What follows belongs to an exercise in optimizing a design on an open flow for small area; a production flow would make more cautious choices. RTL that was checked went through simulation tests only; none was proved equivalent to the original. Some runs may be left out. An edit can pass the tests and still lose a function that they never use. Function not checked in runs 6 and 9: the RTL went through the layout flow alone. In runs 5 to 9 the design's own scripts or RTL, not TritonCTS, make the clock network. No driver is modelled on the clock port, so clock power and skew are understated where the tree is cut down; a real chip needs a root buffer or a tree. Power is estimated from default activity; no workload was simulated.

==> flow/design.v <==
module Binary_mul_16_1_bi (P, A, B, clk, rst_n, en);
    input signed [15:0] A;
    input signed [15:0] B;
    input clk, rst_n, en;
    output reg [30:0] P;
    reg  [2:0]  k;
    reg  [15:0] H;
    wire [16:0] Bx = {B, 1'b0};
    wire        b_hi = Bx[{k, 1'b0} + 5'd2];
    wire        b_mi = Bx[{k, 1'b0} + 5'd1];
    wire        b_lo = Bx[{k, 1'b0}];
    wire one = b_mi ^ b_lo;
    wire two = (b_hi & ~b_mi & ~b_lo) | (~b_hi & b_mi & b_lo);
    wire neg = b_hi;
    wire [16:0] mag = one ? {A[15], A} : two ? {A, 1'b0} : 17'd0;
    wire [17:0] pp  = {mag[16], mag} ^ {18{neg}};
    wire [17:0] acc = (k == 3'd0) ? 18'd0 : {{2{H[15]}}, H};
    wire [17:0] T   = acc + pp + {17'd0, neg};
    always @(posedge clk or negedge rst_n) begin
        if (!rst_n) k <= 3'd0;
        else        k <= k + 3'd1;
    end
    always @(posedge clk) begin
        H <= T[17:2];
        case (k)
            3'd0: P[1:0]   <= T[1:0];
            3'd1: P[3:2]   <= T[1:0];
            3'd2: P[5:4]   <= T[1:0];
            3'd3: P[7:6]   <= T[1:0];
            3'd4: P[9:8]   <= T[1:0];
            3'd5: P[11:10] <= T[1:0];
            3'd6: P[13:12] <= T[1:0];
            3'd7: P[30:14] <= T[16:0];
        endcase
    end
endmodule
==> flow/run.sh <==
#!/bin/bash
# synth_recipe.tcl (not shown) runs the flow's synth.tcl, then flattens the netlist and writes it again
# the make line also repeats each setting of config.mk as NAME=value (left out here)
make -C /OpenROAD-flow-scripts/flow DESIGN_CONFIG=/design/flow/config.mk WORK_HOME=/design/flow/orfs CLKGATE_MAP_FILE= SYNTH_SCRIPT=/design/flow/synth_recipe.tcl finish
==> flow/config.mk <==
export PLATFORM = sky130hd
export DESIGN_NAME = Binary_mul_16_1_bi
export DESIGN_NICKNAME = Binary_mul_16_1_bi
export VERILOG_FILES = /design/flow/design.v
export SDC_FILE = /design/flow/constraint.sdc
export NUM_CORES = 4
export LEC_CHECK = 0
export CAP_MARGIN = 20
export CORE_MARGIN = 2
export CORE_UTILIZATION = 40
export SLEW_MARGIN = 20
==> flow/constraint.sdc <==
create_clock -name core_clock -period 10.0 [get_ports {clk}]
set_input_delay 2.0000 -clock core_clock [delete_from_list [all_inputs] [get_ports {clk}]]
set_output_delay 2.0000 -clock core_clock [all_outputs]
set_load 0.01 [all_outputs]
==> run notes, run 1 <==
status finished clean; clock slew at reported path FFs 0.09 ns; largest family of logic cells by synthesized area compound AO/OA/AOI/OAI gates; site row count 31; Min Hold Slack 0.639 ns; compound-gate portion of the synthesized area around 17%; post-synthesis adder-cell area fraction under 10%; Startpoint Class input port; DP Area 3710 sq um; most frequent cells in the layout clkdlybuf4s50_1, edfxtp_1, a21oi_1; grt ovf 0; Most flops, register P; Core ar. 7250 sq um; register area share after synthesis 44.4%; cts hold-fix bufs 0; maximum VDD drop slightly below 50 uV; fin crit share 61.8%; fmax 0.162 GHz; critical path buffer and inverter count 2; Slew headroom 36.9%; max-capacitance violation count 0; die width 90.4 microns; largest net degree at the start of global routing 21; Final TNS setup 0 ns; Setup crit end kind flop; min Tclk post-route 6.18 ns; CP max stage delay 0.46 ns; Buffers on Ports 64; Final Worst Setup Slack between 3 and 4 ns; list of most frequent post-synthesis cells edfxtp_1, a21oi_1, ha_1; DR WL/cell 14.9 microns; Top Registers P x31, H x16, k x3; Top Family by Delay on Critical Path compound AO/OA/AOI/OAI gates; Synth-to-Final Area Change 28.1%; Total GRT Usage around 16%; initial antenna violation count 0; worst path cell trace clkdlybuf4s50_1 -> mux4_2 -> mux2i_1 -> and2_4 -> nor3b_1 -> buf_4 -> a221oi_1 -> ha_1 -> nor2b_1 -> o21ai_0 -> a21oi_1 -> o21ai_0 -> a21oi_1 -> o21ai_0 -> a21oi_1 -> o311ai_0; Initial Util about two fifths; most common cell in the netlist edfxtp_1; CTS tree yes; multiplexer share of the synthesized area a little over a tenth; drt drc 0; fin. max-slew vios 0; vias per inst 5.19; Final Skew approximately 0.0066 ns; share of the synthesized area in the top cell type between 30 and 40%
==> run 1: routing by layer <==
| metal | wire, microns | up-vias | global-route usage [%] | share of wire [%] |
|---|---|---|---|---|
| met5 | 0 | - | 0 | 0 |
| met4 | 74 | 0 | 4.23 | 1.2 |
| met3 | 195 | 6 | 2.75 | 3.1 |
| met2 | 3000 | 44 | 26.6 | 47 |
| met1 | 3090 | 1049 | 21.8 | 49 |
| li1 | - | 1112 | - | - |
==> run 1: worst reg2reg max path, cell delays in order (launching register included) <==
cell,delay (ns)
dfrtp_1,0.63
mux4_2,0.56
mux2i_1,0.32
and2_4,0.36
nor3b_1,0.09
buf_4,0.20
a221oi_1,0.30
ha_1,0.32
nor2b_1,0.14
o21ai_0,0.21
a21oi_1,0.16
o21ai_0,0.24
a21oi_1,0.11
o21ai_0,0.34
a21oi_1,0.16
o311ai_0,0.45
==> run 1: report_power, final <==
group | leakage, nW | switching, mW | internal, mW
clock network | 0.0504 | 0.0685 | 0.0744
logic | 0.948 | 0.0867 | 0.0730
registers | 0.456 | 0.00151 | 0.241
total | 1.45 | 0.157 | 0.389
==> run 1: logic make-up (layout without fill, tap and decap cells) <==
group                    after synthesis  count (layout)
AO/OA/AOI/OAI                         72              72
AND/OR/NAND/NOR                       56              56
flip-flops                            50              50
XOR/XNOR                              14              14
adder cells (fa/ha/maj)               23              23
multiplexers                          24              24
buffers and inverters                 25              88
==> run 1: area by class of cell <==
| cell class | instances | area [sq um] | area share [%] |
|---|---|---|---|
| multi-input combinational | 189 | 1550 | 40.6 |
| sequential | 50 | 1330 | 34.7 |
| clock inverter | 3 | 45.0 | 1.18 |
| clock buffer | 5 | 68.8 | 1.80 |
| inverter | 14 | 52.6 | 1.37 |
| tap | 99 | 124 | 3.24 |
| timing repair buffer | 66 | 656 | 17.1 |
==> run 1: worst paths after layout <==
check | from | depth (start not counted) | to | slack [ns]
worst min register to register | k[0]$_DFF_PN0_ | 1 | k[0]$_DFF_PN0_ | 0.64
worst min-delay path | k[0]$_DFF_PN0_ | 1 | k[0]$_DFF_PN0_ | 0.64
max in group asynchronous | rst_n | 1 | k[1]$_DFF_PN0_ | 7.97
worst max register to register | k[1]$_DFF_PN0_ | 15 | P[30]$_DFFE_PN_ | 5.18
worst max-delay path | B[12] | 16 | P[30]$_DFFE_PN_ | 3.82
min in group asynchronous | rst_n | 1 | k[2]$_DFF_PN0_ | 1.88
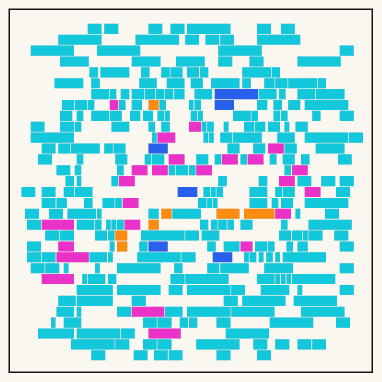
Fig. 1. Cells by drive strength (run 1).
(4 px per micron)
- _3 and _4 cells: orange (cells 7)
- _2 cells: magenta (cells 24)
- _6 and larger: blue (cells 6)
- _0 and _1 cells: cyan (cells 290)

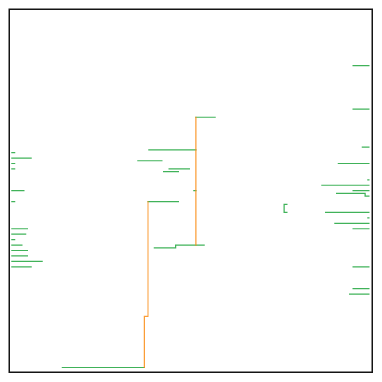
Fig. 2. Routed metal, one color a layer (run 1).
(4 px per micron) Two of the layers only.
- metal 3: green (wire length 195 microns)
- metal 4: orange (wire length 74.4 microns)

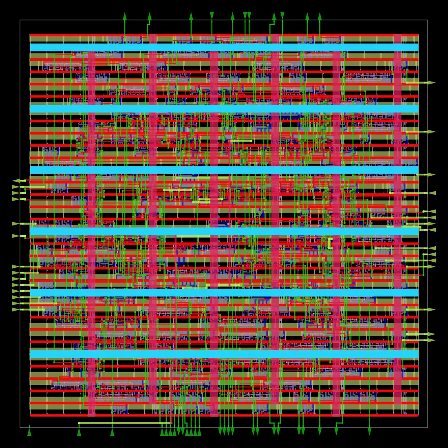
Fig. 3. Full-chip view from the flow's report step (run 1).
Die Span Y: 90.4 microns
final core occ: 52.7%
Final Instance Count excl. Fillers: 426
full die area: 8170 sq um

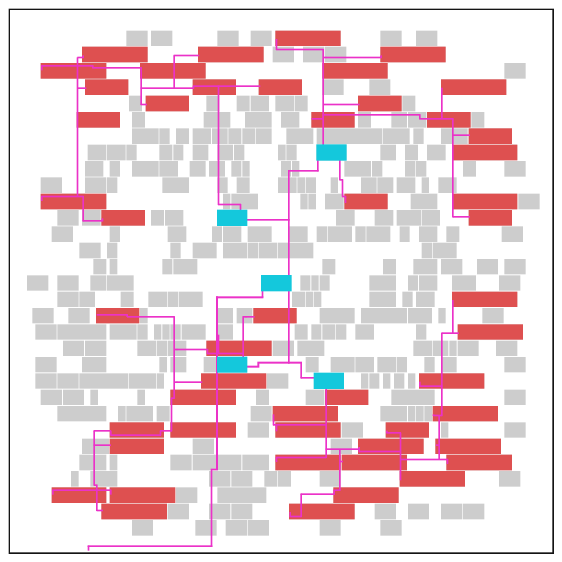
Fig. 4. Clock network drawn from the DEF (run 1).
(6 px per micron)
- flip-flops: red (count 50)
- clock wires: magenta (length 602 microns)
- clock drivers: cyan (count 5)
- routed clock nets: 6
- flops lie: spread over the die

==> inputs of run 2 (changes only) <==
==> flow/flow/run.sh (new file) <==
#!/bin/bash
# Standard ORFS layout, with the port buffers made of the smallest buffer cell.
set -euo pipefail
bash standard.sh \
  'BUFFER_PORTS_ARGS=-buffer_cell sky130_fd_sc_hd__buf_1' \
  finish > flow.log 2>&1
==> flow/standard.sh (new file) <==
#!/bin/bash
# synth_recipe.tcl (not shown) runs the flow's synth.tcl, then flattens the netlist and writes it again
# the make line also repeats each setting of config.mk as NAME=value (left out here)
make -C /OpenROAD-flow-scripts/flow DESIGN_CONFIG=/design/flow/config.mk WORK_HOME=/design/flow/orfs CLKGATE_MAP_FILE= SYNTH_SCRIPT=/design/flow/synth_recipe.tcl "${@:-finish}"
removed: flow/run.sh
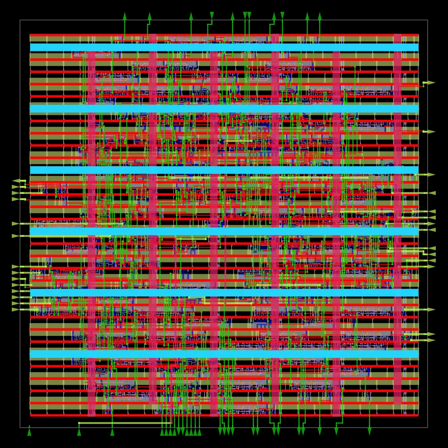
Fig. 5. Full-chip view from the flow's report step (run 2).
site row count: 31
die width: 90.4 microns
final core occ: 47.2%
I/O Pins: 66
fin area: 3420 sq um

==> run 2 against run 1 <==
Effect of this change:
- still clean
- cell count stayed put
- sequential power hardly changed
- maximum frequency is 6.1% higher
==> run notes, run 2 <==
list of most frequent post-synthesis cells edfxtp_1, a21oi_1, ha_1; critical path buffer and inverter count 2 (unchanged); Synth Net Count 322; Most flops, register P; grt ovf 0 (unchanged); full die area 8170 sq um (unchanged); total clock sinks 50; total CTS buffers 5; DRT iter0 DRCs 96; Post-Syn Area about 3000 sq um; fmax 0.172 GHz (+6.1%); ant diodes 0; status finished clean; Top Family by Delay on Critical Path compound AO/OA/AOI/OAI gates; Final Skew 0.00652 ns (-0.000114 ns); vias in the first global route 2112; Root Driver clkbuf_8; main area contributors after synthesis edfxtp_1, dfxtp_1, ha_1; worst path cell trace buf_1 -> mux4_2 -> mux2i_1 -> and2_4 -> nor3b_1 -> buf_4 -> a221oi_1 -> ha_1 -> nor2b_1 -> o21ai_0 -> a21oi_1 -> o21ai_0 -> a21oi_1 -> o21ai_0 -> a21oi_1 -> o311ai_0; Least-Margin Pin Slew 0.987 ns; Final Wtd Congestion a little over 0.8; DR WL/cell 14.5 microns (-2.6%); Antenna Violating Nets Remaining 0; cts hold-fix bufs 0 (unchanged); maximum VDD drop 45.7 uV (-6.3%); Final Hold Vio Count 0; CP max stage delay 0.46 ns (about the same); vias about 2200; Buffers on Ports 64 (unchanged); Arr. time, crit path 5.89 ns; most common cell in the netlist edfxtp_1; initial antenna violation count 0 (unchanged); fin crit share 58.3% (-3.5 points); Pleak 1.28 nW; CTS tree yes; Clk Latency, worst-skew pair 0.31 ns; Longest Clk Path Bufs 2; Setup Viol. Count Final 0; share of layout cells above drive strength 1 11.3%; Initial Util 41.2% (unchanged); Post-synth EDFFs 31; commonest non-fill, non-tap cell in the layout buf_1; path type of the worst setup path input port to flop; RSZ-0062 raised after global routing false; ys async rst share approximately 6%; H-tree depth 2; HPWL Detailed 4540 microns; max-capacitance violation count 0 (unchanged); slowest stage cell, crit path mux4_2; Top Registers P x31, H x16, k x3; register area share after synthesis 44.4% (unchanged); Final TNS setup 0 ns (unchanged); PD cells 157 nW/um^2; critical path peak fanout 20; most frequent cells in the layout buf_1, edfxtp_1, a21oi_1; first-pass GRT wire length 10300 microns; Total GRT Usage 15.5% (-0.51 points); Synth cell types 46; Core ar. 7250 sq um (unchanged); vias per inst 5.15 (-0.72%); post-cts sizing count 0; Slew headroom 34.2% (-2.7 points); Synth-to-Final Area Change 14.7%; min Tclk post-route 5.83 ns (-0.353 ns); Setup crit end kind flop; Startpoint Class input port; final wirelength roughly 6200 microns; share of the synthesized area in the top cell type 31.2% (unchanged); Fillers 710; post-CTS setup buffer count 0; Post-Syn Instances 264; fin. max-slew vios 0 (unchanged); prevailing post-synth register cell edfxtp_1; TritonRoute pass-1 iters 4; drt drc 0 (unchanged); Final Instance Count excl. Fillers 426 (unchanged); clock slew at reported path FFs 0.10 ns (about the same); # placed instances 418; Hold Path Class flop to flop; WP data required 10.06 ns; largest net degree at the start of global routing 21 (unchanged)
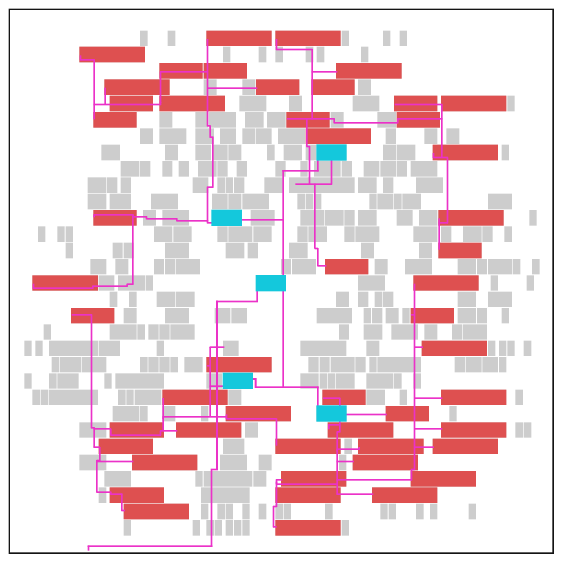
Fig. 6. Clock network drawn from the DEF (run 2).
(6 px per micron)
- flip-flops: red (count 50)
- clock drivers: cyan (count 5)
- clock wires: magenta (length 651 microns)
- flops lie: spread over the die
- routed clock nets: 6

[run 2: final cells by class]
class	count	area (sq um)	area share, %
clock buffer	5	68.8	2.01
clock inverter	3	45.0	1.32
inverter	14	52.6	1.54
multi-input combinational	189	1550	45.3
sequential	50	1330	38.7
tap	99	124	3.62
timing repair buffer	66	255	7.46
[run 2: path summary, 6_finish.rpt]
| check | slack [ns] | cells past startpoint | endpoint | startpoint |
|---|---|---|---|---|
| max in group asynchronous | 8.37 | 1 | k[1]$_DFF_PN0_ | rst_n |
| min reg2reg | 0.63 | 1 | k[0]$_DFF_PN0_ | k[0]$_DFF_PN0_ |
| min | 0.63 | 1 | k[0]$_DFF_PN0_ | k[0]$_DFF_PN0_ |
| max | 4.17 | 16 | P[30]$_DFFE_PN_ | B[12] |
| max reg2reg | 5.18 | 15 | P[30]$_DFFE_PN_ | k[1]$_DFF_PN0_ |
| min in group asynchronous | 1.48 | 1 | k[2]$_DFF_PN0_ | rst_n |
[run 2: per-layer routing]
| layer | vias to the layer above | wire length, microns | GRT usage (%) |
|---|---|---|---|
| li1 | 1117 | - | - |
| met1 | 1028 | 2950 | 21.8 |
| met2 | 44 | 2910 | 24.2 |
| met3 | 6 | 258 | 3.09 |
| met4 | 0 | 77 | 4.87 |
| met5 | - | 0 | 0 |
[run 2: power by group]
group | switching [mW] | internal (mW)
combinational | 0.0852 | 0.0633
sequential | 0.00153 | 0.241
clock | 0.0717 | 0.0745
[run 2: per-stage QoR]
step | util [%] | setup slack [ns] | hold slack [ns] | total power [mW] | cell area, sq um
finish | 47.2 | 4.17 | 0.635 | 0.537 | 3420
global route | 47.2 | 3.59 | 0.673 | 0.567 | 3420
CTS | 47.2 | 4.13 | 0.646 | 0.541 | 3420
detailed placement | 45.6 | 3.81 | 0.627 | 0.396 | 3310
global placement | 45.6 | 3.91 | 0.628 | 0.394 | 3310
floorplan | - | 4.35 | 0.547 | 0.361 | 2990
[run 2: cells by family after synthesis]
logic type	after synthesis	synth area share (%)
multiplexers	24	10.8
AND/OR/NAND/NOR	56	10.2
buffers and inverters	25	3.60
XOR/XNOR	14	4.11
adder cells (fa/ha/maj)	23	9.89
AO/OA/AOI/OAI	72	17.0
flip-flops	50	44.4
==> inputs of run 3 (changes only) <==
==> flow/design.v (replaced) <==
module Binary_mul_16_1_bi (P, A, B, clk, rst_n, en);
    input signed [15:0] A;
    input signed [15:0] B;
    input clk, rst_n, en;
    output [30:0] P;
    reg  [30:2] Pr;
    assign P = {Pr, (A[1] & B[0]) ^ (A[0] & B[1]), A[0] & B[0]};
    reg  [2:0]  k;
    reg  [15:0] H;
    reg         b_lo;
    wire        b_hi = B[{k, 1'b1}];
    wire        b_mi = B[{k, 1'b0}];
    wire one = b_mi ^ b_lo;
    wire two = (b_hi & ~b_mi & ~b_lo) | (~b_hi & b_mi & b_lo);
    wire neg = b_hi;
    wire [17:0] ax  = {{2{A[15]}}, A};
    wire [17:0] ax2 = {A[15], A, 1'b0};
    wire [17:0] hx  = {{2{H[15]}}, H};
    wire        run = (k != 3'd0);
    wire [17:0] pp, ac, T;
    wire [18:0] c;
    assign c[0] = neg;
    genvar i;
    generate
        for (i = 0; i < 18; i = i + 1) begin : g_add
            assign pp[i] = ((one & ax[i]) | (two & ax2[i])) ^ neg;
            assign ac[i] = run & hx[i];
            assign T[i]  = ac[i] ^ pp[i] ^ c[i];
            assign c[i+1] = (ac[i] & pp[i]) | (ac[i] & c[i]) | (pp[i] & c[i]);
        end
    endgenerate
    always @(posedge clk or negedge rst_n) begin
        if (!rst_n) k <= 3'd0;
        else        k <= k + 3'd1;
    end
    always @(posedge clk) begin
        H <= T[17:2];
        b_lo <= b_hi & (k != 3'd7);
        case (k)
            3'd1: Pr[3:2]   <= T[1:0];
            3'd2: Pr[5:4]   <= T[1:0];
            3'd3: Pr[7:6]   <= T[1:0];
            3'd4: Pr[9:8]   <= T[1:0];
            3'd5: Pr[11:10] <= T[1:0];
            3'd6: Pr[13:12] <= T[1:0];
            3'd7: Pr[30:14] <= T[16:0];
            default: ;
        endcase
    end
endmodule
==> flow/flow/run.sh (replaced) <==
#!/bin/bash
# ORFS layout through standard.sh, with three changes:
#  - synthesis is the standard script with an area-oriented ABC mapping
#    script (flow/area.abc); registers are untouched;
#  - port buffers use the smallest buffer cell;
#  - clock tree: a small tree without dummy loads.
# Each tool's full output stays in orfs/logs; make's output goes to flow.log.
set -euo pipefail
W=$PWD
export MY_ABC_SCRIPT=$W/flow/area.abc
bash standard.sh \
  "SYNTH_SCRIPT=$W/flow/synth.tcl" \
  'BUFFER_PORTS_ARGS=-buffer_cell sky130_fd_sc_hd__buf_1' \
  "CTS_ARGS=-sink_clustering_enable -repair_clock_nets -dont_use_dummy_load -buf_list sky130_fd_sc_hd__clkbuf_8 -root_buf sky130_fd_sc_hd__clkbuf_8 -sink_clustering_size 50 -sink_clustering_max_diameter 400" \
  finish > flow.log 2>&1
==> flow/flow/area.abc (new file) <==
strash
&get -n
&st
&dch -f
&nf -R 1000
&put
topo
==> flow/flow/synth.tcl (new file) <==
proc synth {args} { yosys synth -nofsm -noshare {*}$args }
set fh [open $::env(SCRIPTS_DIR)/synth.tcl]
set body [read $fh]
close $fh
set body [string map [list {log_cmd abc {*}$abc_args} {log_cmd abc {*}[lreplace $abc_args 1 1 $::env(MY_ABC_SCRIPT)]}] $body]
uplevel #0 $body
# left out here: clear keep_hierarchy, flatten, clean up, hide names made inside functions, write 1_2_yosys.v
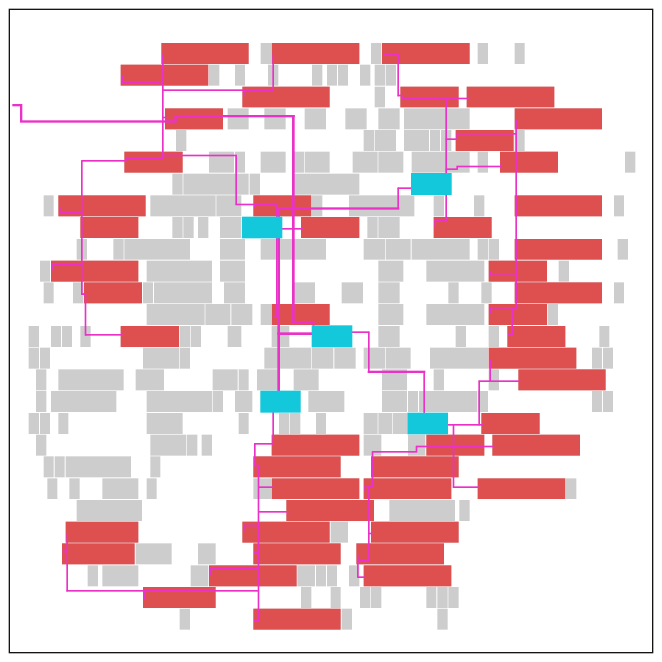
Fig. 7. Clock network drawn from the DEF (run 3).
(8 px per micron)
- flip-flops: red (count 49)
- clock wires: magenta (length 504 microns)
- clock drivers: cyan (count 5)
- flops lie: spread over the die

==> run 3 against run 2 <==
Effect of this change:
- still clean on timing, DRC and antenna
- flip-flop and latch count shrank 1
- cell count shrank 27%
- non-clock buffer count grew 2
- sequential power is essentially flat
- clock skew grew 0.011 ns
- clock power shrank 31%
- routed wire length shrank 35%
- synthesized cell count shrank 37%
- highest routed layer unchanged
==> run notes, run 3 <==
largest family of logic cells by synthesized area adder cells; main area contributors after synthesis edfxtp_1, dfxtp_1, fa_1; Hold Path Class flop to flop; critical path peak fanout 3 (-85%); share of layout cells above drive strength 1 10.4% (-0.90 points); fin crit share 95.8% (+38 points); largest net degree at the start of global routing 19 (-9.5%); die width 80.2 microns (-11%); CTS tree yes; Core ar. 5570 sq um (-23%); Synth cell types 20 (-57%); Final Skew 0.0179 ns (+0.0114 ns); Total GRT Usage 13.6% (-1.9 points); hold path cells 3 (+2); Synth Net Count 225 (-30%); register area share after synthesis 55.3% (+11 points); TritonRoute pass-1 iters 4 (unchanged); Post-Syn Instances 167 (-37%); ys async rst share 6.12% (+0.12 points); cts hold-fix bufs 0 (unchanged); drt drc 0 (unchanged); Min Hold Slack 0.652 ns (+0.0172 ns); Final Wtd Congestion 0.741 (-8.6%); maximum VDD drop 78.1 uV (+71%); slowest stage cell, crit path fa_1; min Tclk post-route 9.58 ns (+3.75 ns); most frequent cells in the layout buf_1, edfxtp_1, clkinv_1; post-CTS setup buffer count 0 (unchanged); Pleak 0.994 nW (-22%); total CTS buffers 5 (unchanged); Final Instance Count excl. Fillers 312 (-27%); multiplexer share of the synthesized area 4.74% (-6.0 points); worst slack, placed 0.0876 ns (-3.72 ns); grt ovf 0 (unchanged); Arr. time, crit path 9.64 ns (+3.75 ns); Synth Area in XOR/XNOR 6.78% (+2.7 points); clock slew at reported path FFs 0.09 ns (about the same); initial antenna violation count 0 (unchanged); fmax 0.104 GHz (-39%); Fillers 531 (-25%); R2R depth 24 (+9); simple-gate share of the synthesized area 6.03% (-4.2 points); list of most frequent post-synthesis cells edfxtp_1, clkinv_1, nand2_1; vias in the first global route 1414 (-33%); CP max stage delay 0.52 ns (+0.06 ns); Buffers on Ports 64 (unchanged); ant diodes 0 (unchanged); vias per inst 4.64 (-9.9%); vias 1449 (-34%); Pwr Total 0.463 mW (-14%); Final Hold Vio Count 0 (unchanged); Post-Syn Area 2320 sq um (-22%); Most flops, register Pr; Top Registers Pr x29, H x16, k x3; post-synthesis adder-cell area fraction 17.9% (+8.0 points); RSZ-0062 raised after global routing false; compound-gate portion of the synthesized area 5.71% (-11 points); Setup Viol. Count Final 0 (unchanged); prevailing post-synth register cell edfxtp_1; most common cell in the netlist edfxtp_1; Antenna Violating Nets Remaining 0 (unchanged); DP Area 2740 sq um (-17%); Root Driver clkbuf_8; commonest non-fill, non-tap cell in the layout buf_1; site row count 27 (-13%); final core occ 50.3% (+3.1 points); full die area 6440 sq um (-21%); status finished clean; path type of the worst setup path input port to flop; DRT iter0 DRCs 67 (-30%); max-capacitance violation count 0 (unchanged); WP data required 10.06 ns (about the same); Initial Util 41.7% (+0.55 points); total clock sinks 49 (-2.0%); post-cts sizing count 0 (unchanged); Final TNS setup 0 ns (unchanged); H-tree depth 2 (unchanged); share of the synthesized area in the top cell type 37.5% (+6.3 points); Synth-to-Final Area Change 20.7%; Startpoint Class input port; DR WL/cell 13.0 microns (-11%); Slew headroom 40.6% (+6.4 points); Setup crit end kind flop; Clk Latency, worst-skew pair 0.30 ns (about the same); Longest Clk Path Bufs 2 (unchanged); # placed instances 307 (-27%)
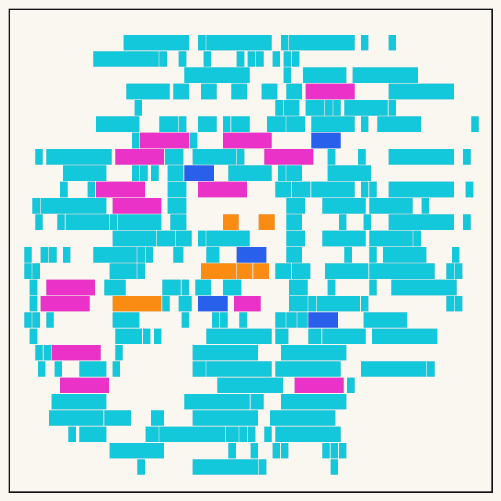
Fig. 8. Cells by drive strength (run 3).
(6 px per micron)
Signal buffers: 68
Final Worst Setup Slack: 0.419 ns
fin area: 2810 sq um

[run 3: cell count changes in the layout (fill, tap and decap cells not counted), sizes merged, moves of 13 or more]
cell / previous run / this run
a221oi: 14 / 0
mux2: 15 / 0
ha: 22 / 6
clkinv: 0 / 22
a21oi: 28 / 2
and2: 18 / 5
inv: 14 / 0
a22oi: 1 / 15
fa: 1 / 17
[run 3: cell type report]
| class | count | area, sq um | share of cell area, % |
|---|---|---|---|
| Clock buffer | 5 | 68.8 | 2.45 |
| Inverter | 22 | 82.6 | 2.94 |
| Sequential cell | 49 | 1290 | 45.9 |
| Timing Repair Buffer | 68 | 270 | 9.63 |
| Tap cell | 72 | 90.1 | 3.21 |
| Multi-Input combinational cell | 96 | 1010 | 35.9 |
[run 3: worst paths after layout]
kind | from | end | slack, ns
max | B[0] | Pr[30]$_DFFE_PP_ | 0.42
min | H[5]$_DFF_P_ | H[3]$_DFF_P_ | 0.65
max reg2reg | k[0]$_DFF_PN0_ | Pr[30]$_DFFE_PP_ | 1.61
min reg2reg | H[5]$_DFF_P_ | H[3]$_DFF_P_ | 0.65
max in group asynchronous | rst_n | k[1]$_DFF_PN0_ | 8.33
min in group asynchronous | rst_n | k[2]$_DFF_PN0_ | 1.51
[run 3: logic make-up after synthesis]
family                     Yosys count
DFF                                 49
adders and majority gates           23
muxes                                6
xor gates and xnor gates            18
AOI/OAI and AO/OA                   19
buffers and inverters               22
and+or+nand+nor                     30
[run 3: critical path, delay by kind of cell]
kind	cells	cell delay, ns
compound gates	2	0.20
fa+ha+maj	16	6.01
xor+xnor	1	0.25
simple gates	1	0.20
buf+inv	3	0.24
mux	2	0.74
[run 3: power by group]
part | switching [mW] | internal, mW | total [mW]
logic | 0.0672 | 0.0500 | 0.117
clock network | 0.0554 | 0.0451 | 0.101
registers | 0.00310 | 0.242 | 0.246
[run 3: layer usage]
metal	GRT usage (%)	routed length [microns]
met1	17.7	1770
met2	21.5	1930
met3	3.71	292
met4	5.59	50
met5	0	0
==> inputs of run 4 (changes only) <==
==> flow/flow/run.sh (replaced) <==
#!/bin/bash
# ORFS layout through standard.sh, with three changes:
#  - synthesis is the standard script with an area-oriented ABC mapping
#    script (flow/area.abc); registers are untouched;
#  - port buffers use the smallest buffer cell;
#  - clock tree: a single clock buffer (flow/cts_hook.tcl) in place of
#    TritonCTS's two-level tree.
# Each tool's full output stays in orfs/logs; make's output goes to flow.log.
set -euo pipefail
W=$PWD
export MY_ABC_SCRIPT=$W/flow/area.abc
export ONE_CLOCK_BUFFER=sky130_fd_sc_hd__clkbuf_8
bash standard.sh \
  "SYNTH_SCRIPT=$W/flow/synth.tcl" \
  'BUFFER_PORTS_ARGS=-buffer_cell sky130_fd_sc_hd__buf_1' \
  "PRE_CTS_TCL=$W/flow/cts_hook.tcl" \
  finish > flow.log 2>&1
==> flow/flow/cts_hook.tcl (new file) <==
# Clock tree: one clock buffer, placed at the centre of the registers,
# drives every register's clock pin (all registers see the same clock).
rename clock_tree_synthesis orfs_clock_tree_synthesis
proc clock_tree_synthesis {args} {
  set block [ord::get_db_block]
  set sx 0.0
  set sy 0.0
  set n 0
  foreach inst [$block getInsts] {
    if { [[$inst getMaster] isSequential] } {
      set box [$inst getBBox]
      set sx [expr { $sx + ([$box xMin] + [$box xMax]) / 2.0 }]
      set sy [expr { $sy + ([$box yMin] + [$box yMax]) / 2.0 }]
      incr n
    }
  }
  set x [ord::dbu_to_microns [expr { int($sx / $n) }]]
  set y [ord::dbu_to_microns [expr { int($sy / $n) }]]
  puts "Clock buffer at ($x, $y) for $n registers"
  insert_buffer -buffer_cell $::env(ONE_CLOCK_BUFFER) -net clk -location [list $x $y] \
    -buffer_name clkbuf_root -net_name clknet_root
  [$block findNet clknet_root] setSigType CLOCK
  [$block findNet clk] setSigType CLOCK
  set_propagated_clock [all_clocks]
}
==> run 4 against run 3 <==
Effect of this change:
- synthesized cell count is the same
- the run now fails in clock tree synthesis
- synthesized area is the same
==> run notes, run 4 <==
main area contributors after synthesis edfxtp_1, dfxtp_1, fa_1; Die Span Y 80.2 microns; ys async rst share 6.12% (unchanged); share of the synthesized area in the top cell type 37.5% (unchanged); list of most frequent post-synthesis cells edfxtp_1, clkinv_1, nand2_1; worst slack, placed 0.0876 ns (unchanged); prevailing post-synth register cell edfxtp_1; largest area contributor in the netlist edfxtp_1; Post-Syn Area 2320 sq um (unchanged); Halt Stage clock tree synthesis; most common cell in the netlist edfxtp_1; I/O Pins between 60 and 70; site row count 27 (unchanged); Final Wtd Congestion 0.741 (unchanged); Synth Net Count 225 (unchanged); register area share after synthesis 55.3% (unchanged); synth warn 1; stop err Error: cts.tcl, 36 invalid command name "NULL"; Post-Syn Area per Cell about 14 sq um; Initial Util 41.7% (unchanged); status stopped before the end; Buffers on Ports 64 (unchanged); Synth cell types 20 (unchanged); HPWL Detailed 3190 microns; Post-synth EDFFs 29; Yosys reg bits 49; Post-Syn Instances 167 (unchanged); die width 80.2 microns (unchanged)
[run 4: cell counts after synthesis]
No cell type changed its count.
[run 4: worst max-delay path by stage]
stage                             endpoint  slack, ns  cells after the start
after detailed placement  Pr[30]$_DFFE_PP_       0.09                     25
after global placement    Pr[30]$_DFFE_PP_       0.15                     25
after floorplan           Pr[30]$_DFFE_PP_       0.04                     24
[run 4: power by group through the flow]
| stage | sequential (mW) | combinational, mW | clock, mW |
|---|---|---|---|
| detailed placement | 0.250 | 0.120 | 0 |
| floorplan | 0.249 | 0.0895 | 0 |
| global placement | 0.250 | 0.119 | 0 |
[run 4: cells by family after synthesis]
group           synth area share (%)
flops                           55.3
simple gates                    6.03
fa+ha+maj                       17.9
buf+inv                         3.55
compound gates                  5.71
xor+xnor                        6.78
mux                             4.74
[run 4: metrics by stage]
stage / instance area (sq um) / std cells
after floorplan: 2380 / 167
after global placement: 2740 / 307
after detailed placement: 2740 / 307
==> inputs of run 5 (changes only) <==
==> flow/flow/run.sh (replaced) <==
#!/bin/bash
# ORFS layout through standard.sh, with three changes:
#  - synthesis is the standard script with an area-oriented ABC mapping
#    script (flow/area.abc); registers are untouched;
#  - port buffers use the smallest buffer cell;
#  - clock tree: three clock buffers fed by the clock port (flow/cts_hook.tcl),
#    each driving one cluster of registers, in place of
#    TritonCTS's two-level tree.
# Each tool's full output stays in orfs/logs; make's output goes to flow.log.
set -euo pipefail
W=$PWD
export MY_ABC_SCRIPT=$W/flow/area.abc
export CLOCK_BUFFERS=3
export CLOCK_BUFFER_CELL=sky130_fd_sc_hd__clkbuf_8
bash standard.sh \
  "SYNTH_SCRIPT=$W/flow/synth.tcl" \
  'BUFFER_PORTS_ARGS=-buffer_cell sky130_fd_sc_hd__buf_1' \
  "PRE_CTS_TCL=$W/flow/cts_hook.tcl" \
  finish > flow.log 2>&1
==> flow/flow/cts_hook.tcl (replaced) <==
proc one_level_clock {nbuf cell} {
  set block [ord::get_db_block]
  set pins {}
  set px {}
  set py {}
  foreach it [[$block findNet clk] getITerms] {
    set inst [$it getInst]
    set box [$inst getBBox]
    lappend pins $it
    lappend px [expr { ([$box xMin] + [$box xMax]) / 2.0 }]
    lappend py [expr { ([$box yMin] + [$box yMax]) / 2.0 }]
  }
  set n [llength $pins]
  # initial centres: spread along sorted x
  set order [lsort -real -indices $px]
  set cx {}
  set cy {}
  for {set c 0} {$c < $nbuf} {incr c} {
    set i [lindex $order [expr { int(($c + 0.5) * $n / $nbuf) }]]
    lappend cx [lindex $px $i]
    lappend cy [lindex $py $i]
  }
  for {set iter 0} {$iter < 50} {incr iter} {
    set asg {}
    for {set i 0} {$i < $n} {incr i} {
      set best 0
      set bd 1e30
      for {set c 0} {$c < $nbuf} {incr c} {
        set d [expr { abs([lindex $px $i] - [lindex $cx $c]) + abs([lindex $py $i] - [lindex $cy $c]) }]
        if { $d < $bd } { set bd $d; set best $c }
      }
      lappend asg $best
    }
    for {set c 0} {$c < $nbuf} {incr c} {
      set sx 0.0; set sy 0.0; set m 0
      for {set i 0} {$i < $n} {incr i} {
        if { [lindex $asg $i] == $c } {
          set sx [expr { $sx + [lindex $px $i] }]
          set sy [expr { $sy + [lindex $py $i] }]
          incr m
        }
      }
      if { $m > 0 } {
        lset cx $c [expr { $sx / $m }]
        lset cy $c [expr { $sy / $m }]
      }
    }
  }
  for {set c 0} {$c < $nbuf} {incr c} {
    set loads {}
    for {set i 0} {$i < $n} {incr i} {
      if { [lindex $asg $i] == $c } {
        set it [lindex $pins $i]
        lappend loads [get_pins [[$it getInst] getName]/[[$it getMTerm] getName]]
      }
    }
    if { [llength $loads] == 0 } { continue }
    set x [ord::dbu_to_microns [expr { int([lindex $cx $c]) }]]
    set y [ord::dbu_to_microns [expr { int([lindex $cy $c]) }]]
    puts "Clock buffer $c at ($x, $y) drives [llength $loads] registers"
    insert_buffer -buffer_cell $cell -net clk -load_pins $loads -location [list $x $y] \
      -buffer_name clkbuf_leaf_$c -net_name clknet_leaf_$c
  }
  foreach net [$block getNets] {
    if { [string match clk* [$net getName]] } {
      $net setSigType CLOCK
    }
  }
  set_propagated_clock [all_clocks]
}

rename clock_tree_synthesis orfs_clock_tree_synthesis
proc clock_tree_synthesis {args} {
  one_level_clock $::env(CLOCK_BUFFERS) $::env(CLOCK_BUFFER_CELL)
}
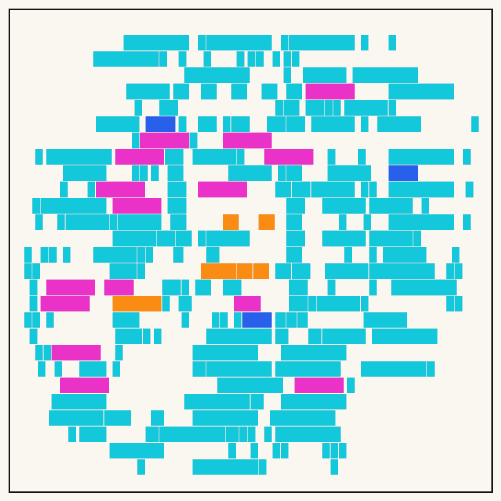
Fig. 9. Cells by drive strength (run 5).
(6 px per micron)
- _6 and larger: blue (cells 3)
- _2 cells: magenta (cells 15)
- _0 and _1 cells: cyan (cells 214)
- _3 and _4 cells: orange (cells 6)

==> run 5 against run 4 <==
Effect of this change:
- now clean on timing, DRC and antenna
- synthesized cell count stayed put
- synthesized area unchanged
==> run notes, run 5 <==
sequential share of power 56.2%; drt drc 0; initial antenna violation count 0; status finished clean; Total GRT Usage 12.7%; vias 1423; largest net degree at the start of global routing 20; slowest stage cell, crit path fa_1; ys async rst share 6.12% (unchanged); prevailing post-synth register cell edfxtp_1; multiplexer share of the synthesized area 4.74% (unchanged); critical path peak fanout 3; Synth Area in XOR/XNOR 6.78% (unchanged); Psw between 0.1 and 0.15 mW; largest family of logic cells by synthesized area adder cells; Final Wtd Congestion 0.741 (unchanged); # placed instances 307 (unchanged); DRT iter0 DRCs 88; commonest non-fill, non-tap cell in the layout buf_1; vias per inst approximately 4.6; CP max stage delay 0.52 ns; Final Worst Setup Slack 0.311 ns; fin. max-slew vios 0; Final Skew approximately 0.023 ns; simple-gate share of the synthesized area 6.03% (unchanged); reg2reg setup slack 1.60 ns; TritonRoute pass-1 iters 4; Post-synth EDFFs 29 (unchanged); Synth cell types 20 (unchanged); Yosys reg bits 49 (unchanged); min Tclk post-route 9.69 ns; internal power 0.320 mW; Hold Path Class flop to flop; Startpoint Class input port; path type of the worst setup path input port to flop; HPWL Detailed 3190 microns (unchanged); synth warn 1 (unchanged); most common cell in the netlist edfxtp_1; grt ovf 0; post-CTS setup buffer count 0; Setup crit end kind flop; I/O Pins 66 (unchanged); share of the synthesized area in the top cell type 37.5% (unchanged); hold path cells 3; max reg flops 29; Buffers on Ports 64 (unchanged); max-capacitance violation count 0; Top Registers Pr x29, H x16, k x3; DR WL/cell approximately 13 microns; met3 Usage GRT 2.02%; Switching Share 26.7%; PD cells 157 nW/um^2; most frequent cells in the layout buf_1, edfxtp_1, clkinv_1; R2R depth 24; final core occ 49.9%; Setup Viol. Count Final 0; post-synthesis adder-cell area fraction 17.9% (unchanged); register area share after synthesis 55.3% (unchanged); Post-Syn Instances 167 (unchanged); Synth Net Count 225 (unchanged); clock power share 17.0%; compound-gate portion of the synthesized area 5.71% (unchanged); Hold Startpoint H[5]$_DFF_P_; fin nets 298; GRT met1 Usage 18.5%; Comb power frac 26.8%; Most flops, register Pr; Core ar. 5570 sq um; Fillers 530; die width 80.2 microns (unchanged); Slew headroom 40.6%; first-pass GRT wire length 6560 microns; Post-Syn Area per Cell 13.9 sq um (unchanged); maximum VDD drop 87.3 uV; Synth-to-Final Area Change 19.6%; worst reg2reg startpoint k[0]$_DFF_PN0_; Post-Syn Area 2320 sq um (unchanged); cts hold-fix bufs 0; area of the multi-input gates 1010 sq um; Arr. time, crit path 9.59 ns; WP data required 9.90 ns; FF-to-FF End Pr[30]$_DFFE_PP_; site row count 27 (unchanged); Top Usage Layer GRT met2; Hold Path End H[3]$_DFF_P_; Final Instance Count excl. Fillers 310; register area 1290 sq um; fin crit share 96.9%; Final Hold Vio Count 0; fmax 0.103 GHz; full die area 6440 sq um; vias in the first global route roughly 1400; main area contributors after synthesis edfxtp_1, dfxtp_1, fa_1; worst slack, placed 0.0876 ns (unchanged); Least-Margin Pin Slew 0.891 ns; share of layout cells above drive strength 1 10.1%; largest area contributor in the netlist edfxtp_1; Initial Util 41.7% (unchanged); post-cts sizing count 0; Final TNS setup 0 ns; list of most frequent post-synthesis cells edfxtp_1, clkinv_1, nand2_1; Pleak 0.974 nW; met2 usage 21.2%; clock slew at reported path FFs 0.09 ns; Clk Latency, worst-skew pair between 0.15 and 0.2 ns
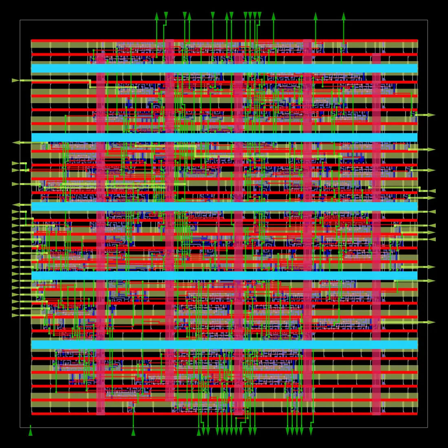
Fig. 10. Full-chip view from the flow's report step (run 5).
final wirelength: 4030 microns
Die Span Y: 80.2 microns

-- run 5: worst max-delay path by stage --
stage / start / end / slack, ns / depth (start not counted)
global route: B[0] / Pr[30]$_DFFE_PP_ / 0.03 / 25
detailed placement: B[0] / Pr[30]$_DFFE_PP_ / 0.09 / 25
global placement: B[0] / Pr[30]$_DFFE_PP_ / 0.15 / 25
floorplan: B[15] / Pr[30]$_DFFE_PP_ / 0.04 / 24
CTS: B[0] / Pr[30]$_DFFE_PP_ / 0.24 / 25
finish: B[0] / Pr[30]$_DFFE_PP_ / 0.31 / 25
-- run 5: power groups by stage --
stage,registers (mW),logic [mW],clock network [mW]
after detailed placement,0.250,0.120,0
after CTS,0.246,0.121,0.0769
after global placement,0.250,0.119,0
after floorplan,0.249,0.0895,0
after global routing,0.247,0.136,0.0877
final,0.246,0.117,0.0743
-- run 5: logic make-up after synthesis --
family | after synthesis
flip-flops | 49
buffers and inverters | 22
AND/OR/NAND/NOR | 30
multiplexers | 6
adder cells (fa/ha/maj) | 23
XOR/XNOR | 18
AO/OA/AOI/OAI | 19
-- run 5: critical path: cells and delay by family --
family                   cells  cell delay, ns
adder cells (fa/ha/maj)     16            6.00
multiplexers                 2            0.71
XOR/XNOR                     1            0.25
buffers and inverters        3            0.24
AO/OA/AOI/OAI                2            0.20
AND/OR/NAND/NOR              1            0.19
-- run 5: area by class of cell, without the clock buffers --
cell class	instances	share of cell area (%)
Timing Repair Buffer	68	9.72
Multi-Input combinational cell	96	36.3
Inverter	22	2.97
Tap cell	72	3.24
Sequential cell	49	46.2
-- run 5: metrics by stage --
step / instance area [sq um] / power, mW / hold slack, ns
floorplan: 2380 / 0.339 / 0.594
global placement: 2740 / 0.369 / 0.650
detailed placement: 2740 / 0.370 / 0.656
CTS: 2780 / 0.443 / 0.669
global route: 2780 / 0.471 / 0.710
finish: 2780 / 0.437 / 0.656
-- run 5: metal layers --
| layer | part of all wire (%) | up-vias |
|---|---|---|
| li1 | - | 707 |
| met1 | 45 | 673 |
| met2 | 48 | 41 |
| met3 | 6.4 | 2 |
| met4 | 0.60 | 0 |
| met5 | 0 | - |
==> inputs of run 6 (changes only) <==
--- a/flow/design.v
+++ b/flow/design.v
@@ -7,12 +7,11 @@
     assign P = {Pr, (A[1] & B[0]) ^ (A[0] & B[1]), A[0] & B[0]};
     reg  [2:0]  k;
     reg  [15:0] H;
-    reg         b_lo;
-    wire        b_hi = B[{k, 1'b1}];
-    wire        b_mi = B[{k, 1'b0}];
-    wire one = b_mi ^ b_lo;
-    wire two = (b_hi & ~b_mi & ~b_lo) | (~b_hi & b_mi & b_lo);
-    wire neg = b_hi;
+    reg         one, two, neg;
+    wire [2:0]  j    = k + 3'd1;
+    wire        n_hi = B[{j, 1'b1}];
+    wire        n_mi = B[{j, 1'b0}];
+    wire        n_lo = neg & (k != 3'd7);
     wire [17:0] ax  = {{2{A[15]}}, A};
     wire [17:0] ax2 = {A[15], A, 1'b0};
     wire [17:0] hx  = {{2{H[15]}}, H};
@@ -34,8 +33,10 @@
         else        k <= k + 3'd1;
     end
     always @(posedge clk) begin
-        H <= T[17:2];
-        b_lo <= b_hi & (k != 3'd7);
+        H   <= T[17:2];
+        one <= n_mi ^ n_lo;
+        two <= (n_hi & ~n_mi & ~n_lo) | (~n_hi & n_mi & n_lo);
+        neg <= n_hi;
         case (k)
             3'd1: Pr[3:2]   <= T[1:0];
             3'd2: Pr[5:4]   <= T[1:0];
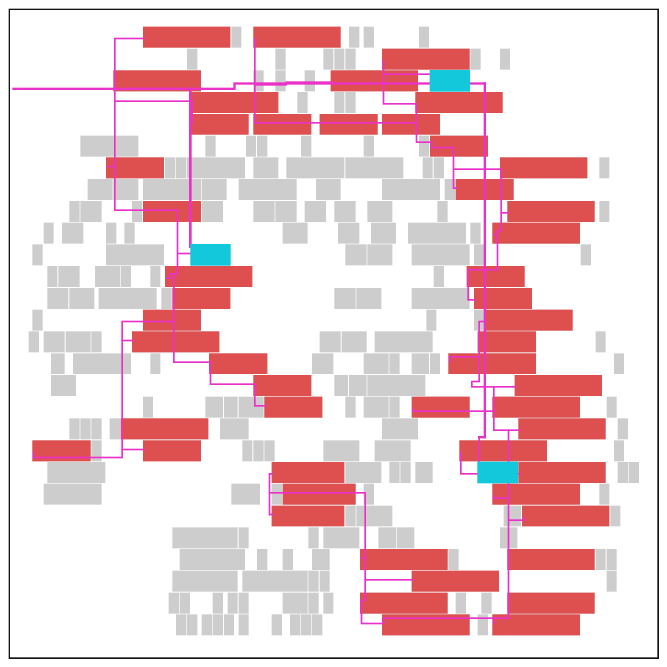
Fig. 11. Clock network drawn from the DEF (run 6).
(8 px per micron)
- clock drivers: cyan (count 3)
- clock wires: magenta (length 502 microns)
- flip-flops: red (count 51)
- routed clock nets: 4

==> run 6 against run 5 <==
Effect of this change:
- via count down 2.8%
- global-route usage down 0.83 points
- sequential power up 6%
- sequential share of layout area up 2.1 points
- synthesized area up 1.8%
- synthesized cell count up 1.8%
- die area up 1.7%
- critical endpoint unchanged
==> run notes, run 6 <==
status finished clean; synth warn 1 (unchanged); fin nets 297 (-0.34%); DP Area 2700 sq um (-1.3%); Setup crit end kind flop; die width 80.9 microns (+0.87%); ys async rst share 5.88% (-0.24 points); final core occ 47.2% (-2.7 points); Die Span Y 80.9 microns (+0.87%); commonest non-fill, non-tap cell in the layout buf_1; Yosys reg bits 51 (+4.1%); largest net degree at the start of global routing 22 (+10%); Top Registers Pr x29, H x16, k x3; post-CTS setup buffer count 0 (unchanged); WP data required 9.92 ns (+0.02 ns); Post-synth EDFFs 29 (unchanged); CP max stage delay 0.51 ns (about the same); Post-Syn Area 2370 sq um (+1.8%); drt drc 0 (unchanged); Most flops, register Pr; R2R depth 23 (-4.2%); fin crit share 90.0% (-6.9 points); HPWL Detailed 2840 microns (-11%); reg2reg setup slack 1.64 ns (+0.04 ns); post-cts sizing count 0 (unchanged); Post-Syn Instances 170 (+1.8%); Least-Margin Pin Slew 0.909 ns (+0.0181 ns); simple-gate share of the synthesized area 5.60% (-0.43 points); Synth Area in XOR/XNOR 7.03% (+0.25 points); metal1 wirelength 1540 microns (-15%); path type of the worst setup path input port to flop; cts hold-fix bufs 0 (unchanged); post-synthesis adder-cell area fraction 17.5% (-0.32 points); Setup Viol. Count Final 0 (unchanged); most frequent cells in the layout buf_1, edfxtp_1, clkinv_1, nand2_1, dfxtp_1; fmax 0.111 GHz (+7.7%); max-capacitance violation count 0 (unchanged); vias per inst 4.43 (-3.4%); met3 wire length 182 microns (-29%); worst reg2reg startpoint k[0]$_DFF_PN0_; largest area contributor in the netlist edfxtp_1; slowest stage cell, crit path fa_1; critical path peak fanout 6 (+3); I/O Pins 66 (unchanged); most common cell in the netlist edfxtp_1; multiplexer share of the synthesized area 4.65% (-0.085 points); share of layout cells above drive strength 1 2.95% (-7.1 points); Synth cell types 17 (-15%); FF-to-FF End Pr[30]$_DFFE_PP_; Hold Path Class flop to flop; Hold Startpoint H[3]$_DFF_P_; fin. max-slew vios 0 (unchanged); Synth-to-Final Area Change 15.9%; list of most frequent post-synthesis cells edfxtp_1, clkinv_1, nand2_1; register area share after synthesis 56.0% (+0.70 points); hold path cells 3 (unchanged); Clk Latency, worst-skew pair 0.17 ns (about the same); min Tclk post-route 9.00 ns (-0.689 ns); Initial Util 40.7% (-1.0 points)
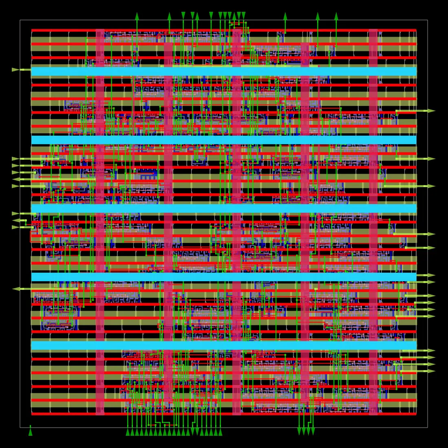
Fig. 12. Full-chip view from the flow's report step (run 6).
full die area: 6550 sq um
fin area: 2740 sq um

==> run 6: final cells by class, without the clock buffers <==
type / count / area [sq um]
tap: 75 / 93.8
timing repair buffer: 64 / 240
fill: 556 / 3070
sequential: 51 / 1330
inverter: 22 / 82.6
multi-input combinational: 97 / 958
==> run 6: how the worst max path moves through the flow <==
stage,start,endpoint,slack (ns),depth (start not counted)
5_1_grt,A[0],Pr[30]$_DFFE_PP_,0.65,21
3_5_place_dp,A[0],Pr[30]$_DFFE_PP_,0.77,21
4_1_cts,A[0],Pr[30]$_DFFE_PP_,0.95,21
2_1_floorplan,A[0],Pr[30]$_DFFE_PP_,1.23,20
6_report,A[0],Pr[30]$_DFFE_PP_,1.00,21
3_3_place_gp,A[0],Pr[30]$_DFFE_PP_,0.85,21
==> run 6: power breakdown <==
group,switching (mW),internal (mW)
sequential,0.00776,0.252
clock,0.0476,0.0278
combinational,0.0599,0.0433
total,0.115,0.323
==> run 6: per-stage QoR <==
stage | std cells | setup WS, ns | power, mW | hold slack (ns)
final | 312 | 1.00 | 0.439 | 0.636
after global routing | 312 | 0.650 | 0.472 | 0.684
after CTS | 312 | 0.951 | 0.447 | 0.636
after detailed placement | 309 | 0.770 | 0.372 | 0.645
after global placement | 309 | 0.849 | 0.369 | 0.647
after floorplan | 170 | 1.23 | 0.344 | 0.594
==> run 6: layer usage <==
| metal | vias to the layer above | track usage (%) |
|---|---|---|
| li1 | 705 | - |
| met1 | 647 | 15.5 |
| met2 | 27 | 21.6 |
| met3 | 4 | 1.44 |
| met4 | 0 | 2.03 |
| met5 | - | 0 |
==> run 6: logic make-up after synthesis <==
family                     count (synthesis)
AOI/OAI and AO/OA                         19
adders and majority gates                 23
muxes                                      6
buffers and inverters                     22
xor gates and xnor gates                  19
and+or+nand+nor                           30
DFF                                       51
==> run 6: worst max-delay path, delay by kind of cell <==
family | cells | cell delay (ns)
compound gates | 1 | 0.14
xor+xnor | 1 | 0.22
fa+ha+maj | 16 | 6.20
buf+inv | 3 | 0.34
==> inputs of run 7 (changes only) <==
--- a/flow/design.v
+++ b/flow/design.v
@@ -8,14 +8,23 @@
     reg  [2:0]  k;
     reg  [15:0] H;
     reg         one, two, neg;
-    wire [2:0]  j    = k + 3'd1;
-    wire        n_hi = B[{j, 1'b1}];
-    wire        n_mi = B[{j, 1'b0}];
+    reg         n_hi, n_mi;
+    always @(*) begin
+        case (k)
+            3'd0: {n_hi, n_mi} = B[3:2];
+            3'd1: {n_hi, n_mi} = B[5:4];
+            3'd2: {n_hi, n_mi} = B[7:6];
+            3'd3: {n_hi, n_mi} = B[9:8];
+            3'd4: {n_hi, n_mi} = B[11:10];
+            3'd5: {n_hi, n_mi} = B[13:12];
+            3'd6: {n_hi, n_mi} = B[15:14];
+            default: {n_hi, n_mi} = B[1:0];
+        endcase
+    end
     wire        n_lo = neg & (k != 3'd7);
     wire [17:0] ax  = {{2{A[15]}}, A};
     wire [17:0] ax2 = {A[15], A, 1'b0};
     wire [17:0] hx  = {{2{H[15]}}, H};
-    wire        run = (k != 3'd0);
     wire [17:0] pp, ac, T;
     wire [18:0] c;
     assign c[0] = neg;
@@ -23,7 +32,7 @@
     generate
         for (i = 0; i < 18; i = i + 1) begin : g_add
             assign pp[i] = ((one & ax[i]) | (two & ax2[i])) ^ neg;
-            assign ac[i] = run & hx[i];
+            assign ac[i] = hx[i];
             assign T[i]  = ac[i] ^ pp[i] ^ c[i];
             assign c[i+1] = (ac[i] & pp[i]) | (ac[i] & c[i]) | (pp[i] & c[i]);
         end
@@ -33,7 +42,7 @@
         else        k <= k + 3'd1;
     end
     always @(posedge clk) begin
-        H   <= T[17:2];
+        H   <= T[17:2] & {16{k != 3'd7}};
         one <= n_mi ^ n_lo;
         two <= (n_hi & ~n_mi & ~n_lo) | (~n_hi & n_mi & n_lo);
         neg <= n_hi;
--- a/flow/flow/run.sh
+++ b/flow/flow/run.sh
@@ -1,7 +1,8 @@
 #!/bin/bash
 # ORFS layout through standard.sh, with three changes:
-#  - synthesis is the standard script with an area-oriented ABC mapping
-#    script (flow/area.abc); registers are untouched;
+#  - synthesis is the standard script (flow/synth.tcl) with an
+#    area-oriented ABC mapping script (flow/area.abc) and only full adders
+#    extracted as adder cells; registers are untouched;
 #  - port buffers use the smallest buffer cell;
 #  - clock tree: three clock buffers fed by the clock port (flow/cts_hook.tcl),
 #    each driving one cluster of registers, in place of
==> flow/flow/synth.tcl (replaced) <==
proc synth {args} { yosys synth -nofsm -noshare {*}$args }
set fh [open $::env(SCRIPTS_DIR)/synth.tcl]
set body [read $fh]
close $fh
set body [string map [list {log_cmd abc {*}$abc_args} {log_cmd abc {*}[lreplace $abc_args 1 1 $::env(MY_ABC_SCRIPT)]} {extract_fa {*}[dont_use_extract_fa_args]} {extract_fa -fa}] $body]
uplevel #0 $body
# left out here: clear keep_hierarchy, flatten, clean up, hide names made inside functions, write 1_2_yosys.v
--- a/flow/config.mk
+++ b/flow/config.mk
@@ -7,5 +7,6 @@
 export LEC_CHECK = 0
 export CAP_MARGIN = 20
 export CORE_MARGIN = 2
-export CORE_UTILIZATION = 40
+export CORE_UTILIZATION = 65
+export PLACE_DENSITY = 0.85
 export SLEW_MARGIN = 20
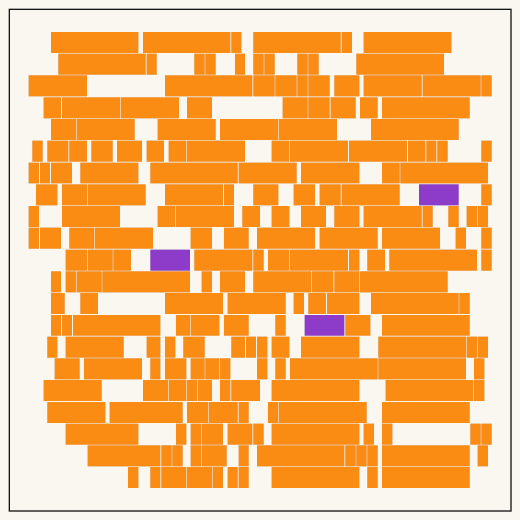
Fig. 13. Cells by drive strength (run 7).
(8 px per micron)
Synth-to-Final Area Change: 15.2%
Final Worst Setup Slack: 0.902 ns
fin area: 2570 sq um

==> run 7 against run 6 <==
Effect of this change:
- via count increased by 2.5%
- first-iteration DRC count increased by 63%
- critical path type unchanged
- cell count decreased by 16%
- global-route usage increased by 8.6 points
- critical path depth decreased by 2
- sequential share of layout area increased by 3.3 points
- final area decreased by 6.4%
- largest power group unchanged
- routed wire length increased by 5.7%
- setup slack got worse by 0.098 ns
==> run notes, run 7 <==
Most flops, register Pr; Arr. time, crit path around 9.0 ns; grt ovf 0; status finished clean; fin crit share 91.0% (+0.98 points); fmax 0.110 GHz (-1.1%); Final Hold Vio Count 0; max-capacitance violation count 0 (unchanged); Crit path top cell by count fa_1; DR WL/cell roughly 15 microns; Synth Net Count approximately 200; most common cell in the netlist edfxtp_1; HPWL Detailed 2920 microns (+2.7%); worst slack, placed 0.736 ns (-0.0332 ns); largest net degree at the start of global routing 22 (unchanged); final core occ 77.5% (+30 points); Die Span Y 62.5 microns (-23%); prevailing post-synth register cell edfxtp_1; max reg flops 29; Post-Syn Area 2230 sq um (-5.9%); Antenna Violating Nets Remaining 0; DP Area 2520 sq um (-6.5%); share of the synthesized area in the top cell type 39.1%; ys async rst share 5.88% (unchanged); fin. max-slew vios 0 (unchanged); Clk Latency, worst-skew pair 0.17 ns (about the same); RSZ-0062 raised after global routing false; Hold Path Class flop to flop; drt drc 0 (unchanged); CP max stage delay 0.46 ns (-0.05 ns); Top Registers Pr x29, H x16, k x3; post-cts sizing count 0 (unchanged); Pleak 0.869 nW; I/O Pins 66 (unchanged); Setup Viol. Count Final 0 (unchanged); first-pass GRT wire length roughly 6500 microns; fin nets 270 (-9.1%); DRT iter0 DRCs 93; worst path cell trace buf_1 -> nand2_1 -> mux2_1 -> fa_1 -> fa_1 -> fa_1 -> fa_1 -> fa_1 -> fa_1 -> fa_1 -> fa_1 -> fa_1 -> fa_1 -> fa_1 -> fa_1 -> fa_1 -> fa_1 -> fa_1 -> fa_1; slowest stage cell, crit path fa_1; R2R depth 17 (-26%); final wirelength 3860 microns; initial antenna violation count 0; Startpoint Class input port; register area share after synthesis 59.6% (+3.5 points); site row count 21; Final Wtd Congestion between 0.8 and 0.9; vias in the first global route 1426; die width 62.5 microns (-23%); post-CTS setup buffer count 0 (unchanged); Final TNS setup 0 ns; vias 1418; cts hold-fix bufs 0 (unchanged); clock slew at reported path FFs 0.12 ns; Initial Util 67.3% (+27 points); Buffers on Ports between 60 and 70; main area contributors after synthesis edfxtp_1, dfxtp_1, fa_1; Total GRT Usage between 20 and 25%; Final Skew 0.0317 ns; Pwr Total 0.447 mW (+2.0%); Slew headroom 36.5%; Synth cell types 23 (+6); path type of the worst setup path input port to flop; min Tclk post-route 9.10 ns (+0.0979 ns); commonest non-fill, non-tap cell in the layout buf_1; vias per inst 5.39 (+22%); PD cells 174 nW/um^2; critical path peak fanout 4 (-2); list of most frequent post-synthesis cells edfxtp_1, dfxtp_1, xnor2_1; maximum VDD drop 112 uV; full die area 3910 sq um (-40%); TritonRoute pass-1 iters 4; most frequent cells in the layout buf_1, edfxtp_1, dfxtp_1; Fillers 229 (-59%); WP data required 9.92 ns (about the same); Post-Syn Area per Cell between 10 and 15 sq um; Post-Syn Instances 150 (-12%); share of layout cells above drive strength 1 1.38% (-1.6 points); Least-Margin Pin Slew 0.952 ns (+0.0430 ns); ant diodes 0; hold path cells 1 (-2); Core ar. ~3300 sq um; Post-synth EDFFs 29 (unchanged); register area 1330 sq um (unchanged); area of the multi-input gates 890 sq um (-7.2%); largest area contributor in the netlist edfxtp_1; Yosys reg bits 51 (unchanged); synth warn 1 (unchanged); Setup crit end kind flop
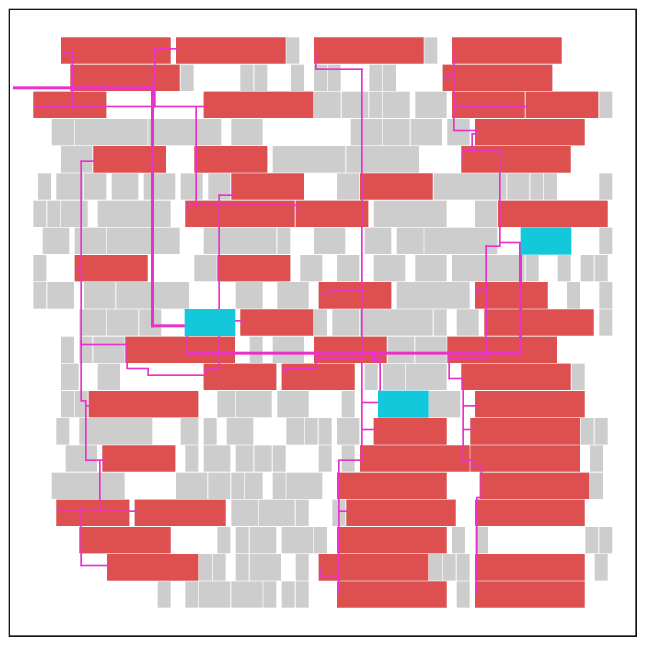
Fig. 14. Clock network drawn from the DEF (run 7).
(10 px per micron)
- flip-flops: red (count 51)
- clock drivers: cyan (count 3)
- clock wires: magenta (length 418 microns)
- flops lie: spread over the die
- routed clock nets: 4

-- run 7: worst paths after layout --
check	slack (ns)	from	endpoint
min in group asynchronous	1.61	rst_n	k[2]$_DFF_PN0_
min	0.61	k[0]$_DFF_PN0_	k[0]$_DFF_PN0_
max	0.90	A[0]	Pr[30]$_DFFE_PP_
max in group asynchronous	8.25	rst_n	k[0]$_DFF_PN0_
max reg2reg	2.14	neg$_DFF_P_	Pr[30]$_DFFE_PP_
min reg2reg	0.61	k[0]$_DFF_PN0_	k[0]$_DFF_PN0_
-- run 7: power breakdown --
group | switching [mW] | leakage [nW] | internal [mW]
clock | 0.0464 | 0.0216 | 0.0278
combinational | 0.0540 | 0.386 | 0.0555
sequential | 0.0112 | 0.462 | 0.252
total | 0.112 | 0.869 | 0.336
-- run 7: cell families after synthesis --
group	Yosys count	share of synthesized area [%]
flops	51	59.6
simple gates	35	8.76
fa+ha+maj	16	14.4
xor+xnor	20	7.87
compound gates	23	7.98
mux	2	0.955
buf+inv	3	0.506
-- run 7: per-stage QoR --
step / hold WS, ns / std cells
global placement: 0.571 / 260
CTS: 0.611 / 263
global route: 0.639 / 263
finish: 0.608 / 263
floorplan: 0.543 / 150
detailed placement: 0.583 / 260
-- run 7: critical path: cells and delay by family --
kind | cells | cell delay [ns]
fa+ha+maj | 16 | 6.36
buf+inv | 1 | 0.16
simple gates | 1 | 0.13
mux | 1 | 0.37
-- run 7: layout make-up, without the clock buffers --
cell class                 count  area share [%]
sequential                    51            51.7
multi-input combinational     96            34.7
timing repair buffer          64            9.36
tap                           46            2.24
inverter                       3           0.439
-- run 7: metal layers --
layer,global-route usage (%),routed length (microns),vias up
met1,27.4,1520,685
met3,1.98,263,4
met2,38.0,2050,53
met5,0,0,-
li1,-,-,676
met4,1.94,34,0
==> inputs of run 8 (changes only) <==
--- a/flow/config.mk
+++ b/flow/config.mk
@@ -7,6 +7,5 @@
 export LEC_CHECK = 0
 export CAP_MARGIN = 20
 export CORE_MARGIN = 2
-export CORE_UTILIZATION = 65
-export PLACE_DENSITY = 0.85
+export CORE_UTILIZATION = 40
 export SLEW_MARGIN = 20
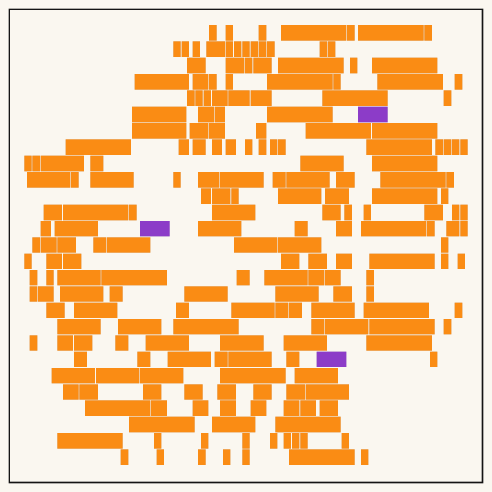
Fig. 15. Cells by drive strength (run 8).
(6 px per micron)
fin area: 2600 sq um
Final Worst Setup Slack: 0.933 ns
Synth-to-Final Area Change: 16.7%

==> run 8 against run 7 <==
Effect of this change:
- critical path type unchanged
- via count decreased by 2.3%
- clock skew decreased by 0.0043 ns
- still clean on timing, DRC and antenna
- die area increased by 58%
- critical endpoint unchanged
- first-iteration DRC count decreased by 37%
- highest routed layer unchanged
==> run notes, run 8 <==
FF-to-FF End Pr[30]$_DFFE_PP_; reg2reg setup slack 2.10 ns (-0.04 ns); Arr. time, crit path 8.99 ns (-0.03 ns); register area share after synthesis 59.6% (unchanged); Post-Syn Area 2230 sq um (unchanged); min Tclk post-route 9.07 ns (-0.0307 ns); Initial Util 40.9% (-26 points); first-pass GRT wire length 6510 microns (+0.74%); met3 Usage GRT 1.26% (-0.72 points); Crit path top cell by count fa_1; CP max stage delay 0.45 ns (about the same); Post-Syn Area per Cell 14.8 sq um (unchanged); DRT iter0 DRCs 59 (-37%); maximum VDD drop 92.8 uV (-17%); vias per inst 4.80 (-11%); fmax 0.110 GHz (+0.34%); Most flops, register Pr; TritonRoute pass-1 iters 4 (unchanged); share of the synthesized area in the top cell type 39.1% (unchanged); Fillers 512 (+120%); post-CTS setup buffer count 0 (unchanged); worst reg2reg startpoint one$_DFF_P_; full die area 6180 sq um (+58%); WP data required 9.92 ns (about the same); Post-synth EDFFs 29 (unchanged); slowest stage cell, crit path fa_1; Startpoint Class input port; DR WL/cell 13.7 microns (-6.4%); hold path cells 1 (unchanged); Final TNS setup 0 ns (unchanged); Post-Syn Instances 150 (unchanged); Hold Startpoint k[0]$_DFF_PN0_; Clk Latency, worst-skew pair 0.17 ns (about the same); critical path peak fanout 4 (unchanged); largest area contributor in the netlist edfxtp_1; Yosys reg bits 51 (unchanged); Final Skew 0.0275 ns (-0.00425 ns); HPWL Detailed 2940 microns (+0.84%); Least-Margin Pin Slew 0.968 ns (+0.0164 ns); fin nets 270 (unchanged); Total GRT Usage 12.9% (-7.7 points); R2R depth 18 (+1); grt ovf 0 (unchanged); Final Wtd Congestion 0.714 (-18%); main area contributors after synthesis edfxtp_1, dfxtp_1, fa_1; Buffers on Ports 64 (unchanged); largest net degree at the start of global routing 21 (-4.5%); Hold Path End k[1]$_DFF_PN0_; met2 usage 22.6% (-15 points); vias 1386 (-2.3%); commonest non-fill, non-tap cell in the layout buf_1; Core ar. 5440 sq um (+64%); path type of the worst setup path input port to flop; status finished clean
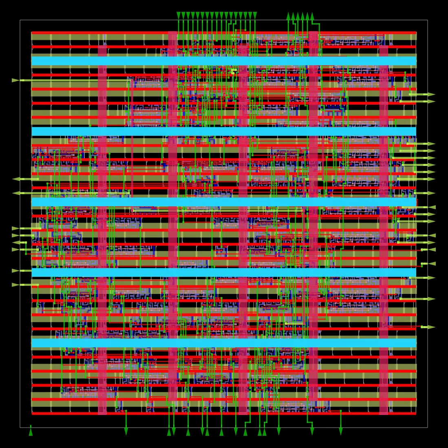
Fig. 16. Full-chip view from the flow's report step (run 8).
Die Span Y: 78.6 microns
final wirelength: 3970 microns
site row count: 27

## run 8: cell counts after synthesis
Identical to the previous run, type by type.
## run 8: layout make-up, without the clock buffers
class | instances | area [sq um] | share of cell area [%]
Inverter | 3 | 11.3 | 0.433
Multi-Input combinational cell | 96 | 890 | 34.2
Sequential cell | 51 | 1330 | 51.0
Tap cell | 72 | 90.1 | 3.47
Timing Repair Buffer | 64 | 240 | 9.24
## run 8: metrics by stage
step           std cells  utilization, %  power [mW]  cell area (sq um)
6_report             289            47.8       0.447               2600
5_1_grt              289            47.8       0.478               2600
4_1_cts              289            47.8       0.455               2600
3_5_place_dp         286            47.0       0.380               2560
3_3_place_gp         286            47.0       0.377               2560
2_1_floorplan        150               -       0.345               2230
## run 8: cell families after synthesis
group                      count (synthesis)  synth area share [%]
adders and majority gates                 16                  14.4
DFF                                       51                  59.6
AOI/OAI and AO/OA                         23                  7.98
and+or+nand+nor                           35                  8.76
buffers and inverters                      3                 0.506
xor gates and xnor gates                  20                  7.87
muxes                                      2                 0.955
## run 8: critical path: cells and delay by family
| kind | cells | cell delay (ns) |
|---|---|---|
| adders and majority gates | 16 | 6.37 |
| buffers and inverters | 1 | 0.15 |
| muxes | 1 | 0.37 |
| and+or+nand+nor | 1 | 0.11 |
## run 8: report_power, final
| part | internal (mW) | switching (mW) | total (mW) |
|---|---|---|---|
| combinational | 0.0551 | 0.0517 | 0.107 |
| sequential | 0.252 | 0.0115 | 0.264 |
| clock | 0.0278 | 0.0483 | 0.0761 |
| total | 0.335 | 0.112 | 0.447 |
## run 8: worst max path at each step
stage                     start          endpoint  slack, ns  cells past startpoint
after floorplan            A[0]  Pr[30]$_DFFE_PP_       1.19                     18
after global placement     A[0]  Pr[30]$_DFFE_PP_       0.81                     19
after detailed placement   A[0]  Pr[30]$_DFFE_PP_       0.70                     19
after CTS                  A[0]  Pr[30]$_DFFE_PP_       0.91                     19
after global routing       A[0]  Pr[30]$_DFFE_PP_       0.72                     19
final                      A[0]  Pr[30]$_DFFE_PP_       0.93                     19
## run 8: per-layer routing
metal  vias up  part of all wire, %
met5         -                    0
met4         0                  1.6
met2        32                   48
met1       667                   46
li1        680                    -
met3         7                  4.2
==> inputs of run 9 (changes only) <==
--- a/flow/design.v
+++ b/flow/design.v
@@ -7,21 +7,23 @@
     assign P = {Pr, (A[1] & B[0]) ^ (A[0] & B[1]), A[0] & B[0]};
     reg  [2:0]  k;
     reg  [15:0] H;
-    reg         one, two, neg;
-    reg         n_hi, n_mi;
+    reg         b_lo;
+    reg         b_hi, b_mi;
     always @(*) begin
         case (k)
-            3'd0: {n_hi, n_mi} = B[3:2];
-            3'd1: {n_hi, n_mi} = B[5:4];
-            3'd2: {n_hi, n_mi} = B[7:6];
-            3'd3: {n_hi, n_mi} = B[9:8];
-            3'd4: {n_hi, n_mi} = B[11:10];
-            3'd5: {n_hi, n_mi} = B[13:12];
-            3'd6: {n_hi, n_mi} = B[15:14];
-            default: {n_hi, n_mi} = B[1:0];
+            3'd0: {b_hi, b_mi} = B[1:0];
+            3'd1: {b_hi, b_mi} = B[3:2];
+            3'd2: {b_hi, b_mi} = B[5:4];
+            3'd3: {b_hi, b_mi} = B[7:6];
+            3'd4: {b_hi, b_mi} = B[9:8];
+            3'd5: {b_hi, b_mi} = B[11:10];
+            3'd6: {b_hi, b_mi} = B[13:12];
+            default: {b_hi, b_mi} = B[15:14];
         endcase
     end
-    wire        n_lo = neg & (k != 3'd7);
+    wire one = b_mi ^ b_lo;
+    wire two = (b_hi & ~b_mi & ~b_lo) | (~b_hi & b_mi & b_lo);
+    wire neg = b_hi;
     wire [17:0] ax  = {{2{A[15]}}, A};
     wire [17:0] ax2 = {A[15], A, 1'b0};
     wire [17:0] hx  = {{2{H[15]}}, H};
@@ -43,9 +45,7 @@
     end
     always @(posedge clk) begin
         H   <= T[17:2] & {16{k != 3'd7}};
-        one <= n_mi ^ n_lo;
-        two <= (n_hi & ~n_mi & ~n_lo) | (~n_hi & n_mi & n_lo);
-        neg <= n_hi;
+        b_lo <= b_hi & (k != 3'd7);
         case (k)
             3'd1: Pr[3:2]   <= T[1:0];
             3'd2: Pr[5:4]   <= T[1:0];
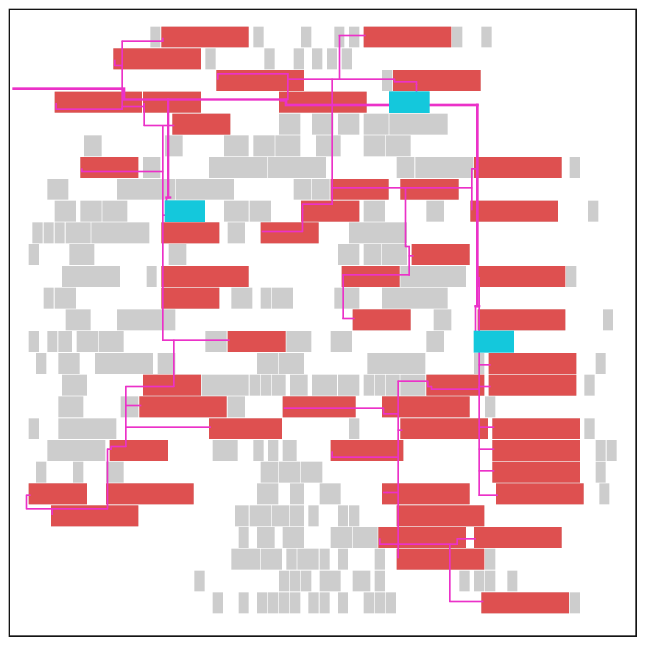
Fig. 17. Clock network drawn from the DEF (run 9).
(8 px per micron)
- flip-flops: red (count 49)
- clock drivers: cyan (count 3)
- clock wires: magenta (length 488 microns)
- flops lie: spread over the die
- routed clock nets: 4

==> run 9 against run 8 <==
Effect of this change:
- still clean
- global-route usage grew 0.70 points
- first-iteration DRC count is 73% higher
- flip-flop and latch count fell by 2
- routed wire length up 1.8%
- cell count rose by 3.5%
- final area is 1.5% higher
- clock power down 1%
- utilization grew 1.0 points
- clock skew shrank 0.011 ns
- via count up 3.0%
- largest cell class unchanged
==> run notes, run 9 <==
status finished clean; ant diodes 0; TritonRoute pass-1 iters 4 (unchanged); Most flops, register Pr; Setup Viol. Count Final 0; share of layout cells above drive strength 1 under 10%; fin nets 280 (+3.7%); Arr. time, crit path 9.53 ns (+0.54 ns); min Tclk post-route 9.62 ns (+0.555 ns); Yosys reg bits 49 (-3.9%); list of most frequent post-synthesis cells edfxtp_1, a22oi_1, and2_0, dfxtp_1, xor2_1; Buffers on Ports 64 (unchanged); RSZ-0062 raised after global routing false; FF-to-FF End Pr[30]$_DFFE_PN_; commonest non-fill, non-tap cell in the layout buf_1; HPWL Detailed 3060 microns (+4.1%); Post-Syn Area 2200 sq um (-1.2%); Hold Path End k[0]$_DFF_PN0_; Top Family by Delay on Critical Path adder cells; PD cells 165 nW/um^2; Pleak 0.904 nW; Die Span Y 78.2 microns (-0.56%); share of the synthesized area in the top cell type 39.6% (+0.47 points); Least-Margin Pin Slew 0.710 ns (-0.258 ns); Setup crit end kind flop; Final Wtd Congestion 0.768 (+7.5%); vias in the first global route 1407; register area share after synthesis 58.4% (-1.1 points); Hold Startpoint k[0]$_DFF_PN0_; Post-Syn Instances 154 (+2.7%); path type of the worst setup path input port to flop; first-pass GRT wire length 6810 microns (+4.6%); R2R depth 24 (+6); WP data required 9.91 ns (about the same); site row count 27 (unchanged); Clk Latency, worst-skew pair 0.16 ns (about the same); ys async rst share a little over 6%; critical path buffer and inverter count 1 (unchanged); slowest stage cell, crit path fa_1; most frequent cells in the layout buf_1, edfxtp_1, a22oi_1; Synth cell types 22; Synth-to-Final Area Change 19.8%; Post-synth EDFFs 29 (unchanged); CP max stage delay 0.45 ns (about the same); Slew headroom 52.6%; clock slew at reported path FFs 0.10 ns; grt ovf 0 (unchanged); final wirelength 4050 microns (+1.8%); full die area 6110 sq um (-1.1%); Synth Net Count 205; vias per inst 4.77 (-0.49%); fin. max-slew vios 0; Startpoint Class input port; initial antenna violation count 0; largest net degree at the start of global routing 20 (-4.8%); prevailing post-synth register cell edfxtp_1; drt drc 0; largest area contributor in the netlist edfxtp_1; Core ar. 5410 sq um (-0.62%); Final Hold Vio Count 0; Total GRT Usage 13.6% (+0.70 points); die width 78.2 microns; Top Registers Pr x29, H x16, k x3; critical path peak fanout 4 (unchanged); synth warn 1; Fillers 515 (+0.59%); maximum VDD drop 75.3 uV (-19%); DRT iter0 DRCs 102 (+73%); max reg flops 29; worst reg2reg startpoint k[0]$_DFF_PN0_; Hold Path Class flop to flop; Final Worst Setup Slack 0.377 ns (-0.555 ns); main area contributors after synthesis edfxtp_1, dfxtp_1, fa_1; most common cell in the netlist edfxtp_1; max-capacitance violation count 0; hold path cells 1 (unchanged); Final TNS setup 0 ns (unchanged); post-CTS setup buffer count 0 (unchanged); worst slack, placed 0.0819 ns; Antenna Violating Nets Remaining 0; DR WL/cell 13.5 microns (-1.6%); Initial Util 40.7% (-0.23 points); vias 1427 (+3.0%); cts hold-fix bufs 0; post-cts sizing count 0; fmax 0.104 GHz (-5.8%); reg2reg setup slack 1.14 ns (-0.96 ns); Crit path top cell by count fa_1; DP Area 2590 sq um (+1.3%); I/O Pins 66; Post-Syn Area per Cell 14.3 sq um (-3.7%); Final Skew 0.0162 ns (-0.0113 ns); fin crit share 96.2%; fin area 2640 sq um (+1.5%)
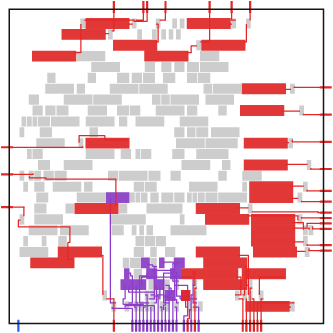
Fig. 18. I/O nets highlighted (run 9).
(4 px per micron)
- P: red (bits 31; direction output; end cells 31; buffers 31; wire 410 microns)
- en: blue (bits 1; direction input; end cells 0; buffers 0)
- B: purple (bits 16; direction input; end cells 13; buffers 16; wire 282 microns)

-- run 9: cell types whose count changed in the layout (fill, tap and decap cells not counted), sizes merged, moves of 2 or more --
cell	before	now
xnor2	17	3
a22oi	15	20
a221oi	2	0
a222oi	2	0
a22o	2	0
xor2	3	17
buf	64	70
o21ai	1	3
dfxtp	19	17
-- run 9: report_power, final --
group	internal, mW	switching (mW)	total, mW
registers	0.243	0.00625	0.249
clock network	0.0278	0.0472	0.0750
logic	0.0543	0.0568	0.111
-- run 9: logic make-up after synthesis --
family,count (synthesis),synth area share [%]
flip-flops,49,58.4
AO/OA/AOI/OAI,26,8.47
AND/OR/NAND/NOR,39,9.89
adder cells (fa/ha/maj),16,14.6
buffers and inverters,4,0.682
XOR/XNOR,20,7.96
-- run 9: cell type report, without the clock buffers --
cell class | count | area [sq um] | area share (%)
inverters | 4 | 15.0 | 0.569
flip-flops and latches | 49 | 1290 | 48.8
well taps | 72 | 90.1 | 3.42
repair buffers | 70 | 285 | 10.8
multi-input cells | 101 | 920 | 34.9
-- run 9: metrics by stage --
stage	power (mW)	hold slack, ns	util, %	std cells
5_1_grt	0.468	0.668	48.8	299
2_1_floorplan	0.332	0.543	-	154
6_report	0.436	0.623	48.8	299
4_1_cts	0.441	0.618	48.7	299
3_3_place_gp	0.364	0.583	47.9	296
3_5_place_dp	0.368	0.590	47.9	296
-- run 9: worst max-delay path by stage --
stage,end,slack [ns],depth (start not counted),from
after CTS,Pr[30]$_DFFE_PN_,0.24,25,B[1]
after global routing,H[14]$_DFF_P_,0.05,26,B[1]
after detailed placement,Pr[30]$_DFFE_PN_,0.08,25,B[1]
final,Pr[30]$_DFFE_PN_,0.38,25,B[1]
after global placement,Pr[30]$_DFFE_PN_,0.13,25,B[1]
after floorplan,Pr[30]$_DFFE_PN_,0.03,24,B[13]
-- run 9: metal layers --
| metal | routed length (microns) | GRT usage, % | up-vias | part of all wire [%] |
|---|---|---|---|---|
| met3 | 188 | 1.15 | 4 | 4.6 |
| li1 | - | - | 704 | - |
| met1 | 1800 | 19.8 | 685 | 45 |
| met4 | 37 | 1.05 | 0 | 0.91 |
| met5 | 0 | 0 | - | 0 |
| met2 | 2020 | 23.2 | 34 | 50 |

## Gallery

Full-chip view from the flow's report step.
picture 1
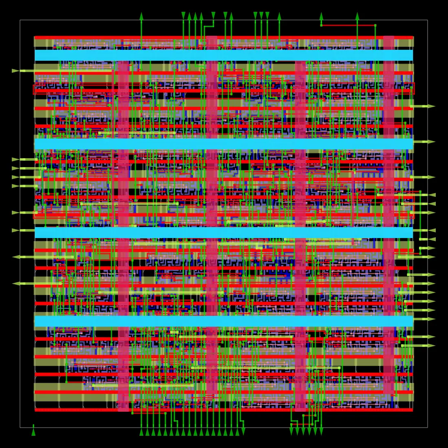
picture 2
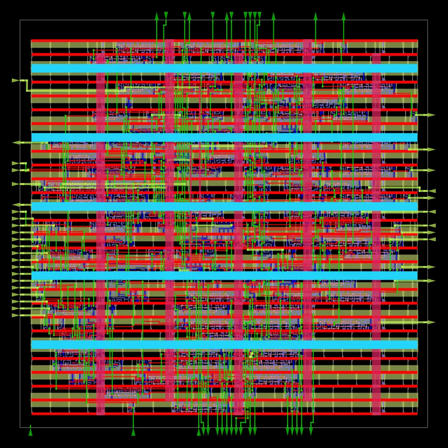
| from | picture |
|---|---|
| run 3 | picture 2 |
| run 7 | picture 1 |


==> notes/layouts.md <==
Pictures saved along the way, in no particular order.

Routed metal, one color a layer.
(a)
(4 px per micron) Two of the layers only.
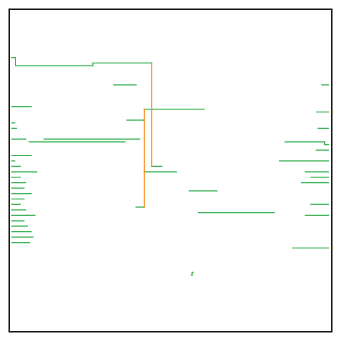
(b)
(6 px per micron) Two of the layers only.
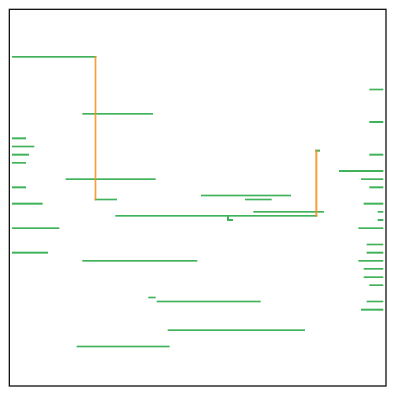
(c)
(4 px per micron) Two of the layers only.
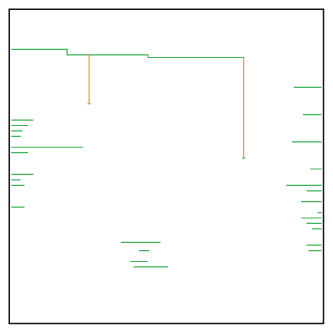
(d)
(4 px per micron) Two of the layers only.
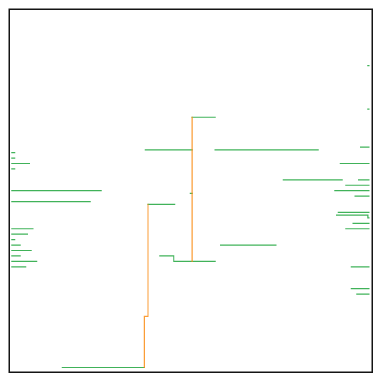
(e)
(4 px per micron) Two of the layers only.
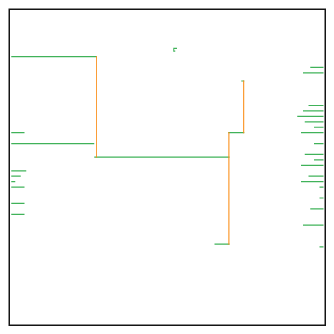
The one with the most wire is (d).
The one with the largest die is (d).
(d) comes from run 2.
(b) comes from run 7.
(e) comes from run 8.
(a) comes from run 3.
(c) comes from run 9.

## port drivers added, routing unchanged
Ports are ideal in the flow. The routed layouts listed here were re-timed in OpenROAD.
Step 1 (the two cells are an assumption about what drives the block):
set clk [get_ports {clk}]
set_driving_cell -lib_cell sky130_fd_sc_hd__clkbuf_16 $clk
set_driving_cell -lib_cell sky130_fd_sc_hd__buf_2 [delete_from_list [all_inputs] $clk]
Step 2 times the ports against the registers' clock, not the clock port: input delays grow and output delays shrink by t, the midpoint of the rising clock arrivals with the driver on.
a / b / c = ideal / step 1 / step 2; a / b = the first two.
run	t, ns	slack for setup (ns)	worst setup path after step 2	slew at the worst register clock pin (ns)	cell pins on the clock port's net
run 1	0.327	3.817 / 3.822 / 3.496	input to register	0.10 / 0.10	1
run 2	0.331	4.170 / 4.179 / 3.848	input to register	0.10 / 0.10	1
run 3	0.316	0.419 / 0.423 / 0.107	input to register	0.09 / 0.09	1
run 5	0.197	0.311 / 0.331 / 0.135	input to register	0.11 / 0.11	3
run 6	0.204	1.000 / 1.026 / 0.823	input to register	0.11 / 0.11	3
run 7	0.199	0.902 / 0.916 / 0.717	input to register	0.12 / 0.12	3
run 8	0.203	0.933 / 0.958 / 0.755	input to register	0.11 / 0.11	3
run 9	0.197	0.377 / 0.397 / 0.200	input to register	0.10 / 0.10	3
After both steps every run listed still meets setup and hold. The setup slack of run 2, which loses most, moves by +0.009 ns with the drivers and by -0.322 ns with both steps.
